Source: an optimization exercise on an open RTL-to-GDS flow (aim: small area and a short achievable clock period). Production flows keep margins and buffers that such runs may drop. RTL that was checked went through simulation tests only; none was proved equivalent to the original. The series may have gaps, and a smaller design here may also do less where the tests do not look. For runs 2 to 6, only the layout was checked, not whether the RTL still works. Power figures rest on the tool's default switching activity, not on a simulated workload.

**flow/run.sh**
```bash
#!/bin/bash
# synth_recipe.tcl (not shown) runs the flow's synth.tcl, then flattens the netlist and writes it again
# the make line also repeats each setting of config.mk as NAME=value (left out here)
make -C /OpenROAD-flow-scripts/flow DESIGN_CONFIG=/design/flow/config.mk WORK_HOME=/design/flow/orfs CLKGATE_MAP_FILE= SYNTH_SCRIPT=/design/flow/synth_recipe.tcl finish
```
**flow/config.mk**
```make
export PLATFORM = sky130hd
export DESIGN_NAME = FSA
export DESIGN_NICKNAME = FSA
export VERILOG_FILES = /design/flow/design.v
export SDC_FILE = /design/flow/constraint.sdc
export NUM_CORES = 4
export LEC_CHECK = 0
export CAP_MARGIN = 20
export CORE_MARGIN = 2
export CORE_UTILIZATION = 40
export SLEW_MARGIN = 20
```
**flow/constraint.sdc**
```tcl
create_clock -name core_clock -period 10.0 [get_ports {clk}]
set_input_delay 2.0000 -clock core_clock [delete_from_list [all_inputs] [get_ports {clk}]]
set_output_delay 2.0000 -clock core_clock [all_outputs]
set_load 0.01 [all_outputs]
```
**flow/design.v**
```verilog
module EntryBox(Ai, Bi, Pi, Gi);
  input Ai, Bi;
  output Pi, Gi;
  wire Pi, Gi;
  xor(Pi, Ai, Bi);
  and(Gi, Ai, Bi);
endmodule
module GenerateBox(Pi, Gi, Gki, G);
  input Pi, Gi, Gki;
  output G;
  wire G;
  wire w1, w2;
  and(w1, Pi, Gki);
  or(G, w1, Gi);
endmodule
module PropagateBox(Pi, Gi, Pki, Gki, P, G);
  input Pi, Gi, Pki, Gki;
  output P, G;
  wire P, G;
  and(P, Pi, Pki);  
  GenerateBox gbox(.Pi(Pi), .Gi(Gi), .Gki(Gki), .G(G));
endmodule
module SumBlock(Pi, Gki, Si);
  input Pi, Gki;
  output Si;
  wire Si;
  xor(Si, Pi, Gki);
endmodule
`timescale 1ns / 1ns
module KoggeStoneAdder8bit(A, B, Ci, S, Co);
  input Ci;
  input [7:0] A, B;
  output [7:0] S;
  output Co;
  wire [7:0] S;
  wire Co;
  wire P00, P01, P02, P03, P04, P05, P06, P07;
  wire G00, G01, G02, G03, G04, G05, G06, G07;
  wire P11, P12, P13, P14, P15, P16, P17;
  wire G10, G11, G12, G13, G14, G15, G16, G17;
  wire P23, P24, P25, P26, P27;
  wire G21, G22, G23, G24, G25, G26, G27;
  wire P37;
  wire G33, G34, G35, G36;
  EntryBox E0(.Ai(A[0]), .Bi(B[0]), .Pi(P00), .Gi(G00));
  EntryBox E1(.Ai(A[1]), .Bi(B[1]), .Pi(P01), .Gi(G01));
  EntryBox E2(.Ai(A[2]), .Bi(B[2]), .Pi(P02), .Gi(G02));
  EntryBox E3(.Ai(A[3]), .Bi(B[3]), .Pi(P03), .Gi(G03));
  EntryBox E4(.Ai(A[4]), .Bi(B[4]), .Pi(P04), .Gi(G04));
  EntryBox E5(.Ai(A[5]), .Bi(B[5]), .Pi(P05), .Gi(G05));
  EntryBox E6(.Ai(A[6]), .Bi(B[6]), .Pi(P06), .Gi(G06));
  EntryBox E7(.Ai(A[7]), .Bi(B[7]), .Pi(P07), .Gi(G07));
  GenerateBox  GB10 (.Pi(P00), .Gi(G00), .Gki(Ci),  .G(G10));
  PropagateBox PB11 (.Pi(P01), .Gi(G01), .Pki(P00), .Gki(G00), .P(P11), .G(G11));
  PropagateBox PB12 (.Pi(P02), .Gi(G02), .Pki(P01), .Gki(G01), .P(P12), .G(G12));
  PropagateBox PB13 (.Pi(P03), .Gi(G03), .Pki(P02), .Gki(G02), .P(P13), .G(G13));
  PropagateBox PB14 (.Pi(P04), .Gi(G04), .Pki(P03), .Gki(G03), .P(P14), .G(G14));
  PropagateBox PB15 (.Pi(P05), .Gi(G05), .Pki(P04), .Gki(G04), .P(P15), .G(G15));
  PropagateBox PB16 (.Pi(P06), .Gi(G06), .Pki(P05), .Gki(G05), .P(P16), .G(G16));
  PropagateBox PB17 (.Pi(P07), .Gi(G07), .Pki(P06), .Gki(G06), .P(P17), .G(G17));
  GenerateBox  GB21 (.Pi(P11), .Gi(G11), .Gki(Ci),  .G(G21));
  GenerateBox  GB22 (.Pi(P12), .Gi(G12), .Gki(G10), .G(G22));
  PropagateBox PB23 (.Pi(P13), .Gi(G13), .Pki(P11), .Gki(G11), .P(P23), .G(G23));
  PropagateBox PB24 (.Pi(P14), .Gi(G14), .Pki(P12), .Gki(G12), .P(P24), .G(G24));
  PropagateBox PB25 (.Pi(P15), .Gi(G15), .Pki(P13), .Gki(G13), .P(P25), .G(G25));
  PropagateBox PB26 (.Pi(P16), .Gi(G16), .Pki(P14), .Gki(G14), .P(P26), .G(G26));
  PropagateBox PB27 (.Pi(P17), .Gi(G17), .Pki(P15), .Gki(G15), .P(P27), .G(G27));
  GenerateBox  GB33 (.Pi(P23), .Gi(G23), .Gki(Ci),  .G(G33));
  GenerateBox  GB34 (.Pi(P24), .Gi(G24), .Gki(G10), .G(G34));
  GenerateBox  GB35 (.Pi(P25), .Gi(G25), .Gki(G21), .G(G35));
  GenerateBox  GB36 (.Pi(P26), .Gi(G26), .Gki(G22), .G(G36));
  PropagateBox PB37 (.Pi(P27), .Gi(G27), .Pki(P23), .Gki(G23), .P(P37), .G(G37));
  GenerateBox  GB47 (.Pi(P37), .Gi(G37), .Gki(Ci), .G(Co)); 
  SumBlock S0(.Pi(P00), .Gki(Ci),  .Si(S[0]));
  SumBlock S1(.Pi(P01), .Gki(G10), .Si(S[1]));
  SumBlock S2(.Pi(P02), .Gki(G21), .Si(S[2]));
  SumBlock S3(.Pi(P03), .Gki(G22), .Si(S[3]));
  SumBlock S4(.Pi(P04), .Gki(G33), .Si(S[4]));
  SumBlock S5(.Pi(P05), .Gki(G34), .Si(S[5]));
  SumBlock S6(.Pi(P06), .Gki(G35), .Si(S[6]));
  SumBlock S7(.Pi(P07), .Gki(G36), .Si(S[7]));
endmodule
`timescale 1ns / 1ns
module KSA_24bit(Ci, A, B, S, Co);
	input Ci;						 
	input [23:0] A, B;			 
	output wire [23:0] S;		 
	output wire Co;				 
	wire W1, W2;
	KoggeStoneAdder8bit KSA0(.A(A[7:0]),   .B(B[7:0]),   .Ci(Ci), .S(S[7:0]),   .Co(W1));
	KoggeStoneAdder8bit KSA1(.A(A[15:8]),  .B(B[15:8]),  .Ci(W1), .S(S[15:8]),  .Co(W2));
	KoggeStoneAdder8bit KSA2(.A(A[23:16]), .B(B[23:16]), .Ci(W2), .S(S[23:16]), .Co(Co));
endmodule
`timescale 1ns / 1ps
module FSA(clk, rst, Multiplicand, Multiplier, Result);
	input clk, rst;
	input [11:0] Multiplicand;
	input [11:0] Multiplier;
	output reg [23:0] Result;
	wire [23:0] W0, W1, W2, W3, W4, W5, W6, W7, W8, W9, W10, W11, W12;
	wire [11:0] WAND0, WAND1, WAND2, WAND3, WAND4, WAND5, WAND6, WAND7, WAND8, WAND9, WAND10, WAND11;
	and(WAND0[0], Multiplicand[0], Multiplier[0]);
	and(WAND0[1], Multiplicand[1], Multiplier[0]);
	and(WAND0[2], Multiplicand[2], Multiplier[0]);
	and(WAND0[3], Multiplicand[3], Multiplier[0]);
	and(WAND0[4], Multiplicand[4], Multiplier[0]);
	and(WAND0[5], Multiplicand[5], Multiplier[0]);
	and(WAND0[6], Multiplicand[6], Multiplier[0]);
	and(WAND0[7], Multiplicand[7], Multiplier[0]);
	and(WAND0[8], Multiplicand[8], Multiplier[0]);
	and(WAND0[9], Multiplicand[9], Multiplier[0]);
	and(WAND0[10], Multiplicand[10], Multiplier[0]);
	and(WAND0[11], Multiplicand[11], ~Multiplier[0]);
	and(WAND1[0], Multiplicand[0], Multiplier[1]);
	and(WAND1[1], Multiplicand[1], Multiplier[1]);
	and(WAND1[2], Multiplicand[2], Multiplier[1]);
	and(WAND1[3], Multiplicand[3], Multiplier[1]);
	and(WAND1[4], Multiplicand[4], Multiplier[1]);
	and(WAND1[5], Multiplicand[5], Multiplier[1]);
	and(WAND1[6], Multiplicand[6], Multiplier[1]);
	and(WAND1[7], Multiplicand[7], Multiplier[1]);
	and(WAND1[8], Multiplicand[8], Multiplier[1]);
	and(WAND1[9], Multiplicand[9], Multiplier[1]);
	and(WAND1[10], Multiplicand[10], Multiplier[1]);
	and(WAND1[11], Multiplicand[11], ~Multiplier[1]);
	and(WAND2[0], Multiplicand[0], Multiplier[2]);
	and(WAND2[1], Multiplicand[1], Multiplier[2]);
	and(WAND2[2], Multiplicand[2], Multiplier[2]);
	and(WAND2[3], Multiplicand[3], Multiplier[2]);
	and(WAND2[4], Multiplicand[4], Multiplier[2]);
	and(WAND2[5], Multiplicand[5], Multiplier[2]);
	and(WAND2[6], Multiplicand[6], Multiplier[2]);
	and(WAND2[7], Multiplicand[7], Multiplier[2]);
	and(WAND2[8], Multiplicand[8], Multiplier[2]);
	and(WAND2[9], Multiplicand[9], Multiplier[2]);
	and(WAND2[10], Multiplicand[10], Multiplier[2]);
	and(WAND2[11], Multiplicand[11], ~Multiplier[2]);
	and(WAND3[0], Multiplicand[0], Multiplier[3]);
	and(WAND3[1], Multiplicand[1], Multiplier[3]);
	and(WAND3[2], Multiplicand[2], Multiplier[3]);
	and(WAND3[3], Multiplicand[3], Multiplier[3]);
	and(WAND3[4], Multiplicand[4], Multiplier[3]);
	and(WAND3[5], Multiplicand[5], Multiplier[3]);
	and(WAND3[6], Multiplicand[6], Multiplier[3]);
	and(WAND3[7], Multiplicand[7], Multiplier[3]);
	and(WAND3[8], Multiplicand[8], Multiplier[3]);
	and(WAND3[9], Multiplicand[9], Multiplier[3]);
	and(WAND3[10], Multiplicand[10], Multiplier[3]);
	and(WAND3[11], Multiplicand[11], ~Multiplier[3]);
	and(WAND4[0], Multiplicand[0], Multiplier[4]);
	and(WAND4[1], Multiplicand[1], Multiplier[4]);
	and(WAND4[2], Multiplicand[2], Multiplier[4]);
	and(WAND4[3], Multiplicand[3], Multiplier[4]);
	and(WAND4[4], Multiplicand[4], Multiplier[4]);
	and(WAND4[5], Multiplicand[5], Multiplier[4]);
	and(WAND4[6], Multiplicand[6], Multiplier[4]);
	and(WAND4[7], Multiplicand[7], Multiplier[4]);
	and(WAND4[8], Multiplicand[8], Multiplier[4]);
	and(WAND4[9], Multiplicand[9], Multiplier[4]);
	and(WAND4[10], Multiplicand[10], Multiplier[4]);
	and(WAND4[11], Multiplicand[11], ~Multiplier[4]);
	and(WAND5[0], Multiplicand[0], Multiplier[5]);
	and(WAND5[1], Multiplicand[1], Multiplier[5]);
	and(WAND5[2], Multiplicand[2], Multiplier[5]);
	and(WAND5[3], Multiplicand[3], Multiplier[5]);
	and(WAND5[4], Multiplicand[4], Multiplier[5]);
	and(WAND5[5], Multiplicand[5], Multiplier[5]);
	and(WAND5[6], Multiplicand[6], Multiplier[5]);
	and(WAND5[7], Multiplicand[7], Multiplier[5]);
	and(WAND5[8], Multiplicand[8], Multiplier[5]);
	and(WAND5[9], Multiplicand[9], Multiplier[5]);
	and(WAND5[10], Multiplicand[10], Multiplier[5]);
	and(WAND5[11], Multiplicand[11], ~Multiplier[5]);
	and(WAND6[0], Multiplicand[0], Multiplier[6]);
	and(WAND6[1], Multiplicand[1], Multiplier[6]);
	and(WAND6[2], Multiplicand[2], Multiplier[6]);
	and(WAND6[3], Multiplicand[3], Multiplier[6]);
	and(WAND6[4], Multiplicand[4], Multiplier[6]);
	and(WAND6[5], Multiplicand[5], Multiplier[6]);
	and(WAND6[6], Multiplicand[6], Multiplier[6]);
	and(WAND6[7], Multiplicand[7], Multiplier[6]);
	and(WAND6[8], Multiplicand[8], Multiplier[6]);
	and(WAND6[9], Multiplicand[9], Multiplier[6]);
	and(WAND6[10], Multiplicand[10], Multiplier[6]);
	and(WAND6[11], Multiplicand[11], ~Multiplier[6]);
	and(WAND7[0], Multiplicand[0], Multiplier[7]);
	and(WAND7[1], Multiplicand[1], Multiplier[7]);
	and(WAND7[2], Multiplicand[2], Multiplier[7]);
	and(WAND7[3], Multiplicand[3], Multiplier[7]);
	and(WAND7[4], Multiplicand[4], Multiplier[7]);
	and(WAND7[5], Multiplicand[5], Multiplier[7]);
	and(WAND7[6], Multiplicand[6], Multiplier[7]);
	and(WAND7[7], Multiplicand[7], Multiplier[7]);
	and(WAND7[8], Multiplicand[8], Multiplier[7]);
	and(WAND7[9], Multiplicand[9], Multiplier[7]);
	and(WAND7[10], Multiplicand[10], Multiplier[7]);
	and(WAND7[11], Multiplicand[11], ~Multiplier[7]);
	and(WAND8[0], Multiplicand[0], Multiplier[8]);
	and(WAND8[1], Multiplicand[1], Multiplier[8]);
	and(WAND8[2], Multiplicand[2], Multiplier[8]);
	and(WAND8[3], Multiplicand[3], Multiplier[8]);
	and(WAND8[4], Multiplicand[4], Multiplier[8]);
	and(WAND8[5], Multiplicand[5], Multiplier[8]);
	and(WAND8[6], Multiplicand[6], Multiplier[8]);
	and(WAND8[7], Multiplicand[7], Multiplier[8]);
	and(WAND8[8], Multiplicand[8], Multiplier[8]);
	and(WAND8[9], Multiplicand[9], Multiplier[8]);
	and(WAND8[10], Multiplicand[10], Multiplier[8]);
	and(WAND8[11], Multiplicand[11], ~Multiplier[8]);
	and(WAND9[0], Multiplicand[0], Multiplier[9]);
	and(WAND9[1], Multiplicand[1], Multiplier[9]);
	and(WAND9[2], Multiplicand[2], Multiplier[9]);
	and(WAND9[3], Multiplicand[3], Multiplier[9]);
	and(WAND9[4], Multiplicand[4], Multiplier[9]);
	and(WAND9[5], Multiplicand[5], Multiplier[9]);
	and(WAND9[6], Multiplicand[6], Multiplier[9]);
	and(WAND9[7], Multiplicand[7], Multiplier[9]);
	and(WAND9[8], Multiplicand[8], Multiplier[9]);
	and(WAND9[9], Multiplicand[9], Multiplier[9]);
	and(WAND9[10], Multiplicand[10], Multiplier[9]);
	and(WAND9[11], Multiplicand[11], ~Multiplier[9]);
	and(WAND10[0], Multiplicand[0], Multiplier[10]);
	and(WAND10[1], Multiplicand[1], Multiplier[10]);
	and(WAND10[2], Multiplicand[2], Multiplier[10]);
	and(WAND10[3], Multiplicand[3], Multiplier[10]);
	and(WAND10[4], Multiplicand[4], Multiplier[10]);
	and(WAND10[5], Multiplicand[5], Multiplier[10]);
	and(WAND10[6], Multiplicand[6], Multiplier[10]);
	and(WAND10[7], Multiplicand[7], Multiplier[10]);
	and(WAND10[8], Multiplicand[8], Multiplier[10]);
	and(WAND10[9], Multiplicand[9], Multiplier[10]);
	and(WAND10[10], Multiplicand[10], Multiplier[10]);
	and(WAND10[11], Multiplicand[11], ~Multiplier[10]);
	and(WAND11[0], ~Multiplicand[0], Multiplier[11]);
	and(WAND11[1], ~Multiplicand[1], Multiplier[11]);
	and(WAND11[2], ~Multiplicand[2], Multiplier[11]);
	and(WAND11[3], ~Multiplicand[3], Multiplier[11]);
	and(WAND11[4], ~Multiplicand[4], Multiplier[11]);
	and(WAND11[5], ~Multiplicand[5], Multiplier[11]);
	and(WAND11[6], ~Multiplicand[6], Multiplier[11]);
	and(WAND11[7], ~Multiplicand[7], Multiplier[11]);
	and(WAND11[8], ~Multiplicand[8], Multiplier[11]);
	and(WAND11[9], ~Multiplicand[9], Multiplier[11]);
	and(WAND11[10], ~Multiplicand[10], Multiplier[11]);
	and(WAND11[11], Multiplicand[11], Multiplier[11]);
  KSA_24bit KSA0(.Ci(1'b0), .A({12'b0, WAND0}), .B({11'b0, WAND1, 1'b0}), .S(W0), .Co());
  KSA_24bit KSA1(.Ci(1'b0), .A({10'b0, WAND2, 2'b0}), .B({9'b0, WAND3, 3'b0}), .S(W1), .Co());
  KSA_24bit KSA2(.Ci(1'b0), .A({8'b0, WAND4, 4'b0}), .B({7'b0, WAND5, 5'b0}), .S(W2), .Co());
  KSA_24bit KSA3(.Ci(1'b0), .A({6'b0, WAND6, 6'b0}), .B({5'b0, WAND7, 7'b0}), .S(W3), .Co());
  KSA_24bit KSA4(.Ci(1'b0), .A({4'b0, WAND8, 8'b0}), .B({3'b0, WAND9, 9'b0}), .S(W4), .Co());
  KSA_24bit KSA5(.Ci(1'b0), .A({2'b0, WAND10, 10'b0}), .B({1'b0, WAND11, 11'b0}), .S(W5), .Co());
  KSA_24bit KSA6(.Ci(1'b0), .A({1'b0, ~Multiplier[11], 10'b0, Multiplier[11], 11'b0}), .B({1'b1, ~Multiplicand[11], 10'b0, Multiplicand[11], 11'b0}), .S(W6), .Co());
  KSA_24bit KSA7(.Ci(1'b0), .A(W0), .B(W1), .S(W7), .Co());
  KSA_24bit KSA8(.Ci(1'b0), .A(W2), .B(W3), .S(W8), .Co());
  KSA_24bit KSA9(.Ci(1'b0), .A(W4), .B(W5), .S(W9), .Co());
  KSA_24bit KSA10(.Ci(1'b0), .A(W7), .B(W8), .S(W10), .Co());
  KSA_24bit KSA11(.Ci(1'b0), .A(W6), .B(W9), .S(W11), .Co());
  KSA_24bit KSA12(.Ci(1'b0), .A(W10), .B(W11), .S(W12), .Co());
	always @(posedge clk) begin
		if(rst == 1'b1) begin			
			Result[23:0] <= 1'b0;
		end else begin
			Result[23:0] <= W12[23:0];
		end
	end
endmodule
```
run_1/met1.png
Supply wires on this layer in gray.
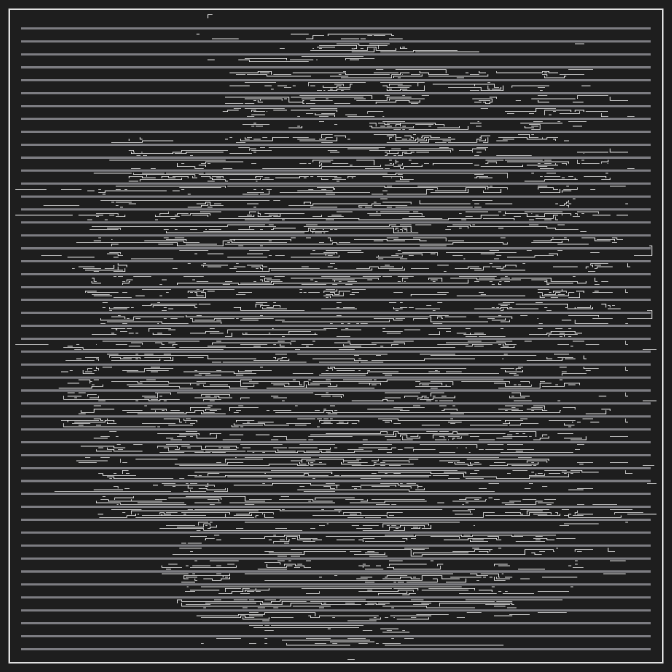
longest straight run = 58.0 um
wire length on this layer = 8610 um
share of all routed wire = 55%
main direction = horizontal
nets with wire on the layer = 1075
via count: 5992
WL final: 15800 um
met1 Usage GRT: 0.260

run_1/final_congestion.png
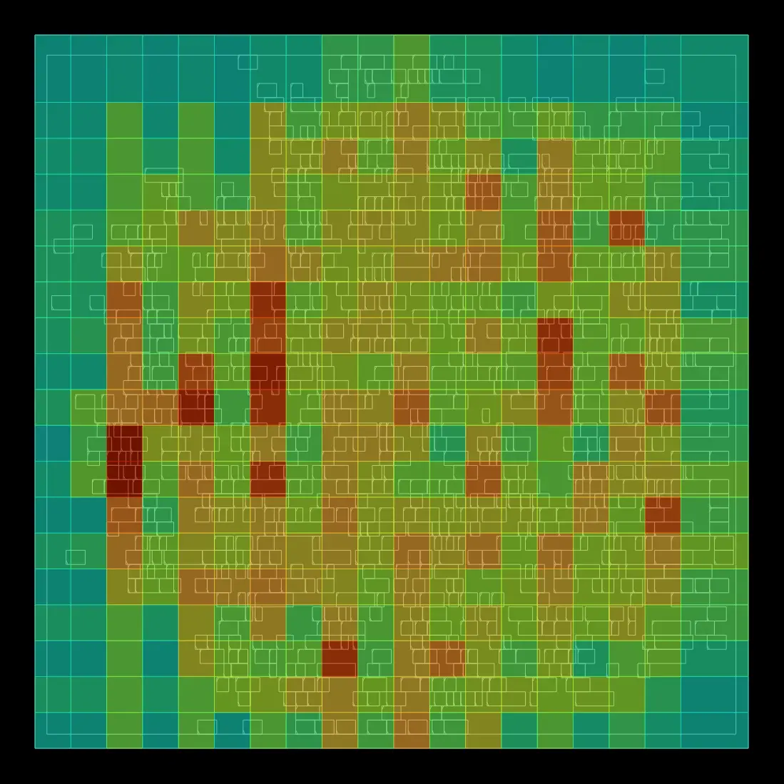
Avg WL per Cell: 13.3 um
GRT met3 Usage: 0.00185
busiest grt layer: met2
routing usage on met2: 0.284

==> results.sh, run 1 <==
export IMPL_ys_seq_area_frac=0.0677
export IMPL_cts_path_max_buffers=2
export IMPL_synth_xor_area_share=0.137
export IMPL_status="complete, no violations"
export IMPL_crit_arrival_ps=9220
export IMPL_cts_tree="done"
export IMPL_slew_viol_final=0
export IMPL_grt_overflow_total=0
export IMPL_ff_latch_area_um2=480
export IMPL_syn_area_um2=7090
export IMPL_reg_largest_list="Result: 24 flops"
export IMPL_synth_edff_count=0
export IMPL_fmax_mhz=111
export IMPL_syn_nets=1117
export IMPL_min_from="rst"
export IMPL_htreeDepth=1
export IMPL_fin_crit_ps=9040
export IMPL_multi_input_area_um2=6220
export IMPL_clkPwrFrac=0.050
export IMPL_dr_pass1_iters=4
export IMPL_critPathLaunchType="primary input"
export IMPL_syn_area_per_cell_um2=7.62
export IMPL_row_count=48
export IMPL_fin_crit_sh=0.904
export IMPL_dp_hpwl_um=13700
export IMPL_post_place_ws_ps=519
export IMPL_fin_nets=1148
export IMPL_place_congestion=0.855
export IMPL_holdPathEnd="Result[5]"
export IMPL_synth_top_cell_area_share=0.238
export IMPL_io_pins=50
export IMPL_portBuffers=49
export IMPL_die_area_um2=18800
export IMPL_endpoint_kind="flop"
export IMPL_hold_path_depth=3
export IMPL_yosys_warnings=2
export IMPL_p_seq_frac=0.089
export IMPL_grt_first_pass_wirelength_um=26600
export IMPL_syn_inst=931
export IMPL_drc=0
export IMPL_cts_root_buf="clkbuf_16"
export IMPL_ys_types=56
export IMPL_peakVddDrop_uv=268
export IMPL_yosys_area_top_type="ha_1"
export IMPL_tns_ps=0
run_1/met2.png
Scale bar: 50 um. Cells faint in the background.
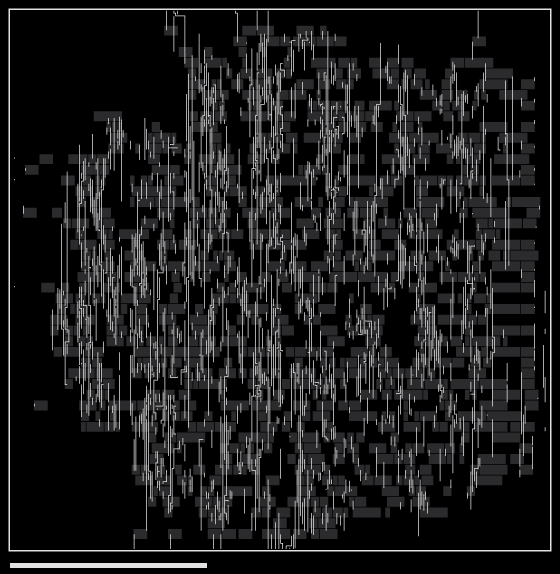
share of all routed wire = 42%
wire length on this layer = 6630 um

## run 1: worst max-delay path, delay by kind of cell
kind | cells | cell delay (ps)
buf+inv | 1 | 610
simple gates | 7 | 1250
fa+ha+maj | 6 | 2150
compound gates | 16 | 2450
xor+xnor | 3 | 380
mux | 2 | 370
## run 1: worst max-delay path by stage
stage	endpoint	slack (ps)	start	cells past startpoint
5_1_grt	Result[23]	210	Multiplicand[2]	35
4_1_cts	Result[23]	750	Multiplicand[2]	35
6_report	Result[23]	960	Multiplicand[2]	35
2_1_floorplan	Result[22]	1720	Multiplier[0]	34
3_3_place_gp	Result[23]	690	Multiplier[1]	35
3_5_place_dp	Result[23]	520	Multiplicand[2]	35
## run 1: final cells by class
type	instances	share of cell area
multi-input cells	800	0.789
repair buffers	54	0.0670
flip-flops and latches	24	0.0610
inverters	79	0.0376
well taps	225	0.0357
clock buffers	3	0.00953
## run 1: through the flow
step           hold WS, ps  area [um^2]  cells
2_1_floorplan         2070         7090    931
3_3_place_gp          2730         7800   1182
5_1_grt               2510         7880   1185
3_5_place_dp          2730         7800   1182
4_1_cts               2490         7870   1185
6_report              2500         7880   1185
## run 1: cell usage in the layout (no fill, tap or decap), types with 4 or more instances in the layout
| cell | n |
|---|---|
| ha_1 | 135 |
| and2_1 | 114 |
| nor2_1 | 96 |
| xnor2_1 | 79 |
| inv_1 | 79 |
| a21oi_1 | 59 |
| clkdlybuf4s50_1 | 49 |
| nand2_1 | 34 |
| a21o_1 | 33 |
| xor2_1 | 32 |
| nor3_1 | 25 |
| fa_1 | 25 |
| dfxtp_1 | 24 |
| nor2b_1 | 23 |
| o21ai_0 | 22 |
| o21bai_1 | 18 |
| nand3_1 | 13 |
| nand2b_1 | 13 |
| o21ai_1 | 10 |
| or3_1 | 7 |
| a211oi_1 | 5 |
| and3_1 | 5 |
| buf_4 | 5 |
| o21a_1 | 4 |
## run 1: repair_timing
action                     4_1_cts  5_1_grt
resized for setup                0        1
buffers inserted                 0        0
hold buffers                     0        0
setup endpoints to repair        0        1
## run 1: power by group through the flow
stage          Sequential (mW)  Clock, mW  Combinational (mW)
2_1_floorplan            0.168          0                1.11
3_3_place_gp             0.149          0                1.41
3_5_place_dp             0.150          0                1.41
4_1_cts                  0.148     0.0860                1.42
5_1_grt                  0.150     0.0887                1.63
6_report                 0.147     0.0823                1.41
## run 1: metal layers
layer	GRT usage	part of all wire	wire [um]	vias up
met5	0	0	0	-
met4	0.0430	0.014	217	0
met3	0.00185	0.021	330	10
met2	0.284	0.42	6630	67
met1	0.260	0.55	8610	2706
li1	-	-	-	3209
## run 1: cells by family (layout without fill, tap and decap cells)
group,Yosys count,in the layout
AOI/OAI and AO/OA,183,183
other,1,1
buffers and inverters,107,136
adders and majority gates,160,160
muxes,3,3
DFF,24,24
xor gates and xnor gates,111,111
and+or+nand+nor,342,342
--- run 2 (changed files replaced; the others as in run 1) ---
==> flow/design.v <==
module FSA(clk, rst, Multiplicand, Multiplier, Result);
  input clk, rst;
  input [11:0] Multiplicand;
  input [11:0] Multiplier;
  output reg [23:0] Result;
  wire one1;
  wire two2;
  wire neg3;
  wire pp4;
  wire pp5;
  wire pp6;
  wire pp7;
  wire pp8;
  wire pp9;
  wire pp10;
  wire pp11;
  wire pp12;
  wire pp13;
  wire pp14;
  wire pp15;
  wire pp16;
  wire one17;
  wire two18;
  wire neg19;
  wire pp20;
  wire pp21;
  wire pp22;
  wire pp23;
  wire pp24;
  wire pp25;
  wire pp26;
  wire pp27;
  wire pp28;
  wire pp29;
  wire pp30;
  wire pp31;
  wire pp32;
  wire one33;
  wire two34;
  wire neg35;
  wire pp36;
  wire pp37;
  wire pp38;
  wire pp39;
  wire pp40;
  wire pp41;
  wire pp42;
  wire pp43;
  wire pp44;
  wire pp45;
  wire pp46;
  wire pp47;
  wire pp48;
  wire one49;
  wire two50;
  wire neg51;
  wire pp52;
  wire pp53;
  wire pp54;
  wire pp55;
  wire pp56;
  wire pp57;
  wire pp58;
  wire pp59;
  wire pp60;
  wire pp61;
  wire pp62;
  wire pp63;
  wire pp64;
  wire one65;
  wire two66;
  wire neg67;
  wire pp68;
  wire pp69;
  wire pp70;
  wire pp71;
  wire pp72;
  wire pp73;
  wire pp74;
  wire pp75;
  wire pp76;
  wire pp77;
  wire pp78;
  wire pp79;
  wire pp80;
  wire one81;
  wire two82;
  wire neg83;
  wire pp84;
  wire pp85;
  wire pp86;
  wire pp87;
  wire pp88;
  wire pp89;
  wire pp90;
  wire pp91;
  wire pp92;
  wire pp93;
  wire pp94;
  wire pp95;
  wire pp96;
  wire s97;
  wire c98;
  wire s99;
  wire c100;
  wire s101;
  wire c102;
  wire s103;
  wire c104;
  wire s105;
  wire c106;
  wire s107;
  wire c108;
  wire s109;
  wire c110;
  wire s111;
  wire c112;
  wire s113;
  wire c114;
  wire s115;
  wire c116;
  wire s117;
  wire c118;
  wire s119;
  wire c120;
  wire s121;
  wire c122;
  wire s123;
  wire c124;
  wire s125;
  wire c126;
  wire s127;
  wire c128;
  wire s129;
  wire c130;
  wire s131;
  wire c132;
  wire s133;
  wire c134;
  wire s135;
  wire c136;
  wire s137;
  wire c138;
  wire s139;
  wire c140;
  wire s141;
  wire c142;
  wire s143;
  wire c144;
  wire s145;
  wire c146;
  wire s147;
  wire c148;
  wire s149;
  wire c150;
  wire s151;
  wire c152;
  wire s153;
  wire c154;
  wire s155;
  wire c156;
  wire s157;
  wire c158;
  wire s159;
  wire c160;
  wire s161;
  wire c162;
  wire s163;
  wire c164;
  wire s165;
  wire c166;
  wire s167;
  wire c168;
  wire s169;
  wire c170;
  wire s171;
  wire c172;
  wire s173;
  wire c174;
  wire s175;
  wire c176;
  wire s177;
  wire c178;
  wire s179;
  wire c180;
  wire s181;
  wire c182;
  wire s183;
  wire c184;
  wire s185;
  wire c186;
  wire s187;
  wire c188;
  wire s189;
  wire c190;
  wire s191;
  wire c192;
  wire s193;
  wire c194;
  wire s195;
  wire c196;
  wire s197;
  wire c198;
  wire s199;
  wire c200;
  wire s201;
  wire c202;
  wire s203;
  wire c204;
  wire s205;
  wire c206;
  wire s207;
  wire c208;
  wire s209;
  wire c210;
  wire s211;
  wire c212;
  wire s213;
  wire c214;
  wire s215;
  wire c216;
  wire g217;
  wire p218;
  wire g219;
  wire p220;
  wire g221;
  wire p222;
  wire g223;
  wire p224;
  wire g225;
  wire p226;
  wire g227;
  wire p228;
  wire g229;
  wire p230;
  wire g231;
  wire p232;
  wire g233;
  wire p234;
  wire g235;
  wire p236;
  wire g237;
  wire p238;
  wire g239;
  wire p240;
  wire g241;
  wire p242;
  wire g243;
  wire p244;
  wire g245;
  wire p246;
  wire g247;
  wire p248;
  wire g249;
  wire p250;
  wire g251;
  wire p252;
  wire g253;
  wire p254;
  wire g255;
  wire p256;
  wire g257;
  wire p258;
  wire g259;
  wire p260;
  wire g261;
  wire p262;
  wire g263;
  wire p264;
  wire G265;
  wire P266;
  wire G267;
  wire P268;
  wire G269;
  wire P270;
  wire G271;
  wire P272;
  wire G273;
  wire P274;
  wire G275;
  wire P276;
  wire G277;
  wire P278;
  wire G279;
  wire P280;
  wire G281;
  wire P282;
  wire G283;
  wire P284;
  wire G285;
  wire P286;
  wire G287;
  wire P288;
  wire G289;
  wire P290;
  wire G291;
  wire P292;
  wire G293;
  wire P294;
  wire G295;
  wire P296;
  wire G297;
  wire P298;
  wire G299;
  wire P300;
  wire G301;
  wire P302;
  wire G303;
  wire P304;
  wire G305;
  wire P306;
  wire G307;
  wire P308;
  wire G309;
  wire P310;
  wire G311;
  wire P312;
  wire G313;
  wire P314;
  wire G315;
  wire P316;
  wire G317;
  wire P318;
  wire G319;
  wire P320;
  wire G321;
  wire P322;
  wire G323;
  wire P324;
  wire G325;
  wire P326;
  wire G327;
  wire P328;
  wire G329;
  wire P330;
  wire G331;
  wire P332;
  wire G333;
  wire P334;
  wire G335;
  wire P336;
  wire G337;
  wire P338;
  wire G339;
  wire P340;
  wire G341;
  wire P342;
  wire G343;
  wire P344;
  wire G345;
  wire P346;
  wire G347;
  wire P348;
  wire G349;
  wire P350;
  wire G351;
  wire P352;
  wire G353;
  wire P354;
  wire G355;
  wire P356;
  wire G357;
  wire P358;
  wire G359;
  wire P360;
  wire G361;
  wire P362;
  wire G363;
  wire P364;
  wire G365;
  wire P366;
  wire G367;
  wire P368;
  wire fs369;
  wire fs370;
  wire fs371;
  wire fs372;
  wire fs373;
  wire fs374;
  wire fs375;
  wire fs376;
  wire fs377;
  wire fs378;
  wire fs379;
  wire fs380;
  wire fs381;
  wire fs382;
  wire fs383;
  wire fs384;
  wire fs385;
  wire fs386;
  wire fs387;
  wire fs388;
  wire fs389;
  wire fs390;
  wire fs391;
  wire fs392;
  assign one1 = Multiplier[0] ^ 1'b0;
  assign two2 = (Multiplier[1] & ~Multiplier[0] & ~1'b0) | (~Multiplier[1] & Multiplier[0] & 1'b0);
  assign neg3 = Multiplier[1];
  assign pp4 = ((one1 & Multiplicand[0]) | (two2 & 1'b0)) ^ neg3;
  assign pp5 = ((one1 & Multiplicand[1]) | (two2 & Multiplicand[0])) ^ neg3;
  assign pp6 = ((one1 & Multiplicand[2]) | (two2 & Multiplicand[1])) ^ neg3;
  assign pp7 = ((one1 & Multiplicand[3]) | (two2 & Multiplicand[2])) ^ neg3;
  assign pp8 = ((one1 & Multiplicand[4]) | (two2 & Multiplicand[3])) ^ neg3;
  assign pp9 = ((one1 & Multiplicand[5]) | (two2 & Multiplicand[4])) ^ neg3;
  assign pp10 = ((one1 & Multiplicand[6]) | (two2 & Multiplicand[5])) ^ neg3;
  assign pp11 = ((one1 & Multiplicand[7]) | (two2 & Multiplicand[6])) ^ neg3;
  assign pp12 = ((one1 & Multiplicand[8]) | (two2 & Multiplicand[7])) ^ neg3;
  assign pp13 = ((one1 & Multiplicand[9]) | (two2 & Multiplicand[8])) ^ neg3;
  assign pp14 = ((one1 & Multiplicand[10]) | (two2 & Multiplicand[9])) ^ neg3;
  assign pp15 = ((one1 & Multiplicand[11]) | (two2 & Multiplicand[10])) ^ neg3;
  assign pp16 = ~(((one1 & Multiplicand[11]) | (two2 & Multiplicand[11])) ^ neg3);
  assign one17 = Multiplier[2] ^ Multiplier[1];
  assign two18 = (Multiplier[3] & ~Multiplier[2] & ~Multiplier[1]) | (~Multiplier[3] & Multiplier[2] & Multiplier[1]);
  assign neg19 = Multiplier[3];
  assign pp20 = ((one17 & Multiplicand[0]) | (two18 & 1'b0)) ^ neg19;
  assign pp21 = ((one17 & Multiplicand[1]) | (two18 & Multiplicand[0])) ^ neg19;
  assign pp22 = ((one17 & Multiplicand[2]) | (two18 & Multiplicand[1])) ^ neg19;
  assign pp23 = ((one17 & Multiplicand[3]) | (two18 & Multiplicand[2])) ^ neg19;
  assign pp24 = ((one17 & Multiplicand[4]) | (two18 & Multiplicand[3])) ^ neg19;
  assign pp25 = ((one17 & Multiplicand[5]) | (two18 & Multiplicand[4])) ^ neg19;
  assign pp26 = ((one17 & Multiplicand[6]) | (two18 & Multiplicand[5])) ^ neg19;
  assign pp27 = ((one17 & Multiplicand[7]) | (two18 & Multiplicand[6])) ^ neg19;
  assign pp28 = ((one17 & Multiplicand[8]) | (two18 & Multiplicand[7])) ^ neg19;
  assign pp29 = ((one17 & Multiplicand[9]) | (two18 & Multiplicand[8])) ^ neg19;
  assign pp30 = ((one17 & Multiplicand[10]) | (two18 & Multiplicand[9])) ^ neg19;
  assign pp31 = ((one17 & Multiplicand[11]) | (two18 & Multiplicand[10])) ^ neg19;
  assign pp32 = ~(((one17 & Multiplicand[11]) | (two18 & Multiplicand[11])) ^ neg19);
  assign one33 = Multiplier[4] ^ Multiplier[3];
  assign two34 = (Multiplier[5] & ~Multiplier[4] & ~Multiplier[3]) | (~Multiplier[5] & Multiplier[4] & Multiplier[3]);
  assign neg35 = Multiplier[5];
  assign pp36 = ((one33 & Multiplicand[0]) | (two34 & 1'b0)) ^ neg35;
  assign pp37 = ((one33 & Multiplicand[1]) | (two34 & Multiplicand[0])) ^ neg35;
  assign pp38 = ((one33 & Multiplicand[2]) | (two34 & Multiplicand[1])) ^ neg35;
  assign pp39 = ((one33 & Multiplicand[3]) | (two34 & Multiplicand[2])) ^ neg35;
  assign pp40 = ((one33 & Multiplicand[4]) | (two34 & Multiplicand[3])) ^ neg35;
  assign pp41 = ((one33 & Multiplicand[5]) | (two34 & Multiplicand[4])) ^ neg35;
  assign pp42 = ((one33 & Multiplicand[6]) | (two34 & Multiplicand[5])) ^ neg35;
  assign pp43 = ((one33 & Multiplicand[7]) | (two34 & Multiplicand[6])) ^ neg35;
  assign pp44 = ((one33 & Multiplicand[8]) | (two34 & Multiplicand[7])) ^ neg35;
  assign pp45 = ((one33 & Multiplicand[9]) | (two34 & Multiplicand[8])) ^ neg35;
  assign pp46 = ((one33 & Multiplicand[10]) | (two34 & Multiplicand[9])) ^ neg35;
  assign pp47 = ((one33 & Multiplicand[11]) | (two34 & Multiplicand[10])) ^ neg35;
  assign pp48 = ~(((one33 & Multiplicand[11]) | (two34 & Multiplicand[11])) ^ neg35);
  assign one49 = Multiplier[6] ^ Multiplier[5];
  assign two50 = (Multiplier[7] & ~Multiplier[6] & ~Multiplier[5]) | (~Multiplier[7] & Multiplier[6] & Multiplier[5]);
  assign neg51 = Multiplier[7];
  assign pp52 = ((one49 & Multiplicand[0]) | (two50 & 1'b0)) ^ neg51;
  assign pp53 = ((one49 & Multiplicand[1]) | (two50 & Multiplicand[0])) ^ neg51;
  assign pp54 = ((one49 & Multiplicand[2]) | (two50 & Multiplicand[1])) ^ neg51;
  assign pp55 = ((one49 & Multiplicand[3]) | (two50 & Multiplicand[2])) ^ neg51;
  assign pp56 = ((one49 & Multiplicand[4]) | (two50 & Multiplicand[3])) ^ neg51;
  assign pp57 = ((one49 & Multiplicand[5]) | (two50 & Multiplicand[4])) ^ neg51;
  assign pp58 = ((one49 & Multiplicand[6]) | (two50 & Multiplicand[5])) ^ neg51;
  assign pp59 = ((one49 & Multiplicand[7]) | (two50 & Multiplicand[6])) ^ neg51;
  assign pp60 = ((one49 & Multiplicand[8]) | (two50 & Multiplicand[7])) ^ neg51;
  assign pp61 = ((one49 & Multiplicand[9]) | (two50 & Multiplicand[8])) ^ neg51;
  assign pp62 = ((one49 & Multiplicand[10]) | (two50 & Multiplicand[9])) ^ neg51;
  assign pp63 = ((one49 & Multiplicand[11]) | (two50 & Multiplicand[10])) ^ neg51;
  assign pp64 = ~(((one49 & Multiplicand[11]) | (two50 & Multiplicand[11])) ^ neg51);
  assign one65 = Multiplier[8] ^ Multiplier[7];
  assign two66 = (Multiplier[9] & ~Multiplier[8] & ~Multiplier[7]) | (~Multiplier[9] & Multiplier[8] & Multiplier[7]);
  assign neg67 = Multiplier[9];
  assign pp68 = ((one65 & Multiplicand[0]) | (two66 & 1'b0)) ^ neg67;
  assign pp69 = ((one65 & Multiplicand[1]) | (two66 & Multiplicand[0])) ^ neg67;
  assign pp70 = ((one65 & Multiplicand[2]) | (two66 & Multiplicand[1])) ^ neg67;
  assign pp71 = ((one65 & Multiplicand[3]) | (two66 & Multiplicand[2])) ^ neg67;
  assign pp72 = ((one65 & Multiplicand[4]) | (two66 & Multiplicand[3])) ^ neg67;
  assign pp73 = ((one65 & Multiplicand[5]) | (two66 & Multiplicand[4])) ^ neg67;
  assign pp74 = ((one65 & Multiplicand[6]) | (two66 & Multiplicand[5])) ^ neg67;
  assign pp75 = ((one65 & Multiplicand[7]) | (two66 & Multiplicand[6])) ^ neg67;
  assign pp76 = ((one65 & Multiplicand[8]) | (two66 & Multiplicand[7])) ^ neg67;
  assign pp77 = ((one65 & Multiplicand[9]) | (two66 & Multiplicand[8])) ^ neg67;
  assign pp78 = ((one65 & Multiplicand[10]) | (two66 & Multiplicand[9])) ^ neg67;
  assign pp79 = ((one65 & Multiplicand[11]) | (two66 & Multiplicand[10])) ^ neg67;
  assign pp80 = ~(((one65 & Multiplicand[11]) | (two66 & Multiplicand[11])) ^ neg67);
  assign one81 = Multiplier[10] ^ Multiplier[9];
  assign two82 = (Multiplier[11] & ~Multiplier[10] & ~Multiplier[9]) | (~Multiplier[11] & Multiplier[10] & Multiplier[9]);
  assign neg83 = Multiplier[11];
  assign pp84 = ((one81 & Multiplicand[0]) | (two82 & 1'b0)) ^ neg83;
  assign pp85 = ((one81 & Multiplicand[1]) | (two82 & Multiplicand[0])) ^ neg83;
  assign pp86 = ((one81 & Multiplicand[2]) | (two82 & Multiplicand[1])) ^ neg83;
  assign pp87 = ((one81 & Multiplicand[3]) | (two82 & Multiplicand[2])) ^ neg83;
  assign pp88 = ((one81 & Multiplicand[4]) | (two82 & Multiplicand[3])) ^ neg83;
  assign pp89 = ((one81 & Multiplicand[5]) | (two82 & Multiplicand[4])) ^ neg83;
  assign pp90 = ((one81 & Multiplicand[6]) | (two82 & Multiplicand[5])) ^ neg83;
  assign pp91 = ((one81 & Multiplicand[7]) | (two82 & Multiplicand[6])) ^ neg83;
  assign pp92 = ((one81 & Multiplicand[8]) | (two82 & Multiplicand[7])) ^ neg83;
  assign pp93 = ((one81 & Multiplicand[9]) | (two82 & Multiplicand[8])) ^ neg83;
  assign pp94 = ((one81 & Multiplicand[10]) | (two82 & Multiplicand[9])) ^ neg83;
  assign pp95 = ((one81 & Multiplicand[11]) | (two82 & Multiplicand[10])) ^ neg83;
  assign pp96 = ~(((one81 & Multiplicand[11]) | (two82 & Multiplicand[11])) ^ neg83);
  assign s97 = neg19 ^ pp6;
  assign c98 = neg19 & pp6;
  assign s99 = pp7 ^ pp21;
  assign c100 = pp7 & pp21;
  assign s101 = neg35 ^ pp8 ^ pp22;
  assign c102 = (neg35 & pp8) | (neg35 & pp22) | (pp8 & pp22);
  assign s103 = pp36 ^ c100;
  assign c104 = pp36 & c100;
  assign s105 = pp9 ^ pp23 ^ pp37;
  assign c106 = (pp9 & pp23) | (pp9 & pp37) | (pp23 & pp37);
  assign s107 = c102 ^ c104;
  assign c108 = c102 & c104;
  assign s109 = neg51 ^ pp10 ^ pp24;
  assign c110 = (neg51 & pp10) | (neg51 & pp24) | (pp10 & pp24);
  assign s111 = pp38 ^ pp52 ^ c106;
  assign c112 = (pp38 & pp52) | (pp38 & c106) | (pp52 & c106);
  assign s113 = s109 ^ c108;
  assign c114 = s109 & c108;
  assign s115 = pp11 ^ pp25 ^ pp39;
  assign c116 = (pp11 & pp25) | (pp11 & pp39) | (pp25 & pp39);
  assign s117 = pp53 ^ c110 ^ s115;
  assign c118 = (pp53 & c110) | (pp53 & s115) | (c110 & s115);
  assign s119 = c112 ^ c114;
  assign c120 = c112 & c114;
  assign s121 = neg67 ^ pp12 ^ pp26;
  assign c122 = (neg67 & pp12) | (neg67 & pp26) | (pp12 & pp26);
  assign s123 = pp40 ^ pp54 ^ pp68;
  assign c124 = (pp40 & pp54) | (pp40 & pp68) | (pp54 & pp68);
  assign s125 = c116 ^ s121 ^ s123;
  assign c126 = (c116 & s121) | (c116 & s123) | (s121 & s123);
  assign s127 = c118 ^ s125;
  assign c128 = c118 & s125;
  assign s129 = pp13 ^ pp27 ^ pp41;
  assign c130 = (pp13 & pp27) | (pp13 & pp41) | (pp27 & pp41);
  assign s131 = pp55 ^ pp69 ^ c122;
  assign c132 = (pp55 & pp69) | (pp55 & c122) | (pp69 & c122);
  assign s133 = c124 ^ s129 ^ c126;
  assign c134 = (c124 & s129) | (c124 & c126) | (s129 & c126);
  assign s135 = s131 ^ c128;
  assign c136 = s131 & c128;
  assign s137 = neg83 ^ pp14 ^ pp28;
  assign c138 = (neg83 & pp14) | (neg83 & pp28) | (pp14 & pp28);
  assign s139 = pp42 ^ pp56 ^ pp70;
  assign c140 = (pp42 & pp56) | (pp42 & pp70) | (pp56 & pp70);
  assign s141 = pp84 ^ c130 ^ s137;
  assign c142 = (pp84 & c130) | (pp84 & s137) | (c130 & s137);
  assign s143 = s139 ^ c132 ^ s141;
  assign c144 = (s139 & c132) | (s139 & s141) | (c132 & s141);
  assign s145 = c134 ^ c136;
  assign c146 = c134 & c136;
  assign s147 = pp15 ^ pp29 ^ pp43;
  assign c148 = (pp15 & pp29) | (pp15 & pp43) | (pp29 & pp43);
  assign s149 = pp57 ^ pp71 ^ pp85;
  assign c150 = (pp57 & pp71) | (pp57 & pp85) | (pp71 & pp85);
  assign s151 = c138 ^ c140 ^ s147;
  assign c152 = (c138 & c140) | (c138 & s147) | (c140 & s147);
  assign s153 = s149 ^ c142 ^ s151;
  assign c154 = (s149 & c142) | (s149 & s151) | (c142 & s151);
  assign s155 = c144 ^ s153;
  assign c156 = c144 & s153;
  assign s157 = 1'b1 ^ pp16 ^ pp30;
  assign c158 = (1'b1 & pp16) | (1'b1 & pp30) | (pp16 & pp30);
  assign s159 = pp44 ^ pp58 ^ pp72;
  assign c160 = (pp44 & pp58) | (pp44 & pp72) | (pp58 & pp72);
  assign s161 = pp86 ^ c148 ^ c150;
  assign c162 = (pp86 & c148) | (pp86 & c150) | (c148 & c150);
  assign s163 = s157 ^ s159 ^ c152;
  assign c164 = (s157 & s159) | (s157 & c152) | (s159 & c152);
  assign s165 = s161 ^ c154 ^ s163;
  assign c166 = (s161 & c154) | (s161 & s163) | (c154 & s163);
  assign s167 = 1'b1 ^ pp31 ^ pp45;
  assign c168 = (1'b1 & pp31) | (1'b1 & pp45) | (pp31 & pp45);
  assign s169 = pp59 ^ pp73 ^ pp87;
  assign c170 = (pp59 & pp73) | (pp59 & pp87) | (pp73 & pp87);
  assign s171 = c158 ^ c160 ^ s167;
  assign c172 = (c158 & c160) | (c158 & s167) | (c160 & s167);
  assign s173 = s169 ^ c162 ^ s171;
  assign c174 = (s169 & c162) | (s169 & s171) | (c162 & s171);
  assign s175 = c164 ^ s173;
  assign c176 = c164 & s173;
  assign s177 = pp32 ^ pp46 ^ pp60;
  assign c178 = (pp32 & pp46) | (pp32 & pp60) | (pp46 & pp60);
  assign s179 = pp74 ^ pp88 ^ c168;
  assign c180 = (pp74 & pp88) | (pp74 & c168) | (pp88 & c168);
  assign s181 = c170 ^ s177 ^ c172;
  assign c182 = (c170 & s177) | (c170 & c172) | (s177 & c172);
  assign s183 = s179 ^ c174 ^ s181;
  assign c184 = (s179 & c174) | (s179 & s181) | (c174 & s181);
  assign s185 = 1'b1 ^ pp47 ^ pp61;
  assign c186 = (1'b1 & pp47) | (1'b1 & pp61) | (pp47 & pp61);
  assign s187 = pp75 ^ pp89 ^ c178;
  assign c188 = (pp75 & pp89) | (pp75 & c178) | (pp89 & c178);
  assign s189 = s185 ^ c180 ^ s187;
  assign c190 = (s185 & c180) | (s185 & s187) | (c180 & s187);
  assign s191 = c182 ^ s189;
  assign c192 = c182 & s189;
  assign s193 = pp48 ^ pp62 ^ pp76;
  assign c194 = (pp48 & pp62) | (pp48 & pp76) | (pp62 & pp76);
  assign s195 = pp90 ^ c186 ^ s193;
  assign c196 = (pp90 & c186) | (pp90 & s193) | (c186 & s193);
  assign s197 = c188 ^ s195 ^ c190;
  assign c198 = (c188 & s195) | (c188 & c190) | (s195 & c190);
  assign s199 = 1'b1 ^ pp63 ^ pp77;
  assign c200 = (1'b1 & pp63) | (1'b1 & pp77) | (pp63 & pp77);
  assign s201 = pp91 ^ c194 ^ s199;
  assign c202 = (pp91 & c194) | (pp91 & s199) | (c194 & s199);
  assign s203 = c196 ^ s201;
  assign c204 = c196 & s201;
  assign s205 = pp64 ^ pp78 ^ pp92;
  assign c206 = (pp64 & pp78) | (pp64 & pp92) | (pp78 & pp92);
  assign s207 = c200 ^ s205 ^ c202;
  assign c208 = (c200 & s205) | (c200 & c202) | (s205 & c202);
  assign s209 = 1'b1 ^ pp79 ^ pp93;
  assign c210 = (1'b1 & pp79) | (1'b1 & pp93) | (pp79 & pp93);
  assign s211 = c206 ^ s209;
  assign c212 = c206 & s209;
  assign s213 = pp80 ^ pp94 ^ c210;
  assign c214 = (pp80 & pp94) | (pp80 & c210) | (pp94 & c210);
  assign s215 = 1'b1 ^ pp95;
  assign c216 = 1'b1 & pp95;
  assign g217 = neg3 & pp4;
  assign p218 = neg3 ^ pp4;
  assign g219 = pp5 & 1'b0;
  assign p220 = pp5 ^ 1'b0;
  assign g221 = pp20 & s97;
  assign p222 = pp20 ^ s97;
  assign g223 = c98 & s99;
  assign p224 = c98 ^ s99;
  assign g225 = s101 & s103;
  assign p226 = s101 ^ s103;
  assign g227 = s105 & s107;
  assign p228 = s105 ^ s107;
  assign g229 = s111 & s113;
  assign p230 = s111 ^ s113;
  assign g231 = s117 & s119;
  assign p232 = s117 ^ s119;
  assign g233 = c120 & s127;
  assign p234 = c120 ^ s127;
  assign g235 = s133 & s135;
  assign p236 = s133 ^ s135;
  assign g237 = s143 & s145;
  assign p238 = s143 ^ s145;
  assign g239 = c146 & s155;
  assign p240 = c146 ^ s155;
  assign g241 = c156 & s165;
  assign p242 = c156 ^ s165;
  assign g243 = s175 & c166;
  assign p244 = s175 ^ c166;
  assign g245 = c176 & s183;
  assign p246 = c176 ^ s183;
  assign g247 = s191 & c184;
  assign p248 = s191 ^ c184;
  assign g249 = c192 & s197;
  assign p250 = c192 ^ s197;
  assign g251 = s203 & c198;
  assign p252 = s203 ^ c198;
  assign g253 = c204 & s207;
  assign p254 = c204 ^ s207;
  assign g255 = s211 & c208;
  assign p256 = s211 ^ c208;
  assign g257 = c212 & s213;
  assign p258 = c212 ^ s213;
  assign g259 = s215 & c214;
  assign p260 = s215 ^ c214;
  assign g261 = pp96 & c216;
  assign p262 = pp96 ^ c216;
  assign g263 = 1'b1 & 1'b0;
  assign p264 = 1'b1 ^ 1'b0;
  assign G265 = g219 | (p220 & g217);
  assign P266 = p220 & p218;
  assign G267 = g223 | (p224 & g221);
  assign P268 = p224 & p222;
  assign G269 = g227 | (p228 & g225);
  assign P270 = p228 & p226;
  assign G271 = g231 | (p232 & g229);
  assign P272 = p232 & p230;
  assign G273 = g235 | (p236 & g233);
  assign P274 = p236 & p234;
  assign G275 = g239 | (p240 & g237);
  assign P276 = p240 & p238;
  assign G277 = g243 | (p244 & g241);
  assign P278 = p244 & p242;
  assign G279 = g247 | (p248 & g245);
  assign P280 = p248 & p246;
  assign G281 = g251 | (p252 & g249);
  assign P282 = p252 & p250;
  assign G283 = g255 | (p256 & g253);
  assign P284 = p256 & p254;
  assign G285 = g259 | (p260 & g257);
  assign P286 = p260 & p258;
  assign G287 = g263 | (p264 & g261);
  assign P288 = p264 & p262;
  assign G289 = g221 | (p222 & G265);
  assign P290 = p222 & P266;
  assign G291 = G267 | (P268 & G265);
  assign P292 = P268 & P266;
  assign G293 = g229 | (p230 & G269);
  assign P294 = p230 & P270;
  assign G295 = G271 | (P272 & G269);
  assign P296 = P272 & P270;
  assign G297 = g237 | (p238 & G273);
  assign P298 = p238 & P274;
  assign G299 = G275 | (P276 & G273);
  assign P300 = P276 & P274;
  assign G301 = g245 | (p246 & G277);
  assign P302 = p246 & P278;
  assign G303 = G279 | (P280 & G277);
  assign P304 = P280 & P278;
  assign G305 = g253 | (p254 & G281);
  assign P306 = p254 & P282;
  assign G307 = G283 | (P284 & G281);
  assign P308 = P284 & P282;
  assign G309 = g261 | (p262 & G285);
  assign P310 = p262 & P286;
  assign G311 = G287 | (P288 & G285);
  assign P312 = P288 & P286;
  assign G313 = g225 | (p226 & G291);
  assign P314 = p226 & P292;
  assign G315 = G269 | (P270 & G291);
  assign P316 = P270 & P292;
  assign G317 = G293 | (P294 & G291);
  assign P318 = P294 & P292;
  assign G319 = G295 | (P296 & G291);
  assign P320 = P296 & P292;
  assign G321 = g241 | (p242 & G299);
  assign P322 = p242 & P300;
  assign G323 = G277 | (P278 & G299);
  assign P324 = P278 & P300;
  assign G325 = G301 | (P302 & G299);
  assign P326 = P302 & P300;
  assign G327 = G303 | (P304 & G299);
  assign P328 = P304 & P300;
  assign G329 = g257 | (p258 & G307);
  assign P330 = p258 & P308;
  assign G331 = G285 | (P286 & G307);
  assign P332 = P286 & P308;
  assign G333 = G309 | (P310 & G307);
  assign P334 = P310 & P308;
  assign G335 = G311 | (P312 & G307);
  assign P336 = P312 & P308;
  assign G337 = g233 | (p234 & G319);
  assign P338 = p234 & P320;
  assign G339 = G273 | (P274 & G319);
  assign P340 = P274 & P320;
  assign G341 = G297 | (P298 & G319);
  assign P342 = P298 & P320;
  assign G343 = G299 | (P300 & G319);
  assign P344 = P300 & P320;
  assign G345 = G321 | (P322 & G319);
  assign P346 = P322 & P320;
  assign G347 = G323 | (P324 & G319);
  assign P348 = P324 & P320;
  assign G349 = G325 | (P326 & G319);
  assign P350 = P326 & P320;
  assign G351 = G327 | (P328 & G319);
  assign P352 = P328 & P320;
  assign G353 = g249 | (p250 & G351);
  assign P354 = p250 & P352;
  assign G355 = G281 | (P282 & G351);
  assign P356 = P282 & P352;
  assign G357 = G305 | (P306 & G351);
  assign P358 = P306 & P352;
  assign G359 = G307 | (P308 & G351);
  assign P360 = P308 & P352;
  assign G361 = G329 | (P330 & G351);
  assign P362 = P330 & P352;
  assign G363 = G331 | (P332 & G351);
  assign P364 = P332 & P352;
  assign G365 = G333 | (P334 & G351);
  assign P366 = P334 & P352;
  assign G367 = G335 | (P336 & G351);
  assign P368 = P336 & P352;
  assign fs369 = p218;
  assign fs370 = p220 ^ g217;
  assign fs371 = p222 ^ G265;
  assign fs372 = p224 ^ G289;
  assign fs373 = p226 ^ G291;
  assign fs374 = p228 ^ G313;
  assign fs375 = p230 ^ G315;
  assign fs376 = p232 ^ G317;
  assign fs377 = p234 ^ G319;
  assign fs378 = p236 ^ G337;
  assign fs379 = p238 ^ G339;
  assign fs380 = p240 ^ G341;
  assign fs381 = p242 ^ G343;
  assign fs382 = p244 ^ G345;
  assign fs383 = p246 ^ G347;
  assign fs384 = p248 ^ G349;
  assign fs385 = p250 ^ G351;
  assign fs386 = p252 ^ G353;
  assign fs387 = p254 ^ G355;
  assign fs388 = p256 ^ G357;
  assign fs389 = p258 ^ G359;
  assign fs390 = p260 ^ G361;
  assign fs391 = p262 ^ G363;
  assign fs392 = p264 ^ G365;
  wire [23:0] prod = {fs392, fs391, fs390, fs389, fs388, fs387, fs386, fs385, fs384, fs383, fs382, fs381, fs380, fs379, fs378, fs377, fs376, fs375, fs374, fs373, fs372, fs371, fs370, fs369};
  always @(posedge clk) begin
    if (rst)
      Result <= 24'd0;
    else
      Result <= prod;
  end
endmodule
==> run 2 against run 1 <==
Against the previous run:
- power is 18% lower
- sequential power hardly changed
- non-clock buffer count is 3 higher
- die area is 22% lower
==> results.sh, run 2 <==
export IMPL_status="complete, no violations"
export IMPL_ff_latch_area_um2=480
export IMPL_ys_seq_area_frac=0.0870
export IMPL_ys_types=53
export IMPL_postCtsSetupRepairBufs=0
export IMPL_holdWs_ps=2690
export IMPL_min_from="Multiplier[1]"
export IMPL_peakVddDrop_uv=140
export IMPL_cts_path_max_buffers=2
export IMPL_cts_hold_buf=0
export IMPL_fmax_mhz=126
export IMPL_syn_inst=763
export IMPL_antennaDiodeCount=0
export IMPL_fin_nets=856
export IMPL_critPathLaunchType="primary input"
export IMPL_powerDensity_nw_per_um2=222
export IMPL_core_area_um2=13300
export IMPL_htreeDepth=1
export IMPL_drc=0
export IMPL_syn_area_um2=5520
export IMPL_layout_commonest_cell="nand2_1"
export IMPL_fin_crit_sh=0.796
export IMPL_tns_ps=0
export IMPL_multi_input_area_um2=4470
export IMPL_syn_area_per_cell_um2=7.24
export IMPL_hold_path_depth=4
export IMPL_syn_nets=875
export IMPL_grt_first_pass_wirelength_um=24700
export IMPL_reg_largest_list="Result: 24 flops"
export IMPL_dr_pass1_iters=5
export IMPL_io_pins=50
export IMPL_die_area_um2=14800
export IMPL_yosys_area_top_type="fa_1"
export IMPL_crit_arrival_ps=8110
export IMPL_holdPathEnd="Result[0]"
export IMPL_cts_root_buf="clkbuf_16"
export IMPL_placedCellCount=915
export IMPL_row_count=42
export IMPL_grt_overflow_total=0
export IMPL_rsz0062_at_grt="false"
export IMPL_final_cells=918
export IMPL_fin_area_um2=6050
export IMPL_critPathRequiredTime_ps=10150
export IMPL_final_cell_mix="nand2_1, inv_1, a21oi_1"
export IMPL_placed_area_um2=5980
export IMPL_portBuffers=49
export IMPL_synth_top_cell_area_share=0.160
export IMPL_fin_crit_ps=7960
export IMPL_place_congestion=0.888
export IMPL_dp_hpwl_um=10900
export IMPL_cts_resized=0
export IMPL_yosys_warnings=1
export IMPL_slew_viol_final=0
run 2: cell types whose count changed in the layout (fill, tap and decap cells not counted), sizes merged, moves of 24 or more:
cell,previous run,this run
and2,114,6
ha,135,42
xnor2,79,10
nand2,34,79
nor2,96,57
o22ai,0,30
maj3,0,26
a21o,33,8
a22oi,1,25
run 2: logic make-up after synthesis:
logic type | count (synthesis) | synth area share
compound gates | 234 | 0.283
simple gates | 209 | 0.169
buf+inv | 151 | 0.104
fa+ha+maj | 112 | 0.302
flops | 24 | 0.0870
xor+xnor | 21 | 0.0333
mux | 12 | 0.0220
run 2: layer usage:
layer	global-route usage	wire length, um
met2	0.323	6580
met4	0.0682	335
met3	0.0127	917
met5	0	0
met1	0.306	7270
run 2: how the worst max path moves through the flow:
stage | start | to | slack [ps] | cells past startpoint
finish | Multiplier[4] | Result[23] | 2040 | 19
global route | Multiplier[4] | Result[23] | 1660 | 19
detailed placement | Multiplier[4] | Result[23] | 1850 | 19
global placement | Multiplier[4] | Result[23] | 1960 | 19
CTS | Multiplier[4] | Result[23] | 2110 | 19
floorplan | Multiplier[5] | Result[23] | 3280 | 18
run 2: through the flow:
stage / worst slack, ps / util
floorplan: 3280 / -
detailed placement: 1850 / 0.448
finish: 2040 / 0.454
CTS: 2110 / 0.453
global route: 1660 / 0.454
global placement: 1960 / 0.448
run 2: layout make-up:
cell class | instances | share of cell area
clock buffer | 3 | 0.0124
inverter | 70 | 0.0434
multi-input combinational | 588 | 0.738
sequential | 24 | 0.0794
tap | 176 | 0.0364
timing repair buffer | 57 | 0.0901
run 2: critical path, cell delays in order:
cell and delay, ps:
clkdlybuf4s50_1 960, inv_1 440, nor2_1 630, a22oi_1 140, o22ai_1 170, a21oi_1 80, fa_1 490, fa_1 520
inv_1 50, fa_1 380, fa_1 510, inv_1 40, ha_1 320, and3_4 210, and2_4 160, a221oi_4 340
a21boi_2 130, o311a_1 380, a2111oi_4 180
run 2: where the power goes:
group | switching [mW] | leakage (nW) | internal [mW]
Combinational | 0.609 | 2.26 | 0.501
Clock | 0.0310 | 0.0370 | 0.0529
Sequential | 0.00830 | 0.200 | 0.138
Total | 0.649 | 2.50 | 0.693
run_2/met1.png
Supply wires on this layer in gray.
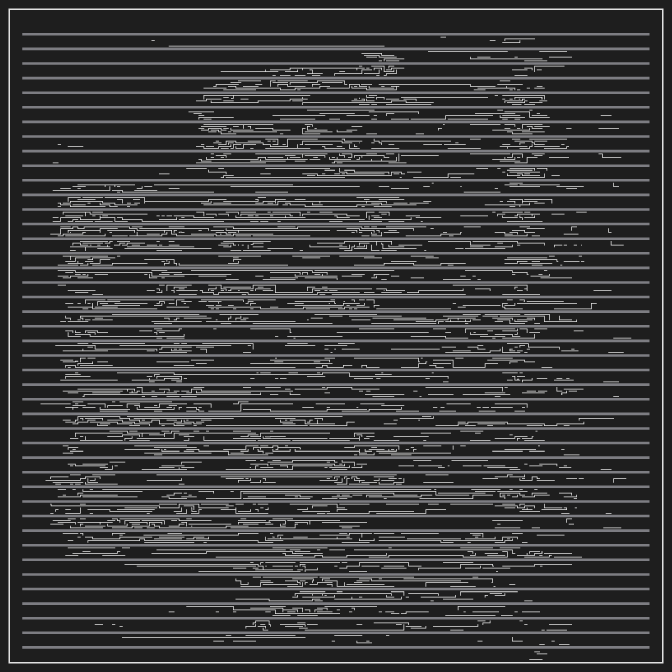
nets with wire on the layer = 784
main direction = horizontal
share of all routed wire = 48%
wire length on this layer = 7270 um
longest straight run = 61.2 um
via count: 5341
met1 Usage GRT: 0.306

run_2/final_congestion.png
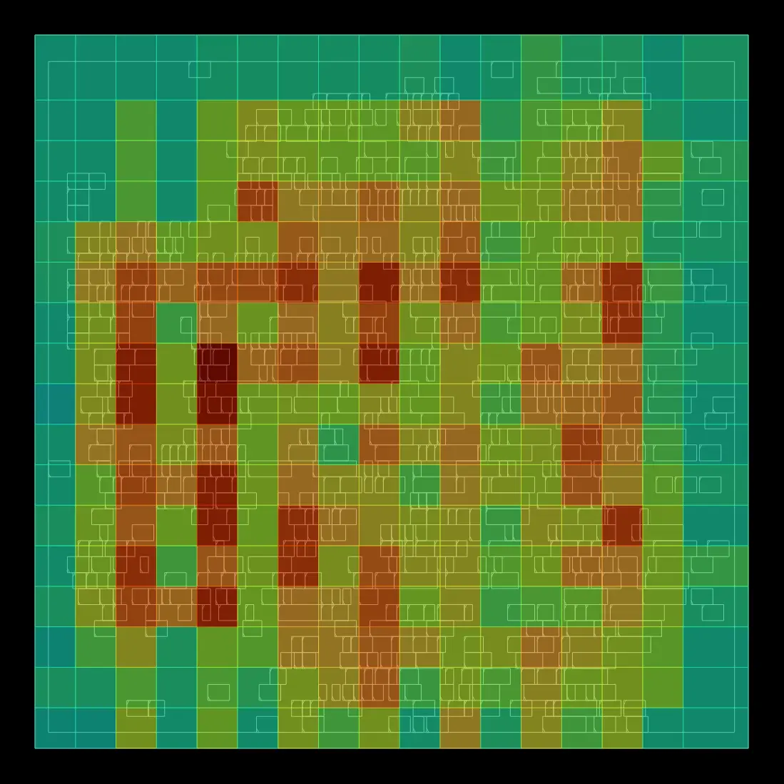
GRT met3 Usage: 0.0127
gr usage total: 0.208
Avg WL per Cell: 16.4 um
final core utilization: 0.454
routing usage on met2: 0.323

run_2/met2.png
Scale bar: 20 um. Cells faint in the background.
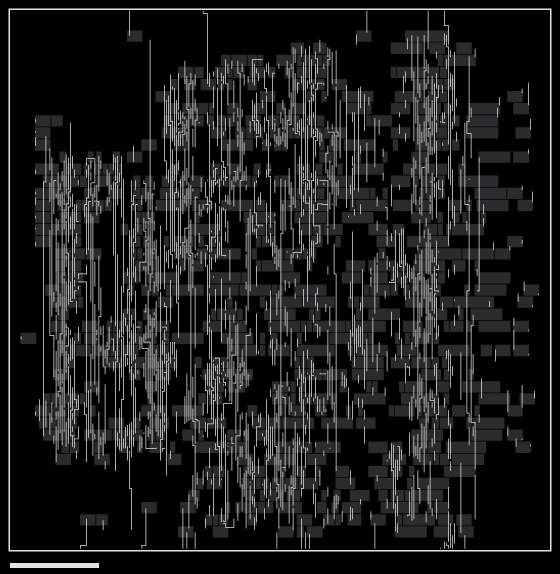
nets with wire on the layer = 655
wire length on this layer = 6580 um
share of all routed wire = 44%
WL final: 15100 um

## Run 3: files that changed since run 2, shown whole
==> flow/design.v <==
module FSA(clk, rst, Multiplicand, Multiplier, Result);
  input clk, rst;
  input [11:0] Multiplicand;
  input [11:0] Multiplier;
  output reg [23:0] Result;
  wire pp1;
  wire pp2;
  wire pp3;
  wire pp4;
  wire pp5;
  wire pp6;
  wire pp7;
  wire pp8;
  wire pp9;
  wire pp10;
  wire pp11;
  wire pp12;
  wire pp13;
  wire pp14;
  wire pp15;
  wire pp16;
  wire pp17;
  wire pp18;
  wire pp19;
  wire pp20;
  wire pp21;
  wire pp22;
  wire pp23;
  wire pp24;
  wire pp25;
  wire pp26;
  wire pp27;
  wire pp28;
  wire pp29;
  wire pp30;
  wire pp31;
  wire pp32;
  wire pp33;
  wire pp34;
  wire pp35;
  wire pp36;
  wire pp37;
  wire pp38;
  wire pp39;
  wire pp40;
  wire pp41;
  wire pp42;
  wire pp43;
  wire pp44;
  wire pp45;
  wire pp46;
  wire pp47;
  wire pp48;
  wire pp49;
  wire pp50;
  wire pp51;
  wire pp52;
  wire pp53;
  wire pp54;
  wire pp55;
  wire pp56;
  wire pp57;
  wire pp58;
  wire pp59;
  wire pp60;
  wire pp61;
  wire pp62;
  wire pp63;
  wire pp64;
  wire pp65;
  wire pp66;
  wire pp67;
  wire pp68;
  wire pp69;
  wire pp70;
  wire pp71;
  wire pp72;
  wire pp73;
  wire pp74;
  wire pp75;
  wire pp76;
  wire pp77;
  wire pp78;
  wire pp79;
  wire pp80;
  wire pp81;
  wire pp82;
  wire pp83;
  wire pp84;
  wire pp85;
  wire pp86;
  wire pp87;
  wire pp88;
  wire pp89;
  wire pp90;
  wire pp91;
  wire pp92;
  wire pp93;
  wire pp94;
  wire pp95;
  wire pp96;
  wire pp97;
  wire pp98;
  wire pp99;
  wire pp100;
  wire pp101;
  wire pp102;
  wire pp103;
  wire pp104;
  wire pp105;
  wire pp106;
  wire pp107;
  wire pp108;
  wire pp109;
  wire pp110;
  wire pp111;
  wire pp112;
  wire pp113;
  wire pp114;
  wire pp115;
  wire pp116;
  wire pp117;
  wire pp118;
  wire pp119;
  wire pp120;
  wire pp121;
  wire pp122;
  wire pp123;
  wire pp124;
  wire pp125;
  wire pp126;
  wire pp127;
  wire pp128;
  wire pp129;
  wire pp130;
  wire pp131;
  wire pp132;
  wire pp133;
  wire pp134;
  wire pp135;
  wire pp136;
  wire pp137;
  wire pp138;
  wire pp139;
  wire pp140;
  wire pp141;
  wire pp142;
  wire pp143;
  wire pp144;
  wire s145;
  wire c146;
  wire s147;
  wire c148;
  wire s149;
  wire c150;
  wire s151;
  wire c152;
  wire s153;
  wire c154;
  wire s155;
  wire c156;
  wire s157;
  wire c158;
  wire s159;
  wire c160;
  wire s161;
  wire c162;
  wire s163;
  wire c164;
  wire s165;
  wire c166;
  wire s167;
  wire c168;
  wire s169;
  wire c170;
  wire s171;
  wire c172;
  wire s173;
  wire c174;
  wire s175;
  wire c176;
  wire s177;
  wire c178;
  wire s179;
  wire c180;
  wire s181;
  wire c182;
  wire s183;
  wire c184;
  wire s185;
  wire c186;
  wire s187;
  wire c188;
  wire s189;
  wire c190;
  wire s191;
  wire c192;
  wire s193;
  wire c194;
  wire s195;
  wire c196;
  wire s197;
  wire c198;
  wire s199;
  wire c200;
  wire s201;
  wire c202;
  wire s203;
  wire c204;
  wire s205;
  wire c206;
  wire s207;
  wire c208;
  wire s209;
  wire c210;
  wire s211;
  wire c212;
  wire s213;
  wire c214;
  wire s215;
  wire c216;
  wire s217;
  wire c218;
  wire s219;
  wire c220;
  wire s221;
  wire c222;
  wire s223;
  wire c224;
  wire s225;
  wire c226;
  wire s227;
  wire c228;
  wire s229;
  wire c230;
  wire s231;
  wire c232;
  wire s233;
  wire c234;
  wire s235;
  wire c236;
  wire s237;
  wire c238;
  wire s239;
  wire c240;
  wire s241;
  wire c242;
  wire s243;
  wire c244;
  wire s245;
  wire c246;
  wire s247;
  wire c248;
  wire s249;
  wire c250;
  wire s251;
  wire c252;
  wire s253;
  wire c254;
  wire n255;
  wire n256;
  wire s257;
  wire c258;
  wire s259;
  wire c260;
  wire s261;
  wire c262;
  wire s263;
  wire c264;
  wire n265;
  wire s266;
  wire c267;
  wire s268;
  wire c269;
  wire s270;
  wire c271;
  wire s272;
  wire c273;
  wire s274;
  wire c275;
  wire s276;
  wire c277;
  wire s278;
  wire c279;
  wire s280;
  wire c281;
  wire s282;
  wire c283;
  wire n284;
  wire s285;
  wire c286;
  wire s287;
  wire c288;
  wire s289;
  wire c290;
  wire s291;
  wire c292;
  wire s293;
  wire c294;
  wire s295;
  wire c296;
  wire s297;
  wire c298;
  wire s299;
  wire c300;
  wire s301;
  wire c302;
  wire s303;
  wire c304;
  wire s305;
  wire c306;
  wire s307;
  wire c308;
  wire s309;
  wire c310;
  wire s311;
  wire c312;
  wire s313;
  wire c314;
  wire s315;
  wire c316;
  wire s317;
  wire c318;
  wire s319;
  wire c320;
  wire s321;
  wire c322;
  wire s323;
  wire c324;
  wire s325;
  wire c326;
  wire s327;
  wire c328;
  wire s329;
  wire c330;
  wire s331;
  wire c332;
  wire s333;
  wire c334;
  wire s335;
  wire c336;
  wire s337;
  wire c338;
  wire s339;
  wire c340;
  wire s341;
  wire c342;
  wire s343;
  wire c344;
  wire s345;
  wire c346;
  wire s347;
  wire c348;
  wire s349;
  wire c350;
  wire s351;
  wire c352;
  wire s353;
  wire c354;
  wire s355;
  wire c356;
  wire s357;
  wire c358;
  wire s359;
  wire c360;
  wire s361;
  wire c362;
  wire s363;
  wire c364;
  wire s365;
  wire c366;
  wire s367;
  wire c368;
  wire g369;
  wire p370;
  wire g371;
  wire p372;
  wire g373;
  wire p374;
  wire g375;
  wire p376;
  wire g377;
  wire p378;
  wire g379;
  wire p380;
  wire g381;
  wire p382;
  wire g383;
  wire p384;
  wire g385;
  wire p386;
  wire g387;
  wire p388;
  wire g389;
  wire p390;
  wire g391;
  wire p392;
  wire g393;
  wire p394;
  wire g395;
  wire p396;
  wire g397;
  wire p398;
  wire g399;
  wire p400;
  wire g401;
  wire p402;
  wire g403;
  wire p404;
  wire g405;
  wire p406;
  wire g407;
  wire p408;
  wire g409;
  wire p410;
  wire g411;
  wire p412;
  wire g413;
  wire p414;
  wire G415;
  wire P416;
  wire G417;
  wire P418;
  wire G419;
  wire P420;
  wire G421;
  wire P422;
  wire G423;
  wire P424;
  wire G425;
  wire P426;
  wire G427;
  wire P428;
  wire G429;
  wire P430;
  wire G431;
  wire P432;
  wire G433;
  wire P434;
  wire G435;
  wire P436;
  wire G437;
  wire P438;
  wire G439;
  wire P440;
  wire G441;
  wire P442;
  wire G443;
  wire P444;
  wire G445;
  wire P446;
  wire G447;
  wire P448;
  wire G449;
  wire P450;
  wire G451;
  wire P452;
  wire G453;
  wire P454;
  wire G455;
  wire P456;
  wire G457;
  wire P458;
  wire G459;
  wire P460;
  wire G461;
  wire P462;
  wire G463;
  wire P464;
  wire G465;
  wire P466;
  wire G467;
  wire P468;
  wire G469;
  wire P470;
  wire G471;
  wire P472;
  wire G473;
  wire P474;
  wire G475;
  wire P476;
  wire G477;
  wire P478;
  wire G479;
  wire P480;
  wire G481;
  wire P482;
  wire G483;
  wire P484;
  wire G485;
  wire P486;
  wire G487;
  wire P488;
  wire G489;
  wire P490;
  wire G491;
  wire P492;
  wire G493;
  wire P494;
  wire G495;
  wire P496;
  wire G497;
  wire P498;
  wire G499;
  wire P500;
  wire G501;
  wire P502;
  wire G503;
  wire P504;
  wire G505;
  wire P506;
  wire G507;
  wire P508;
  wire G509;
  wire P510;
  wire fs511;
  wire fs512;
  wire fs513;
  wire fs514;
  wire fs515;
  wire fs516;
  wire fs517;
  wire fs518;
  wire fs519;
  wire fs520;
  wire fs521;
  wire fs522;
  wire fs523;
  wire fs524;
  wire fs525;
  wire fs526;
  wire fs527;
  wire fs528;
  wire fs529;
  wire fs530;
  wire fs531;
  wire fs532;
  wire fs533;
  assign pp1 = Multiplicand[0] & Multiplier[0];
  assign pp2 = Multiplicand[0] & Multiplier[1];
  assign pp3 = Multiplicand[0] & Multiplier[2];
  assign pp4 = Multiplicand[0] & Multiplier[3];
  assign pp5 = Multiplicand[0] & Multiplier[4];
  assign pp6 = Multiplicand[0] & Multiplier[5];
  assign pp7 = Multiplicand[0] & Multiplier[6];
  assign pp8 = Multiplicand[0] & Multiplier[7];
  assign pp9 = Multiplicand[0] & Multiplier[8];
  assign pp10 = Multiplicand[0] & Multiplier[9];
  assign pp11 = Multiplicand[0] & Multiplier[10];
  assign pp12 = ~(Multiplicand[0] & Multiplier[11]);
  assign pp13 = Multiplicand[1] & Multiplier[0];
  assign pp14 = Multiplicand[1] & Multiplier[1];
  assign pp15 = Multiplicand[1] & Multiplier[2];
  assign pp16 = Multiplicand[1] & Multiplier[3];
  assign pp17 = Multiplicand[1] & Multiplier[4];
  assign pp18 = Multiplicand[1] & Multiplier[5];
  assign pp19 = Multiplicand[1] & Multiplier[6];
  assign pp20 = Multiplicand[1] & Multiplier[7];
  assign pp21 = Multiplicand[1] & Multiplier[8];
  assign pp22 = Multiplicand[1] & Multiplier[9];
  assign pp23 = Multiplicand[1] & Multiplier[10];
  assign pp24 = ~(Multiplicand[1] & Multiplier[11]);
  assign pp25 = Multiplicand[2] & Multiplier[0];
  assign pp26 = Multiplicand[2] & Multiplier[1];
  assign pp27 = Multiplicand[2] & Multiplier[2];
  assign pp28 = Multiplicand[2] & Multiplier[3];
  assign pp29 = Multiplicand[2] & Multiplier[4];
  assign pp30 = Multiplicand[2] & Multiplier[5];
  assign pp31 = Multiplicand[2] & Multiplier[6];
  assign pp32 = Multiplicand[2] & Multiplier[7];
  assign pp33 = Multiplicand[2] & Multiplier[8];
  assign pp34 = Multiplicand[2] & Multiplier[9];
  assign pp35 = Multiplicand[2] & Multiplier[10];
  assign pp36 = ~(Multiplicand[2] & Multiplier[11]);
  assign pp37 = Multiplicand[3] & Multiplier[0];
  assign pp38 = Multiplicand[3] & Multiplier[1];
  assign pp39 = Multiplicand[3] & Multiplier[2];
  assign pp40 = Multiplicand[3] & Multiplier[3];
  assign pp41 = Multiplicand[3] & Multiplier[4];
  assign pp42 = Multiplicand[3] & Multiplier[5];
  assign pp43 = Multiplicand[3] & Multiplier[6];
  assign pp44 = Multiplicand[3] & Multiplier[7];
  assign pp45 = Multiplicand[3] & Multiplier[8];
  assign pp46 = Multiplicand[3] & Multiplier[9];
  assign pp47 = Multiplicand[3] & Multiplier[10];
  assign pp48 = ~(Multiplicand[3] & Multiplier[11]);
  assign pp49 = Multiplicand[4] & Multiplier[0];
  assign pp50 = Multiplicand[4] & Multiplier[1];
  assign pp51 = Multiplicand[4] & Multiplier[2];
  assign pp52 = Multiplicand[4] & Multiplier[3];
  assign pp53 = Multiplicand[4] & Multiplier[4];
  assign pp54 = Multiplicand[4] & Multiplier[5];
  assign pp55 = Multiplicand[4] & Multiplier[6];
  assign pp56 = Multiplicand[4] & Multiplier[7];
  assign pp57 = Multiplicand[4] & Multiplier[8];
  assign pp58 = Multiplicand[4] & Multiplier[9];
  assign pp59 = Multiplicand[4] & Multiplier[10];
  assign pp60 = ~(Multiplicand[4] & Multiplier[11]);
  assign pp61 = Multiplicand[5] & Multiplier[0];
  assign pp62 = Multiplicand[5] & Multiplier[1];
  assign pp63 = Multiplicand[5] & Multiplier[2];
  assign pp64 = Multiplicand[5] & Multiplier[3];
  assign pp65 = Multiplicand[5] & Multiplier[4];
  assign pp66 = Multiplicand[5] & Multiplier[5];
  assign pp67 = Multiplicand[5] & Multiplier[6];
  assign pp68 = Multiplicand[5] & Multiplier[7];
  assign pp69 = Multiplicand[5] & Multiplier[8];
  assign pp70 = Multiplicand[5] & Multiplier[9];
  assign pp71 = Multiplicand[5] & Multiplier[10];
  assign pp72 = ~(Multiplicand[5] & Multiplier[11]);
  assign pp73 = Multiplicand[6] & Multiplier[0];
  assign pp74 = Multiplicand[6] & Multiplier[1];
  assign pp75 = Multiplicand[6] & Multiplier[2];
  assign pp76 = Multiplicand[6] & Multiplier[3];
  assign pp77 = Multiplicand[6] & Multiplier[4];
  assign pp78 = Multiplicand[6] & Multiplier[5];
  assign pp79 = Multiplicand[6] & Multiplier[6];
  assign pp80 = Multiplicand[6] & Multiplier[7];
  assign pp81 = Multiplicand[6] & Multiplier[8];
  assign pp82 = Multiplicand[6] & Multiplier[9];
  assign pp83 = Multiplicand[6] & Multiplier[10];
  assign pp84 = ~(Multiplicand[6] & Multiplier[11]);
  assign pp85 = Multiplicand[7] & Multiplier[0];
  assign pp86 = Multiplicand[7] & Multiplier[1];
  assign pp87 = Multiplicand[7] & Multiplier[2];
  assign pp88 = Multiplicand[7] & Multiplier[3];
  assign pp89 = Multiplicand[7] & Multiplier[4];
  assign pp90 = Multiplicand[7] & Multiplier[5];
  assign pp91 = Multiplicand[7] & Multiplier[6];
  assign pp92 = Multiplicand[7] & Multiplier[7];
  assign pp93 = Multiplicand[7] & Multiplier[8];
  assign pp94 = Multiplicand[7] & Multiplier[9];
  assign pp95 = Multiplicand[7] & Multiplier[10];
  assign pp96 = ~(Multiplicand[7] & Multiplier[11]);
  assign pp97 = Multiplicand[8] & Multiplier[0];
  assign pp98 = Multiplicand[8] & Multiplier[1];
  assign pp99 = Multiplicand[8] & Multiplier[2];
  assign pp100 = Multiplicand[8] & Multiplier[3];
  assign pp101 = Multiplicand[8] & Multiplier[4];
  assign pp102 = Multiplicand[8] & Multiplier[5];
  assign pp103 = Multiplicand[8] & Multiplier[6];
  assign pp104 = Multiplicand[8] & Multiplier[7];
  assign pp105 = Multiplicand[8] & Multiplier[8];
  assign pp106 = Multiplicand[8] & Multiplier[9];
  assign pp107 = Multiplicand[8] & Multiplier[10];
  assign pp108 = ~(Multiplicand[8] & Multiplier[11]);
  assign pp109 = Multiplicand[9] & Multiplier[0];
  assign pp110 = Multiplicand[9] & Multiplier[1];
  assign pp111 = Multiplicand[9] & Multiplier[2];
  assign pp112 = Multiplicand[9] & Multiplier[3];
  assign pp113 = Multiplicand[9] & Multiplier[4];
  assign pp114 = Multiplicand[9] & Multiplier[5];
  assign pp115 = Multiplicand[9] & Multiplier[6];
  assign pp116 = Multiplicand[9] & Multiplier[7];
  assign pp117 = Multiplicand[9] & Multiplier[8];
  assign pp118 = Multiplicand[9] & Multiplier[9];
  assign pp119 = Multiplicand[9] & Multiplier[10];
  assign pp120 = ~(Multiplicand[9] & Multiplier[11]);
  assign pp121 = Multiplicand[10] & Multiplier[0];
  assign pp122 = Multiplicand[10] & Multiplier[1];
  assign pp123 = Multiplicand[10] & Multiplier[2];
  assign pp124 = Multiplicand[10] & Multiplier[3];
  assign pp125 = Multiplicand[10] & Multiplier[4];
  assign pp126 = Multiplicand[10] & Multiplier[5];
  assign pp127 = Multiplicand[10] & Multiplier[6];
  assign pp128 = Multiplicand[10] & Multiplier[7];
  assign pp129 = Multiplicand[10] & Multiplier[8];
  assign pp130 = Multiplicand[10] & Multiplier[9];
  assign pp131 = Multiplicand[10] & Multiplier[10];
  assign pp132 = ~(Multiplicand[10] & Multiplier[11]);
  assign pp133 = ~(Multiplicand[11] & Multiplier[0]);
  assign pp134 = ~(Multiplicand[11] & Multiplier[1]);
  assign pp135 = ~(Multiplicand[11] & Multiplier[2]);
  assign pp136 = ~(Multiplicand[11] & Multiplier[3]);
  assign pp137 = ~(Multiplicand[11] & Multiplier[4]);
  assign pp138 = ~(Multiplicand[11] & Multiplier[5]);
  assign pp139 = ~(Multiplicand[11] & Multiplier[6]);
  assign pp140 = ~(Multiplicand[11] & Multiplier[7]);
  assign pp141 = ~(Multiplicand[11] & Multiplier[8]);
  assign pp142 = ~(Multiplicand[11] & Multiplier[9]);
  assign pp143 = ~(Multiplicand[11] & Multiplier[10]);
  assign pp144 = Multiplicand[11] & Multiplier[11];
  HA us145 (.a(pp3), .b(pp14), .s(s145), .co(c146));
  FA us147 (.a(pp4), .b(pp15), .c(pp26), .s(s147), .co(c148));
  HA us149 (.a(pp37), .b(c146), .s(s149), .co(c150));
  FA us151 (.a(pp5), .b(pp16), .c(pp27), .s(s151), .co(c152));
  FA us153 (.a(pp38), .b(pp49), .c(c148), .s(s153), .co(c154));
  HA us155 (.a(c150), .b(s151), .s(s155), .co(c156));
  FA us157 (.a(pp6), .b(pp17), .c(pp28), .s(s157), .co(c158));
  FA us159 (.a(pp39), .b(pp50), .c(pp61), .s(s159), .co(c160));
  FA us161 (.a(c152), .b(s157), .c(s159), .s(s161), .co(c162));
  HA us163 (.a(c156), .b(c154), .s(s163), .co(c164));
  FA us165 (.a(pp7), .b(pp18), .c(pp29), .s(s165), .co(c166));
  FA us167 (.a(pp40), .b(pp51), .c(pp62), .s(s167), .co(c168));
  FA us169 (.a(pp73), .b(c158), .c(c160), .s(s169), .co(c170));
  FA us171 (.a(s165), .b(s167), .c(c162), .s(s171), .co(c172));
  HA us173 (.a(s169), .b(c164), .s(s173), .co(c174));
  FA us175 (.a(pp8), .b(pp19), .c(pp30), .s(s175), .co(c176));
  FA us177 (.a(pp41), .b(pp52), .c(pp63), .s(s177), .co(c178));
  FA us179 (.a(pp74), .b(pp85), .c(c166), .s(s179), .co(c180));
  FA us181 (.a(c168), .b(s175), .c(s177), .s(s181), .co(c182));
  FA us183 (.a(c170), .b(s179), .c(s181), .s(s183), .co(c184));
  HA us185 (.a(c174), .b(c172), .s(s185), .co(c186));
  FA us187 (.a(pp9), .b(pp20), .c(pp31), .s(s187), .co(c188));
  FA us189 (.a(pp42), .b(pp53), .c(pp64), .s(s189), .co(c190));
  FA us191 (.a(pp75), .b(pp86), .c(pp97), .s(s191), .co(c192));
  FA us193 (.a(c176), .b(c178), .c(s187), .s(s193), .co(c194));
  FA us195 (.a(s189), .b(s191), .c(c180), .s(s195), .co(c196));
  FA us197 (.a(c182), .b(s193), .c(s195), .s(s197), .co(c198));
  HA us199 (.a(c184), .b(c186), .s(s199), .co(c200));
  FA us201 (.a(pp10), .b(pp21), .c(pp32), .s(s201), .co(c202));
  FA us203 (.a(pp43), .b(pp54), .c(pp65), .s(s203), .co(c204));
  FA us205 (.a(pp76), .b(pp87), .c(pp98), .s(s205), .co(c206));
  FA us207 (.a(pp109), .b(c188), .c(c190), .s(s207), .co(c208));
  FA us209 (.a(c192), .b(s201), .c(s203), .s(s209), .co(c210));
  FA us211 (.a(s205), .b(c194), .c(s207), .s(s211), .co(c212));
  FA us213 (.a(s209), .b(c196), .c(s211), .s(s213), .co(c214));
  HA us215 (.a(c200), .b(c198), .s(s215), .co(c216));
  FA us217 (.a(pp11), .b(pp22), .c(pp33), .s(s217), .co(c218));
  FA us219 (.a(pp44), .b(pp55), .c(pp66), .s(s219), .co(c220));
  FA us221 (.a(pp77), .b(pp88), .c(pp99), .s(s221), .co(c222));
  FA us223 (.a(pp110), .b(pp121), .c(c202), .s(s223), .co(c224));
  FA us225 (.a(c204), .b(c206), .c(s217), .s(s225), .co(c226));
  FA us227 (.a(s219), .b(s221), .c(c208), .s(s227), .co(c228));
  FA us229 (.a(c210), .b(s223), .c(s225), .s(s229), .co(c230));
  FA us231 (.a(c212), .b(s227), .c(s229), .s(s231), .co(c232));
  HA us233 (.a(c214), .b(s231), .s(s233), .co(c234));
  FA us235 (.a(pp12), .b(pp23), .c(pp34), .s(s235), .co(c236));
  FA us237 (.a(pp45), .b(pp56), .c(pp67), .s(s237), .co(c238));
  FA us239 (.a(pp78), .b(pp89), .c(pp100), .s(s239), .co(c240));
  FA us241 (.a(pp111), .b(pp122), .c(pp133), .s(s241), .co(c242));
  FA us243 (.a(c218), .b(c220), .c(c222), .s(s243), .co(c244));
  FA us245 (.a(s235), .b(s237), .c(s239), .s(s245), .co(c246));
  FA us247 (.a(s241), .b(c224), .c(c226), .s(s247), .co(c248));
  FA us249 (.a(s243), .b(s245), .c(c228), .s(s249), .co(c250));
  FA us251 (.a(s247), .b(c230), .c(s249), .s(s251), .co(c252));
  HA us253 (.a(c232), .b(c234), .s(s253), .co(c254));
  assign n255 = ~pp24;
  assign n256 = ~pp35;
  HA us257 (.a(n255), .b(n256), .s(s257), .co(c258));
  FA us259 (.a(pp46), .b(pp57), .c(pp68), .s(s259), .co(c260));
  FA us261 (.a(pp79), .b(pp90), .c(pp101), .s(s261), .co(c262));
  FA us263 (.a(pp112), .b(pp123), .c(pp134), .s(s263), .co(c264));
  assign n265 = ~s257;
  FA us266 (.a(n265), .b(c236), .c(c238), .s(s266), .co(c267));
  FA us268 (.a(c240), .b(c242), .c(s259), .s(s268), .co(c269));
  FA us270 (.a(s261), .b(s263), .c(c244), .s(s270), .co(c271));
  FA us272 (.a(c246), .b(s266), .c(s268), .s(s272), .co(c273));
  FA us274 (.a(c248), .b(s270), .c(s272), .s(s274), .co(c275));
  FA us276 (.a(c250), .b(s274), .c(c252), .s(s276), .co(c277));
  FA us278 (.a(pp36), .b(pp47), .c(pp58), .s(s278), .co(c279));
  FA us280 (.a(pp69), .b(pp80), .c(pp91), .s(s280), .co(c281));
  FA us282 (.a(pp102), .b(pp113), .c(pp124), .s(s282), .co(c283));
  assign n284 = ~c258;
  FA us285 (.a(pp135), .b(n284), .c(c260), .s(s285), .co(c286));
  FA us287 (.a(c262), .b(c264), .c(s278), .s(s287), .co(c288));
  FA us289 (.a(s280), .b(s282), .c(c267), .s(s289), .co(c290));
  FA us291 (.a(c269), .b(s285), .c(s287), .s(s291), .co(c292));
  FA us293 (.a(c271), .b(s289), .c(c273), .s(s293), .co(c294));
  FA us295 (.a(s291), .b(c275), .c(s293), .s(s295), .co(c296));
  FA us297 (.a(pp48), .b(pp59), .c(pp70), .s(s297), .co(c298));
  FA us299 (.a(pp81), .b(pp92), .c(pp103), .s(s299), .co(c300));
  FA us301 (.a(pp114), .b(pp125), .c(pp136), .s(s301), .co(c302));
  FA us303 (.a(c279), .b(c281), .c(c283), .s(s303), .co(c304));
  FA us305 (.a(s297), .b(s299), .c(s301), .s(s305), .co(c306));
  FA us307 (.a(c286), .b(c288), .c(s303), .s(s307), .co(c308));
  FA us309 (.a(s305), .b(c290), .c(s307), .s(s309), .co(c310));
  FA us311 (.a(c292), .b(c294), .c(s309), .s(s311), .co(c312));
  FA us313 (.a(pp60), .b(pp71), .c(pp82), .s(s313), .co(c314));
  FA us315 (.a(pp93), .b(pp104), .c(pp115), .s(s315), .co(c316));
  FA us317 (.a(pp126), .b(pp137), .c(c298), .s(s317), .co(c318));
  FA us319 (.a(c300), .b(c302), .c(s313), .s(s319), .co(c320));
  FA us321 (.a(s315), .b(c304), .c(c306), .s(s321), .co(c322));
  FA us323 (.a(s317), .b(s319), .c(c308), .s(s323), .co(c324));
  FA us325 (.a(s321), .b(s323), .c(c310), .s(s325), .co(c326));
  FA us327 (.a(pp72), .b(pp83), .c(pp94), .s(s327), .co(c328));
  FA us329 (.a(pp105), .b(pp116), .c(pp127), .s(s329), .co(c330));
  FA us331 (.a(pp138), .b(c314), .c(c316), .s(s331), .co(c332));
  FA us333 (.a(s327), .b(s329), .c(c318), .s(s333), .co(c334));
  FA us335 (.a(c320), .b(s331), .c(c322), .s(s335), .co(c336));
  FA us337 (.a(s333), .b(c324), .c(s335), .s(s337), .co(c338));
  FA us339 (.a(pp84), .b(pp95), .c(pp106), .s(s339), .co(c340));
  FA us341 (.a(pp117), .b(pp128), .c(pp139), .s(s341), .co(c342));
  FA us343 (.a(c328), .b(c330), .c(s339), .s(s343), .co(c344));
  FA us345 (.a(s341), .b(c332), .c(s343), .s(s345), .co(c346));
  FA us347 (.a(c334), .b(s345), .c(c336), .s(s347), .co(c348));
  FA us349 (.a(pp96), .b(pp107), .c(pp118), .s(s349), .co(c350));
  FA us351 (.a(pp129), .b(pp140), .c(c340), .s(s351), .co(c352));
  FA us353 (.a(c342), .b(s349), .c(c344), .s(s353), .co(c354));
  FA us355 (.a(s351), .b(s353), .c(c346), .s(s355), .co(c356));
  FA us357 (.a(pp108), .b(pp119), .c(pp130), .s(s357), .co(c358));
  FA us359 (.a(pp141), .b(c350), .c(s357), .s(s359), .co(c360));
  FA us361 (.a(c352), .b(s359), .c(c354), .s(s361), .co(c362));
  FA us363 (.a(pp120), .b(pp131), .c(pp142), .s(s363), .co(c364));
  FA us365 (.a(c358), .b(s363), .c(c360), .s(s365), .co(c366));
  FA us367 (.a(pp132), .b(pp143), .c(c364), .s(s367), .co(c368));
  assign g369 = pp2 & pp13;
  assign p370 = pp2 ^ pp13;
  assign g371 = pp25 & s145;
  assign p372 = pp25 ^ s145;
  assign g373 = s147 & s149;
  assign p374 = s147 ^ s149;
  assign g375 = s155 & s153;
  assign p376 = s155 ^ s153;
  assign g377 = s161 & s163;
  assign p378 = s161 ^ s163;
  assign g379 = s173 & s171;
  assign p380 = s173 ^ s171;
  assign g381 = s183 & s185;
  assign p382 = s183 ^ s185;
  assign g383 = s199 & s197;
  assign p384 = s199 ^ s197;
  assign g385 = s213 & s215;
  assign p386 = s213 ^ s215;
  assign g387 = c216 & s233;
  assign p388 = c216 ^ s233;
  assign g389 = s251 & s253;
  assign p390 = s251 ^ s253;
  assign g391 = c254 & s276;
  assign p392 = c254 ^ s276;
  assign g393 = s295 & c277;
  assign p394 = s295 ^ c277;
  assign g395 = c296 & s311;
  assign p396 = c296 ^ s311;
  assign g397 = c312 & s325;
  assign p398 = c312 ^ s325;
  assign g399 = c326 & s337;
  assign p400 = c326 ^ s337;
  assign g401 = c338 & s347;
  assign p402 = c338 ^ s347;
  assign g403 = s355 & c348;
  assign p404 = s355 ^ c348;
  assign g405 = s361 & c356;
  assign p406 = s361 ^ c356;
  assign g407 = s365 & c362;
  assign p408 = s365 ^ c362;
  assign g409 = s367 & c366;
  assign p410 = s367 ^ c366;
  assign g411 = pp144 & c368;
  assign p412 = pp144 ^ c368;
  assign g413 = 1'b1 & 1'b0;
  assign p414 = 1'b1 ^ 1'b0;
  assign G415 = g371 | (p372 & g369);
  assign P416 = p372 & p370;
  assign G417 = g375 | (p376 & g373);
  assign P418 = p376 & p374;
  assign G419 = g379 | (p380 & g377);
  assign P420 = p380 & p378;
  assign G421 = g383 | (p384 & g381);
  assign P422 = p384 & p382;
  assign G423 = g387 | (p388 & g385);
  assign P424 = p388 & p386;
  assign G425 = g391 | (p392 & g389);
  assign P426 = p392 & p390;
  assign G427 = g395 | (p396 & g393);
  assign P428 = p396 & p394;
  assign G429 = g399 | (p400 & g397);
  assign P430 = p400 & p398;
  assign G431 = g403 | (p404 & g401);
  assign P432 = p404 & p402;
  assign G433 = g407 | (p408 & g405);
  assign P434 = p408 & p406;
  assign G435 = g411 | (p412 & g409);
  assign P436 = p412 & p410;
  assign G437 = g373 | (p374 & G415);
  assign P438 = p374 & P416;
  assign G439 = G417 | (P418 & G415);
  assign P440 = P418 & P416;
  assign G441 = g381 | (p382 & G419);
  assign P442 = p382 & P420;
  assign G443 = G421 | (P422 & G419);
  assign P444 = P422 & P420;
  assign G445 = g389 | (p390 & G423);
  assign P446 = p390 & P424;
  assign G447 = G425 | (P426 & G423);
  assign P448 = P426 & P424;
  assign G449 = g397 | (p398 & G427);
  assign P450 = p398 & P428;
  assign G451 = G429 | (P430 & G427);
  assign P452 = P430 & P428;
  assign G453 = g405 | (p406 & G431);
  assign P454 = p406 & P432;
  assign G455 = G433 | (P434 & G431);
  assign P456 = P434 & P432;
  assign G457 = g413 | (p414 & G435);
  assign P458 = p414 & P436;
  assign G459 = g377 | (p378 & G439);
  assign P460 = p378 & P440;
  assign G461 = G419 | (P420 & G439);
  assign P462 = P420 & P440;
  assign G463 = G441 | (P442 & G439);
  assign P464 = P442 & P440;
  assign G465 = G443 | (P444 & G439);
  assign P466 = P444 & P440;
  assign G467 = g393 | (p394 & G447);
  assign P468 = p394 & P448;
  assign G469 = G427 | (P428 & G447);
  assign P470 = P428 & P448;
  assign G471 = G449 | (P450 & G447);
  assign P472 = P450 & P448;
  assign G473 = G451 | (P452 & G447);
  assign P474 = P452 & P448;
  assign G475 = g409 | (p410 & G455);
  assign P476 = p410 & P456;
  assign G477 = G435 | (P436 & G455);
  assign P478 = P436 & P456;
  assign G479 = G457 | (P458 & G455);
  assign P480 = P458 & P456;
  assign G481 = g385 | (p386 & G465);
  assign P482 = p386 & P466;
  assign G483 = G423 | (P424 & G465);
  assign P484 = P424 & P466;
  assign G485 = G445 | (P446 & G465);
  assign P486 = P446 & P466;
  assign G487 = G447 | (P448 & G465);
  assign P488 = P448 & P466;
  assign G489 = G467 | (P468 & G465);
  assign P490 = P468 & P466;
  assign G491 = G469 | (P470 & G465);
  assign P492 = P470 & P466;
  assign G493 = G471 | (P472 & G465);
  assign P494 = P472 & P466;
  assign G495 = G473 | (P474 & G465);
  assign P496 = P474 & P466;
  assign G497 = g401 | (p402 & G495);
  assign P498 = p402 & P496;
  assign G499 = G431 | (P432 & G495);
  assign P500 = P432 & P496;
  assign G501 = G453 | (P454 & G495);
  assign P502 = P454 & P496;
  assign G503 = G455 | (P456 & G495);
  assign P504 = P456 & P496;
  assign G505 = G475 | (P476 & G495);
  assign P506 = P476 & P496;
  assign G507 = G477 | (P478 & G495);
  assign P508 = P478 & P496;
  assign G509 = G479 | (P480 & G495);
  assign P510 = P480 & P496;
  assign fs511 = p370;
  assign fs512 = p372 ^ g369;
  assign fs513 = p374 ^ G415;
  assign fs514 = p376 ^ G437;
  assign fs515 = p378 ^ G439;
  assign fs516 = p380 ^ G459;
  assign fs517 = p382 ^ G461;
  assign fs518 = p384 ^ G463;
  assign fs519 = p386 ^ G465;
  assign fs520 = p388 ^ G481;
  assign fs521 = p390 ^ G483;
  assign fs522 = p392 ^ G485;
  assign fs523 = p394 ^ G487;
  assign fs524 = p396 ^ G489;
  assign fs525 = p398 ^ G491;
  assign fs526 = p400 ^ G493;
  assign fs527 = p402 ^ G495;
  assign fs528 = p404 ^ G497;
  assign fs529 = p406 ^ G499;
  assign fs530 = p408 ^ G501;
  assign fs531 = p410 ^ G503;
  assign fs532 = p412 ^ G505;
  assign fs533 = p414 ^ G507;
  wire [23:0] prod = {fs533, fs532, fs531, fs530, fs529, fs528, fs527, fs526, fs525, fs524, fs523, fs522, fs521, fs520, fs519, fs518, fs517, fs516, fs515, fs514, fs513, fs512, fs511, pp1};
  always @(posedge clk) begin
    if (rst)
      Result <= 24'd0;
    else
      Result <= prod;
  end
endmodule
module FA(a, b, c, s, co);
  input a, b, c;
  output s, co;
  assign s = a ^ b ^ c;
  assign co = (a & b) | (a & c) | (b & c);
endmodule
module HA(a, b, s, co);
  input a, b;
  output s, co;
  assign s = a ^ b;
  assign co = a & b;
endmodule
module IHA(an, bn, sn, con);
  input an, bn;
  output sn, con;
  assign sn = ~(an ^ bn);
  assign con = an | bn;
endmodule
==> flow/config.mk <==
export PLATFORM = sky130hd
export DESIGN_NAME = FSA
export DESIGN_NICKNAME = FSA
export VERILOG_FILES = /design/flow/design.v
export SDC_FILE = /design/flow/constraint.sdc
export NUM_CORES = 4
export LEC_CHECK = 0
export CAP_MARGIN = 20
export CORE_MARGIN = 2
export CORE_UTILIZATION = 40
export SLEW_MARGIN = 20
export SYNTH_HIERARCHICAL = 1
==> run 3 against run 2 <==
Against the previous run:
- largest power group unchanged
- hold slack worse by 72 ps
- clock power increased by 33%
- cell count shrank 34%
- global-route usage is 2.6 points lower
- power up 6.8%
- via count is 41% lower
- flip-flop and latch count is the same
- routed wire length decreased by 31%
- largest cell class unchanged
- sequential power about the same
- combinational power up 5%
- critical path depth decreased by 4
==> results.sh, run 3 <==
export IMPL_crit_buf_inv=1
export IMPL_yosys_warnings=7
export IMPL_placed_area_um2=5160
export IMPL_post_place_ws_ps=2670
export IMPL_ys_seq_area_frac=0.104
export IMPL_syn_area_per_cell_um2=10.5
export IMPL_cts_resized=0
export IMPL_slew_viol_final=0
export IMPL_layout_commonest_cell="and2_1"
export IMPL_holdPathEnd="Result[0]"
export IMPL_cpPeakStageDelay_ps=710
export IMPL_cp_slowest_cell="clkdlybuf4s50_1"
export IMPL_synth_fa_ha_area_frac=0.540
export IMPL_cpMostUsedCell="fa_1"
export IMPL_ys_types=41
export IMPL_dr_pass1_iters=4
export IMPL_synth_edff_count=0
export IMPL_post_drt_wl_per_cell_um=17.1
export IMPL_die_area_um2=12400
export IMPL_synth_xor_area_share=0.0228
export IMPL_status="complete, no violations"
export IMPL_holdWs_ps=2620
export IMPL_grt_overflow_total=0
export IMPL_htreeDepth=1
export IMPL_drc=0
export IMPL_path_delay_family="adder cells"
export IMPL_powerDensity_nw_per_um2=272
export IMPL_cts_hold_buf=0
export IMPL_fmax_mhz=141
export IMPL_placedCellCount=604
export IMPL_peakVddDrop_uv=213
export IMPL_cts_tree="done"
export IMPL_synth_compound_area_share=0.0639
export IMPL_antennaDiodeCount=0
export IMPL_critPathRequiredTime_ps=10170
export IMPL_final_cell_mix="and2_1, fa_1, clkdlybuf4s50_1"
export IMPL_synth_top_family_by_area="adder cells"
export IMPL_reg_largest_list="Result: 24 flops"
export IMPL_synth_top_cell_area_share=0.453
export IMPL_cts_root_buf="clkbuf_16"
export IMPL_dp_hpwl_um=8760
export IMPL_syn_area_um2=4600
export IMPL_grt_first_pass_wirelength_um=18000
export IMPL_synth_simple_area_share=0.233
export IMPL_path_cells="clkdlybuf4s50_1 > and2_1 > fa_1 > fa_1 > fa_1 > fa_1 > fa_1 > fa_1 > ha_1 > a21o_1 > a311oi_2 > o31ai_4 > a21oi_1 > fa_1 > nor2_1"
run 3: area by class of cell:
cell class | count | area (um^2) | share of cell area
Clock buffer | 3 | 75.1 | 0.0142
Clock inverter | 1 | 30.0 | 0.00570
Inverter | 10 | 37.5 | 0.00712
Multi-Input combinational cell | 378 | 3980 | 0.755
Sequential cell | 24 | 480 | 0.0912
Tap cell | 143 | 179 | 0.0340
Timing Repair Buffer | 49 | 490 | 0.0931
run 3: where the power goes:
| group | switching [mW] | internal (mW) | leakage (nW) |
|---|---|---|---|
| combinational | 0.620 | 0.554 | 1.99 |
| clock | 0.0324 | 0.0795 | 0.0511 |
| sequential | 0.00877 | 0.138 | 0.200 |
| total | 0.661 | 0.771 | 2.24 |
run 3: Yosys stat by module (local to each module, per instance):
module / copies in the design / cell area, um^2
FSA: 1 / 2480
HA: 11 / 12.5
FA: 99 / 20.0
run 3: layer usage:
metal / GRT usage / vias to the layer above / wire length, um
met4: 0.0247 / 0 / 121
li1: - / 1442 / -
met5: 0 / - / 0
met2: 0.340 / 71 / 5520
met1: 0.232 / 1636 / 4440
met3: 0.0213 / 8 / 335
run 3: worst max-delay path by stage:
stage | to | cells after the start | from | slack [ps]
2_1_floorplan | Result[17] | 15 | Multiplicand[0] | 3500
3_3_place_gp | Result[17] | 15 | Multiplicand[3] | 2720
3_5_place_dp | Result[17] | 15 | Multiplier[7] | 2670
4_1_cts | Result[17] | 15 | Multiplier[7] | 2910
5_1_grt | Result[20] | 14 | Multiplier[7] | 2700
6_report | Result[17] | 15 | Multiplier[7] | 2910
run 3: cell families (layout without fill, tap and decap cells):
family                   Yosys count  in the layout
AND/OR/NAND/NOR                  190            190
adder cells (fa/ha/maj)          136            136
AO/OA/AOI/OAI                     38             38
buffers and inverters             38             63
flip-flops                        24             24
XOR/XNOR                          12             12
multiplexers                       2              2
run_3/met3.png
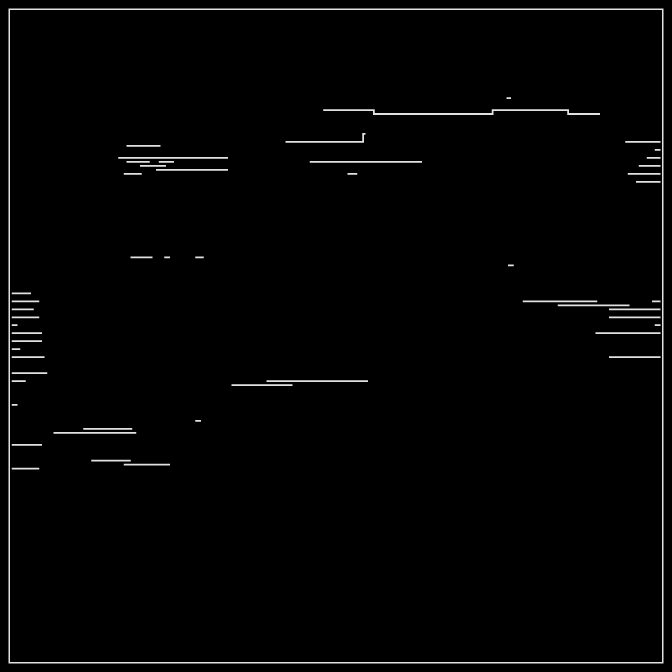
share of all routed wire = 3.2%
wire length on this layer = 336 um
longest straight run = 20.2 um
main direction = horizontal
nets with wire on the layer = 47
WL final: 10400 um
via count: 3157
GRT met3 Usage: 0.0213

run_3/final_worst_path.png
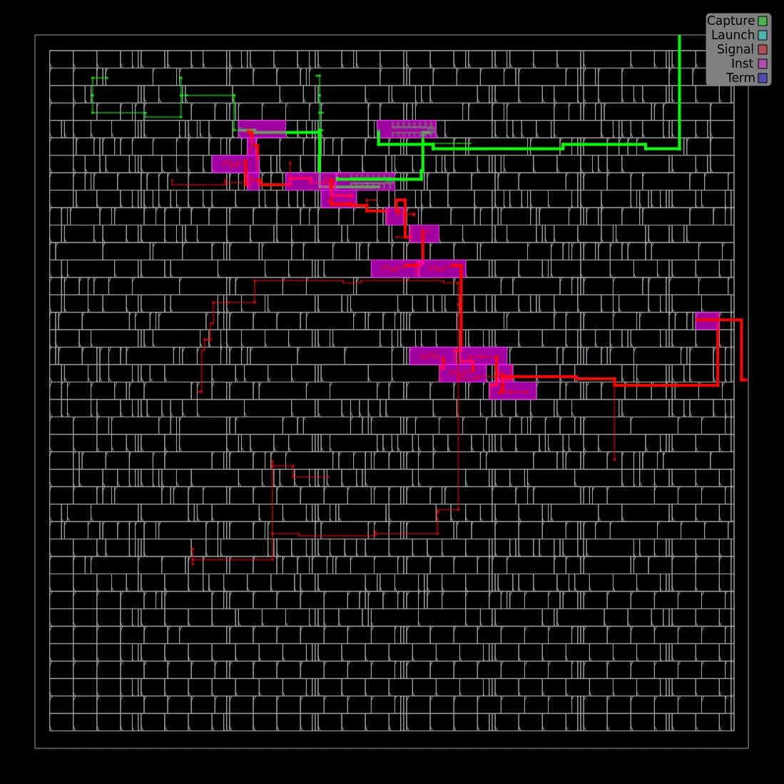
final core utilization: 0.466
TNS Setup: 0 ps
final worst slack: 2910 ps

run_3/met1.png
Supply wires on this layer in gray.
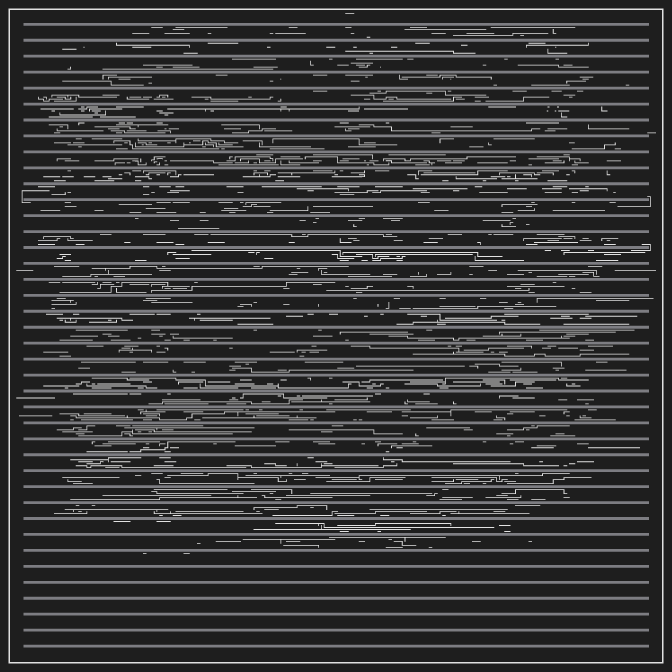
share of all routed wire = 43%
longest straight run = 34.5 um
nets with wire on the layer = 539
met1 Usage GRT: 0.232

==> inputs of run 4 (changes only) <==
--- a/flow/config.mk
+++ b/flow/config.mk
@@ -10,2 +10,3 @@
 export CORE_UTILIZATION = 40
+export SETUP_SLACK_MARGIN = 3
 export SLEW_MARGIN = 20
==> run 4 against run 3 <==
Against the previous run:
- design area rose by 0.66%
- cell count unchanged
- first-iteration DRC count increased by 3.2%
- setup slack improved by 370 ps
- hold slack lost 400 ps
- highest routed layer unchanged
==> results.sh, run 4 <==
export IMPL_grt_first_pass_wirelength_um=18000
export IMPL_core_area_um2=11300
export IMPL_critPathRequiredTime_ps=10170
export IMPL_yosys_warnings=7
export IMPL_syn_area_per_cell_um2=10.5
export IMPL_ys_types=41
export IMPL_crit_arrival_ps=6900
export IMPL_status="complete, no violations"
export IMPL_htreeDepth=1
export IMPL_post_place_ws_ps=2670
export IMPL_critPathLaunchType="primary input"
export IMPL_slew_viol_final=0
export IMPL_die_area_um2=12400
export IMPL_layout_commonest_cell="and2_1"
export IMPL_hold_path_depth=3
export IMPL_syn_nets=602
export IMPL_reg_largest_list="Result: 24 flops"
export IMPL_grt_overflow_total=0
export IMPL_syn_area_um2=4600
export IMPL_cts_path_max_buffers=2
export IMPL_synth_edff_count=0
export IMPL_antennaDiodeCount=0
export IMPL_syn_inst=440
export IMPL_dp_hpwl_um=8760
export IMPL_post_drt_wl_per_cell_um=17.2
export IMPL_io_pins=50
export IMPL_fin_crit_ps=6730
export IMPL_row_count=39
export IMPL_yosys_area_top_type="fa_1"
[run 4: where the power goes]
part | internal (mW) | switching [mW]
Clock | 0.0795 | 0.0323
Combinational | 0.554 | 0.621
Sequential | 0.138 | 0.00877
Total | 0.772 | 0.662
[run 4: through the flow]
step / instance area [um^2] / cells / util / hold slack [ps]
after floorplan: 4600 / 440 / - / 2280
after global placement: 5160 / 604 / 0.456 / 2740
after detailed placement: 5160 / 604 / 0.456 / 2740
after CTS: 5260 / 608 / 0.465 / 2640
after global routing: 5310 / 608 / 0.469 / 2270
final: 5310 / 608 / 0.469 / 2220
[run 4: worst paths after layout]
path	to	startpoint
worst max-delay path	Result[17]	Multiplicand[2]
worst min-delay path	Result[0]	Multiplicand[0]
[run 4: worst max-delay path: stages]
cell	delay, ps
clkdlybuf4s15_1	390
and2_1	290
fa_1	390
fa_1	410
fa_1	380
fa_1	470
fa_1	390
fa_1	440
ha_1	340
a21o_1	200
a311oi_2	310
o31ai_4	160
a21oi_1	200
fa_1	430
nor2_1	100
[run 4: metal layers]
metal	vias to the layer above	track usage	part of all wire	routed length (um)
met4	0	0.0247	0.012	121
li1	1442	-	-	-
met5	-	0	0	0
met3	8	0.0213	0.034	352
met2	71	0.340	0.53	5550
met1	1628	0.232	0.42	4450
[run 4: kinds of logic (layout without fill, tap and decap cells)]
family	count (synthesis)	after routing	share of synthesized area
DFF	24	24	0.104
muxes	2	2	0.00544
adders and majority gates	136	136	0.540
xor gates and xnor gates	12	12	0.0228
and+or+nand+nor	190	190	0.233
buffers and inverters	38	63	0.0310
AOI/OAI and AO/OA	38	38	0.0639
[run 4: cell type report]
class                   instances  area, um^2
clock inverters                 1        30.0
repair buffers                 49         522
clock buffers                   3        75.1
flip-flops and latches         24         480
inverters                      10        37.5
multi-input cells             378        3980
fillers                      1090        6020
well taps                     143         179
[run 4: Yosys stat by module, one instance, submodules excluded]
module  flip-flops and latches  copies in the design  cells inside  cell area, um^2
HA                           0                    11             1             12.5
FSA                         24                     1           330             2480
FA                           0                    99             1             20.0
[run 4: timing repair]
| action | CTS | global route |
|---|---|---|
| buffers inserted | 0 | 0 |
| hold endpoints to repair | 0 | 0 |
| resized for setup | 7 | 21 |
| cloned | 0 | 0 |
| endpoints found under the setup margin | 4 | 9 |
run_4/final_worst_path.png
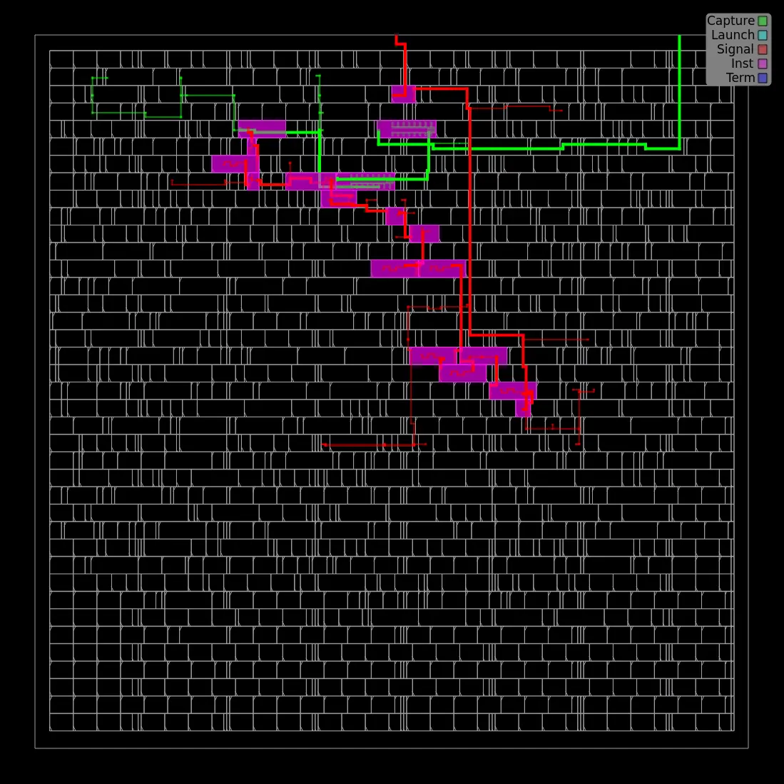
Finished Layout Cells: 608
final worst slack: 3280 ps

run_4/met3.png
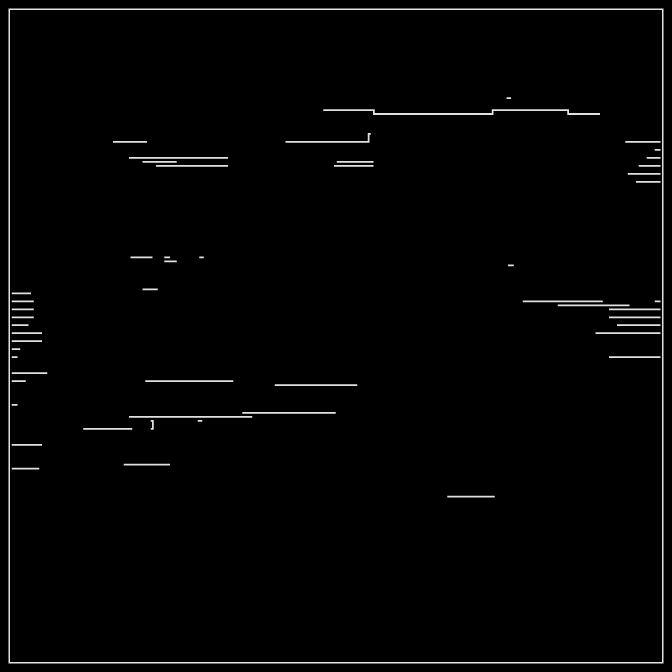
longest straight run = 20.7 um
wire length on this layer = 352 um
main direction = horizontal
nets with wire on the layer = 48
WL final: 10500 um
via count: 3149

run_4/met2.png
Scale bar: 20 um. Cells faint in the background.
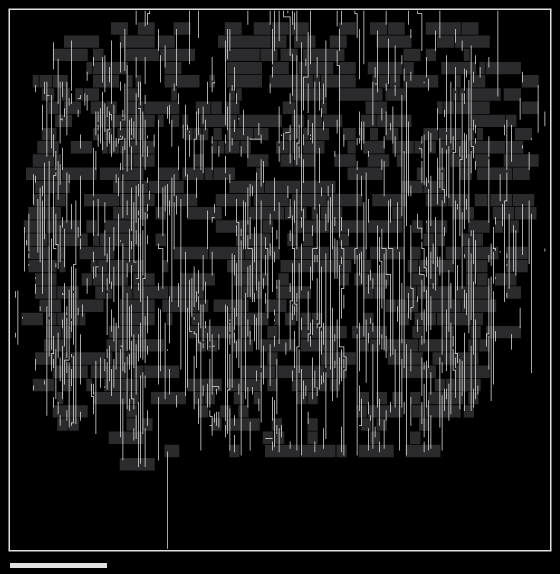
longest straight run = 44.5 um
nets with wire on the layer = 570
main direction = vertical
share of all routed wire = 53%
wire length on this layer = 5550 um
routing usage on met2: 0.340

==> inputs of run 5 (changes only) <==
--- a/flow/config.mk
+++ b/flow/config.mk
@@ -10,3 +10,3 @@
 export CORE_UTILIZATION = 40
-export SETUP_SLACK_MARGIN = 3
+export SETUP_SLACK_MARGIN = 4.5
 export SLEW_MARGIN = 20
==> run 5 against run 4 <==
Against the previous run:
- critical path type unchanged
- fmax rose by 9.6%
- highest routed layer unchanged
- power grew 43%
- via count up 3.7%
- still clean on timing, DRC and antenna
==> results.sh, run 5 <==
export IMPL_status="complete, no violations"
export IMPL_cts_hold_buf=0
export IMPL_grt_max_degree=29
export IMPL_worst_slack_ps=3870
export IMPL_syn_nets=602
export IMPL_slew_viol_final=0
export IMPL_endpoint_kind="flop"
export IMPL_min_from="Multiplicand[0]"
export IMPL_drc=0
export IMPL_crit_arrival_ps=6310
export IMPL_syn_area_um2=4600
export IMPL_post_drt_wl_per_cell_um=18.4
export IMPL_syn_area_per_cell_um2=10.5
export IMPL_cts_tree="done"
export IMPL_yosys_area_top_type="fa_1"
export IMPL_critPathRequiredTime_ps=10170
export IMPL_synth_edff_count=0
export IMPL_critPathLaunchType="primary input"
export IMPL_cts_root_buf="clkbuf_16"
export IMPL_syn_inst=440
export IMPL_fmax_mhz=163
export IMPL_holdWs_ps=2020
export IMPL_grt_first_pass_wirelength_um=19300
export IMPL_yosys_warnings=7
export IMPL_powerDensity_nw_per_um2=349
export IMPL_row_count=39
export IMPL_cp_startpoint="Multiplier[4]"
export IMPL_fin_nets=648
export IMPL_fin_crit_ps=6130
export IMPL_post_place_ws_ps=2840
export IMPL_peakVddDrop_uv=230
export IMPL_synth_top_cell_area_share=0.453
export IMPL_fin_crit_sh=0.613
export IMPL_dr_pass1_iters=4
export IMPL_leakagePower_nw=2.44
export IMPL_gr_usage_all_layers=0.197
export IMPL_portBuffers=49
export IMPL_final_cell_mix="and2_1, fa_1, nand2_1"
export IMPL_io_pins=50
export IMPL_critPathCapture="Result[17]"
export IMPL_htreeDepth=1
export IMPL_tns_ps=0
[run 5: cell counts after synthesis]
No cell type changed its count.
[run 5: layer usage]
metal  global-route usage  vias to the layer above  wire [um]
li1                     -                     1484          -
met1                0.243                     1714       4650
met2                0.381                       57       6460
met3               0.0186                       10        280
met4               0.0239                        0        125
met5                    0                        -          0
[run 5: cell type report]
cell class | instances | area [um^2]
repair buffers | 69 | 706
clock buffers | 3 | 75.1
well taps | 143 | 179
inverters | 10 | 37.5
fillers | 1034 | 5430
flip-flops and latches | 24 | 480
multi-input cells | 378 | 4410
[run 5: what timing repair did]
item,in CTS,in global routing
resized for setup,179,59
setup buffers,8,11
setup endpoints to repair,15,15
cloned,0,1
pin swaps,26,28
[run 5: worst max-delay path, cell delays in order]
cell and delay (ps):
buf_12 110, buf_6 110, and2_4 130, fa_2 550
fa_2 450, fa_1 510, fa_2 360, fa_1 560
ha_4 220, a21o_1 200, a311oi_4 300, o31ai_4 130
a21oi_2 150, fa_2 440, nor2_1 100
[run 5: kinds of logic after synthesis]
logic type,count (synthesis),share of synthesized area
simple gates,190,0.233
fa+ha+maj,136,0.540
compound gates,38,0.0639
buf+inv,38,0.0310
flops,24,0.104
xor+xnor,12,0.0228
mux,2,0.00544
[run 5: modules after synthesis (local to each module, per instance)]
module | cell area (um^2) | cells
FSA | 2480 | 330
HA | 12.5 | 1
FA | 20.0 | 1
[run 5: report_power, final]
group | leakage (nW) | internal, mW | switching [mW]
sequential | 0.200 | 0.138 | 0.00873
combinational | 2.21 | 0.945 | 0.882
clock | 0.0370 | 0.0528 | 0.0305
[run 5: how the worst min path moves through the flow]
stage | endpoint | slack [ps] | cells past startpoint
after floorplan | Result[0] | 2260 | 3
after global placement | Result[5] | 2740 | 1
after detailed placement | Result[8] | 2740 | 1
after CTS | Result[0] | 2020 | 3
after global routing | Result[0] | 2040 | 3
final | Result[0] | 2020 | 3
[run 5: stage by stage]
stage               area (um^2)  cells  power, mW
detailed placement         5290    604       1.46
CTS                        5550    615       1.79
global placement           5290    604       1.44
finish                     5890    627       2.06
floorplan                  4760    440       1.16
global route               5890    627       2.23
run_5/final_congestion.png
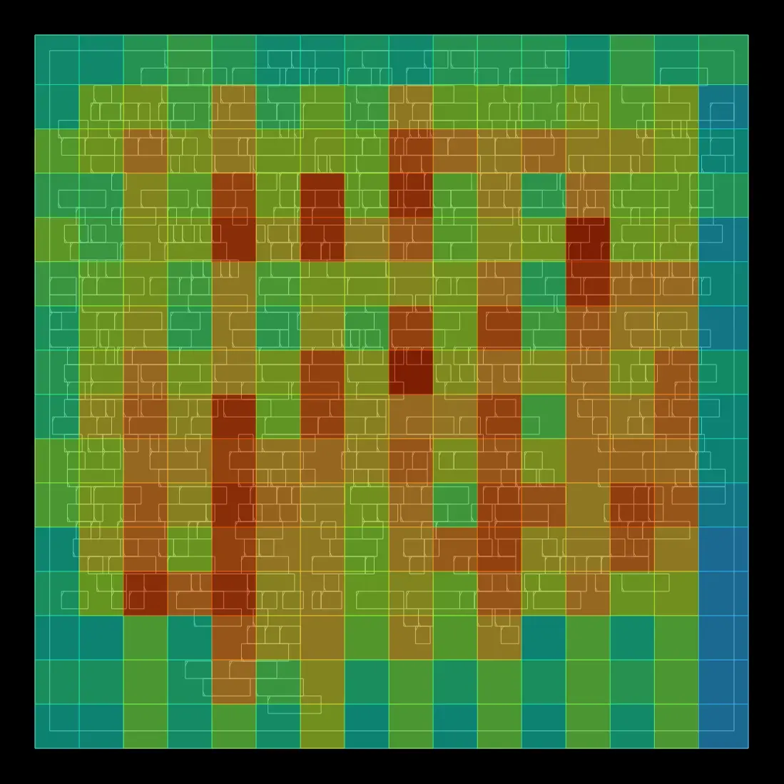
final core utilization: 0.520
GRT met3 Usage: 0.0186

run_5/met1.png
Supply wires on this layer in gray.
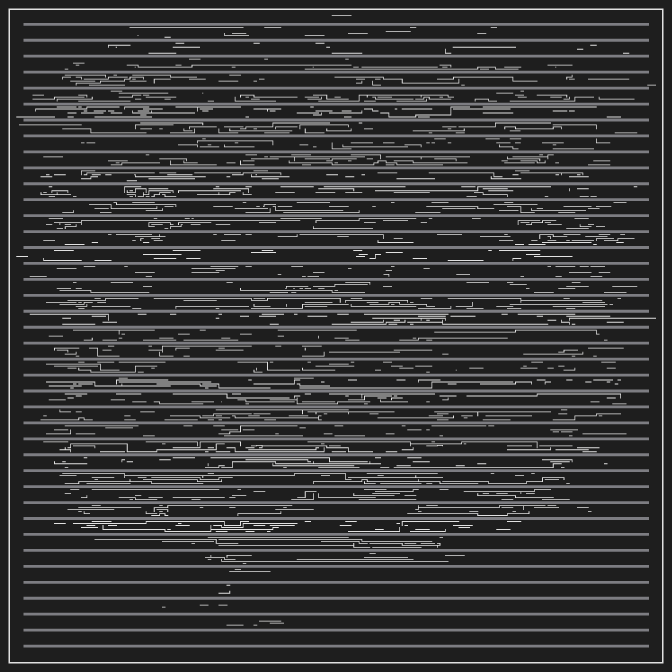
nets with wire on the layer = 552
share of all routed wire = 40%
main direction = horizontal
met1 Usage GRT: 0.243
WL final: 11500 um
via count: 3265

run_5/density.png
The die is cut into 11 by 11 equal tiles; white is low, dark blue is high, 0 to 100% covered.
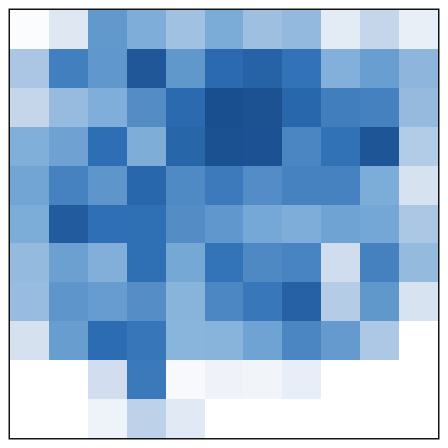
fullest tile = 88%
tiles over 75% full = 12%
nearly empty tiles = 12%
mean over tiles = 46%
Initial Utilization: 0.406
Core Footprint: 11300 um^2

--- run 6: outline of the changes from run 5 ---
flow/design.v: 987 -> 1071 lines; modules unchanged: 0
  FSA: edited, 969 -> 1071 lines
  removed: FA, HA, IHA
--- a/flow/config.mk
+++ b/flow/config.mk
@@ -9,5 +9,3 @@
 export CORE_MARGIN = 2
 export CORE_UTILIZATION = 40
-export SETUP_SLACK_MARGIN = 4.5
 export SLEW_MARGIN = 20
-export SYNTH_HIERARCHICAL = 1
==> run 6 against run 5 <==
Against the previous run:
- critical path type unchanged
- largest power group unchanged
- critical endpoint is now Result[18]
- power decreased by 30%
- fmax shrank 18%
- routed wire length is 2.9% lower
- setup slack worse by 1300 ps
- flip-flop and latch count did not move
==> results.sh, run 6 <==
export IMPL_status="complete, no violations"
export IMPL_critPathLaunchType="primary input"
export IMPL_swShare=0.478
export IMPL_fmax_mhz=134
export IMPL_cts_hold_buf=0
export IMPL_dr_pass1_iters=4
export IMPL_synth_edff_count=0
export IMPL_clkPwrFrac=0.063
export IMPL_powerDensity_nw_per_um2=253
export IMPL_pwr_share_comb=0.836
export IMPL_holdWs_ps=2540
export IMPL_cp_startpoint="Multiplier[7]"
export IMPL_fin_nets=742
export IMPL_tns_ps=0
export IMPL_core_area_um2=12200
export IMPL_p_seq_frac=0.101
export IMPL_io_pins=50
export IMPL_grt_max_degree=35
export IMPL_dp_hpwl_um=9030
export IMPL_critPathRequiredTime_ps=10130
export IMPL_power_mw=1.45
export IMPL_grt_first_pass_wirelength_um=19900
export IMPL_antennaDiodeCount=0
export IMPL_htreeDepth=1
export IMPL_endpoint_kind="flop"
export IMPL_power_switching_mw=0.691
export IMPL_syn_area_per_cell_um2=9.07
export IMPL_fin_area_um2=5710
export IMPL_layout_commonest_cell="inv_1"
export IMPL_syn_area_um2=5030
export IMPL_start_util=0.414
export IMPL_row_count=40
export IMPL_place_congestion=0.844
export IMPL_gr_usage_all_layers=0.190
export IMPL_drc=0
export IMPL_portBuffers=49
export IMPL_die_area_um2=13500
export IMPL_ys_types=45
export IMPL_hold_path_depth=3
export IMPL_crit_arrival_ps=7610
export IMPL_ys_seq_area_frac=0.0955
export IMPL_grt_overflow_total=0
run 6: how the worst max path moves through the flow:
stage / slack (ps) / to / depth (start not counted)
floorplan: 3100 / Result[18] / 21
global placement: 2310 / Result[18] / 20
detailed placement: 2240 / Result[18] / 19
CTS: 2510 / Result[18] / 19
global route: 2140 / Result[18] / 20
finish: 2530 / Result[18] / 20
run 6: critical path, cell delays in order:
cell,delay (ps)
clkdlybuf4s50_1,660
and2_1,310
fa_1,530
inv_1,50
fa_1,520
inv_1,50
fa_1,460
fa_1,490
inv_1,50
fa_1,490
inv_1,40
ha_1,360
a21oi_4,190
o211ai_2,90
or2_1,320
o21ai_0,220
nand2b_1,110
fa_1,440
xnor2_1,160
nor2_1,50
run 6: metal layers:
metal / vias up / track usage / share of wire
met1: 1909 / 0.232 / 0.40
met5: - / 0 / 0
met3: 25 / 0.0208 / 0.042
met2: 102 / 0.353 / 0.53
li1: 1710 / - / -
met4: 0 / 0.0556 / 0.031
run 6: area by class of cell:
class / count / area (um^2) / share of cell area
clock buffer: 4 / 88.8 / 0.0156
inverter: 106 / 398 / 0.0697
tap: 168 / 210 / 0.0368
multi-input combinational: 395 / 4030 / 0.706
sequential: 24 / 480 / 0.0842
timing repair buffer: 50 / 498 / 0.0872
run 6: power by group through the flow:
stage	combinational, mW	sequential [mW]	clock [mW]
finish	1.21	0.146	0.0916
global route	1.41	0.149	0.0993
CTS	1.23	0.147	0.0949
detailed placement	1.22	0.149	0
global placement	1.20	0.149	0
floorplan	0.936	0.166	0
run 6: kinds of logic (layout without fill, tap and decap cells):
family | count (synthesis) | in the layout | share of synthesized area
muxes | 6 | 6 | 0.0134
xor gates and xnor gates | 5 | 5 | 0.00870
AOI/OAI and AO/OA | 40 | 40 | 0.0646
adders and majority gates | 136 | 136 | 0.493
buffers and inverters | 136 | 160 | 0.103
and+or+nand+nor | 208 | 208 | 0.221
DFF | 24 | 24 | 0.0955
run_6/met1.png
Supply wires on this layer in gray.
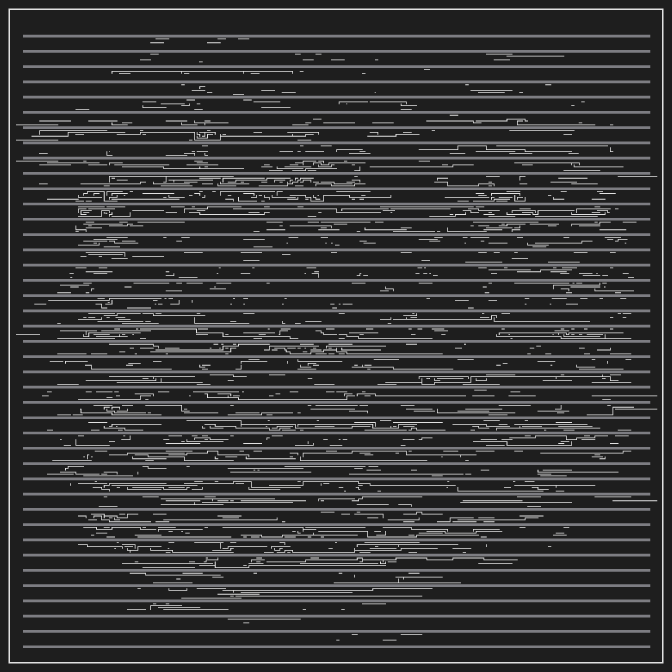
main direction = horizontal
nets with wire on the layer = 638
share of all routed wire = 40%
wire length on this layer = 4470 um
WL final: 11200 um
via count: 3746
met1 Usage GRT: 0.232

run_6/met4.png
Scale bar: 20 um. Supply wires on this layer in gray. Cells faint in the background.
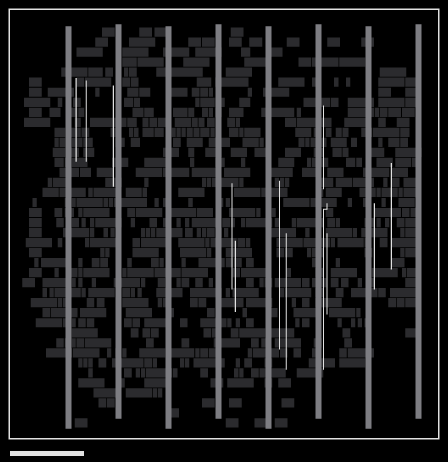
share of all routed wire = 3.1%
wire length on this layer = 343 um
main direction = vertical

run_6/final_worst_path.png
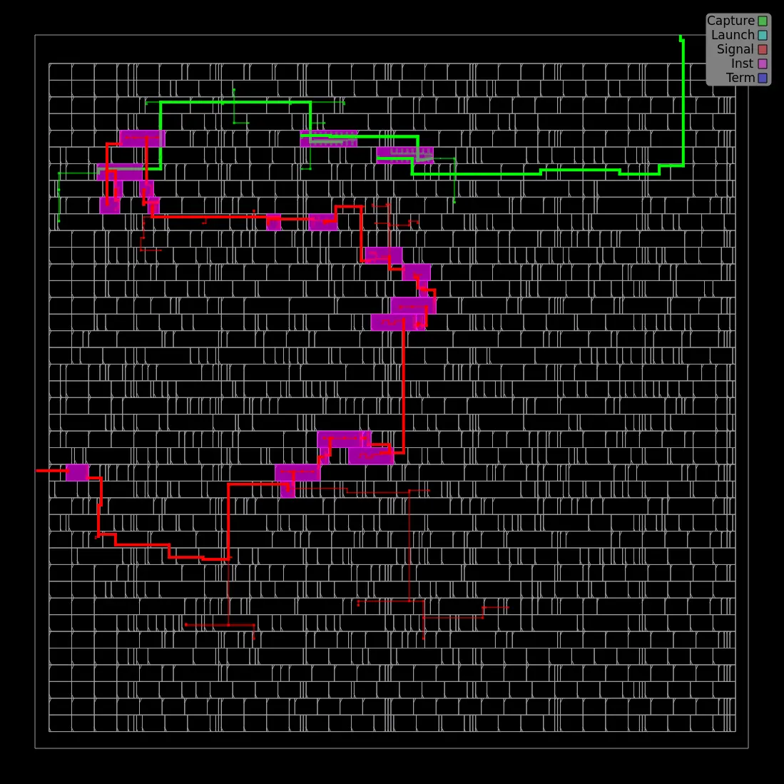
Finished Layout Cells: 747
final worst slack: 2530 ps
minimum clock period: 7470 ps
final core utilization: 0.469

## re-timing with driven ports
Ports are ideal in the flow. The routed layouts listed here were re-timed in OpenROAD. Step 1 assumes that a clkbuf_16 drives the clock port and a buf_2 every other input. Step 2 moves the port delays by t, midway between the first and last clock arrival at a register: inputs arrive t later, outputs are due t later. That takes back most of the time a late clock gives input paths. Slacks: no drivers / after step 1 / after step 2; pairs: no drivers / after step 1.
run | t (ns) | setup WS [ns] | slew at the worst register clock pin (ns) | cell pins on the clock port's net
run 1 | 0.286 | 0.962 / 0.973 / 0.687 | 0.05 / 0.05 | 1
run 2 | 0.287 | 2.039 / 2.047 / 1.759 | 0.06 / 0.06 | 1
run 3 | 0.284 | 2.909 / 2.914 / 2.630 | 0.06 / 0.06 | 1
run 4 | 0.284 | 3.275 / 3.280 / 2.996 | 0.06 / 0.06 | 1
run 5 | 0.282 | 3.866 / 3.834 / 3.551 | 0.06 / 0.06 | 1
run 6 | 0.282 | 2.527 / 2.538 / 2.255 | 0.06 / 0.06 | 1
After both steps setup and hold are still met in every run listed. For run 5, which loses most, drivers alone change the setup slack by -0.032 ns; drivers and shift together by -0.315 ns.
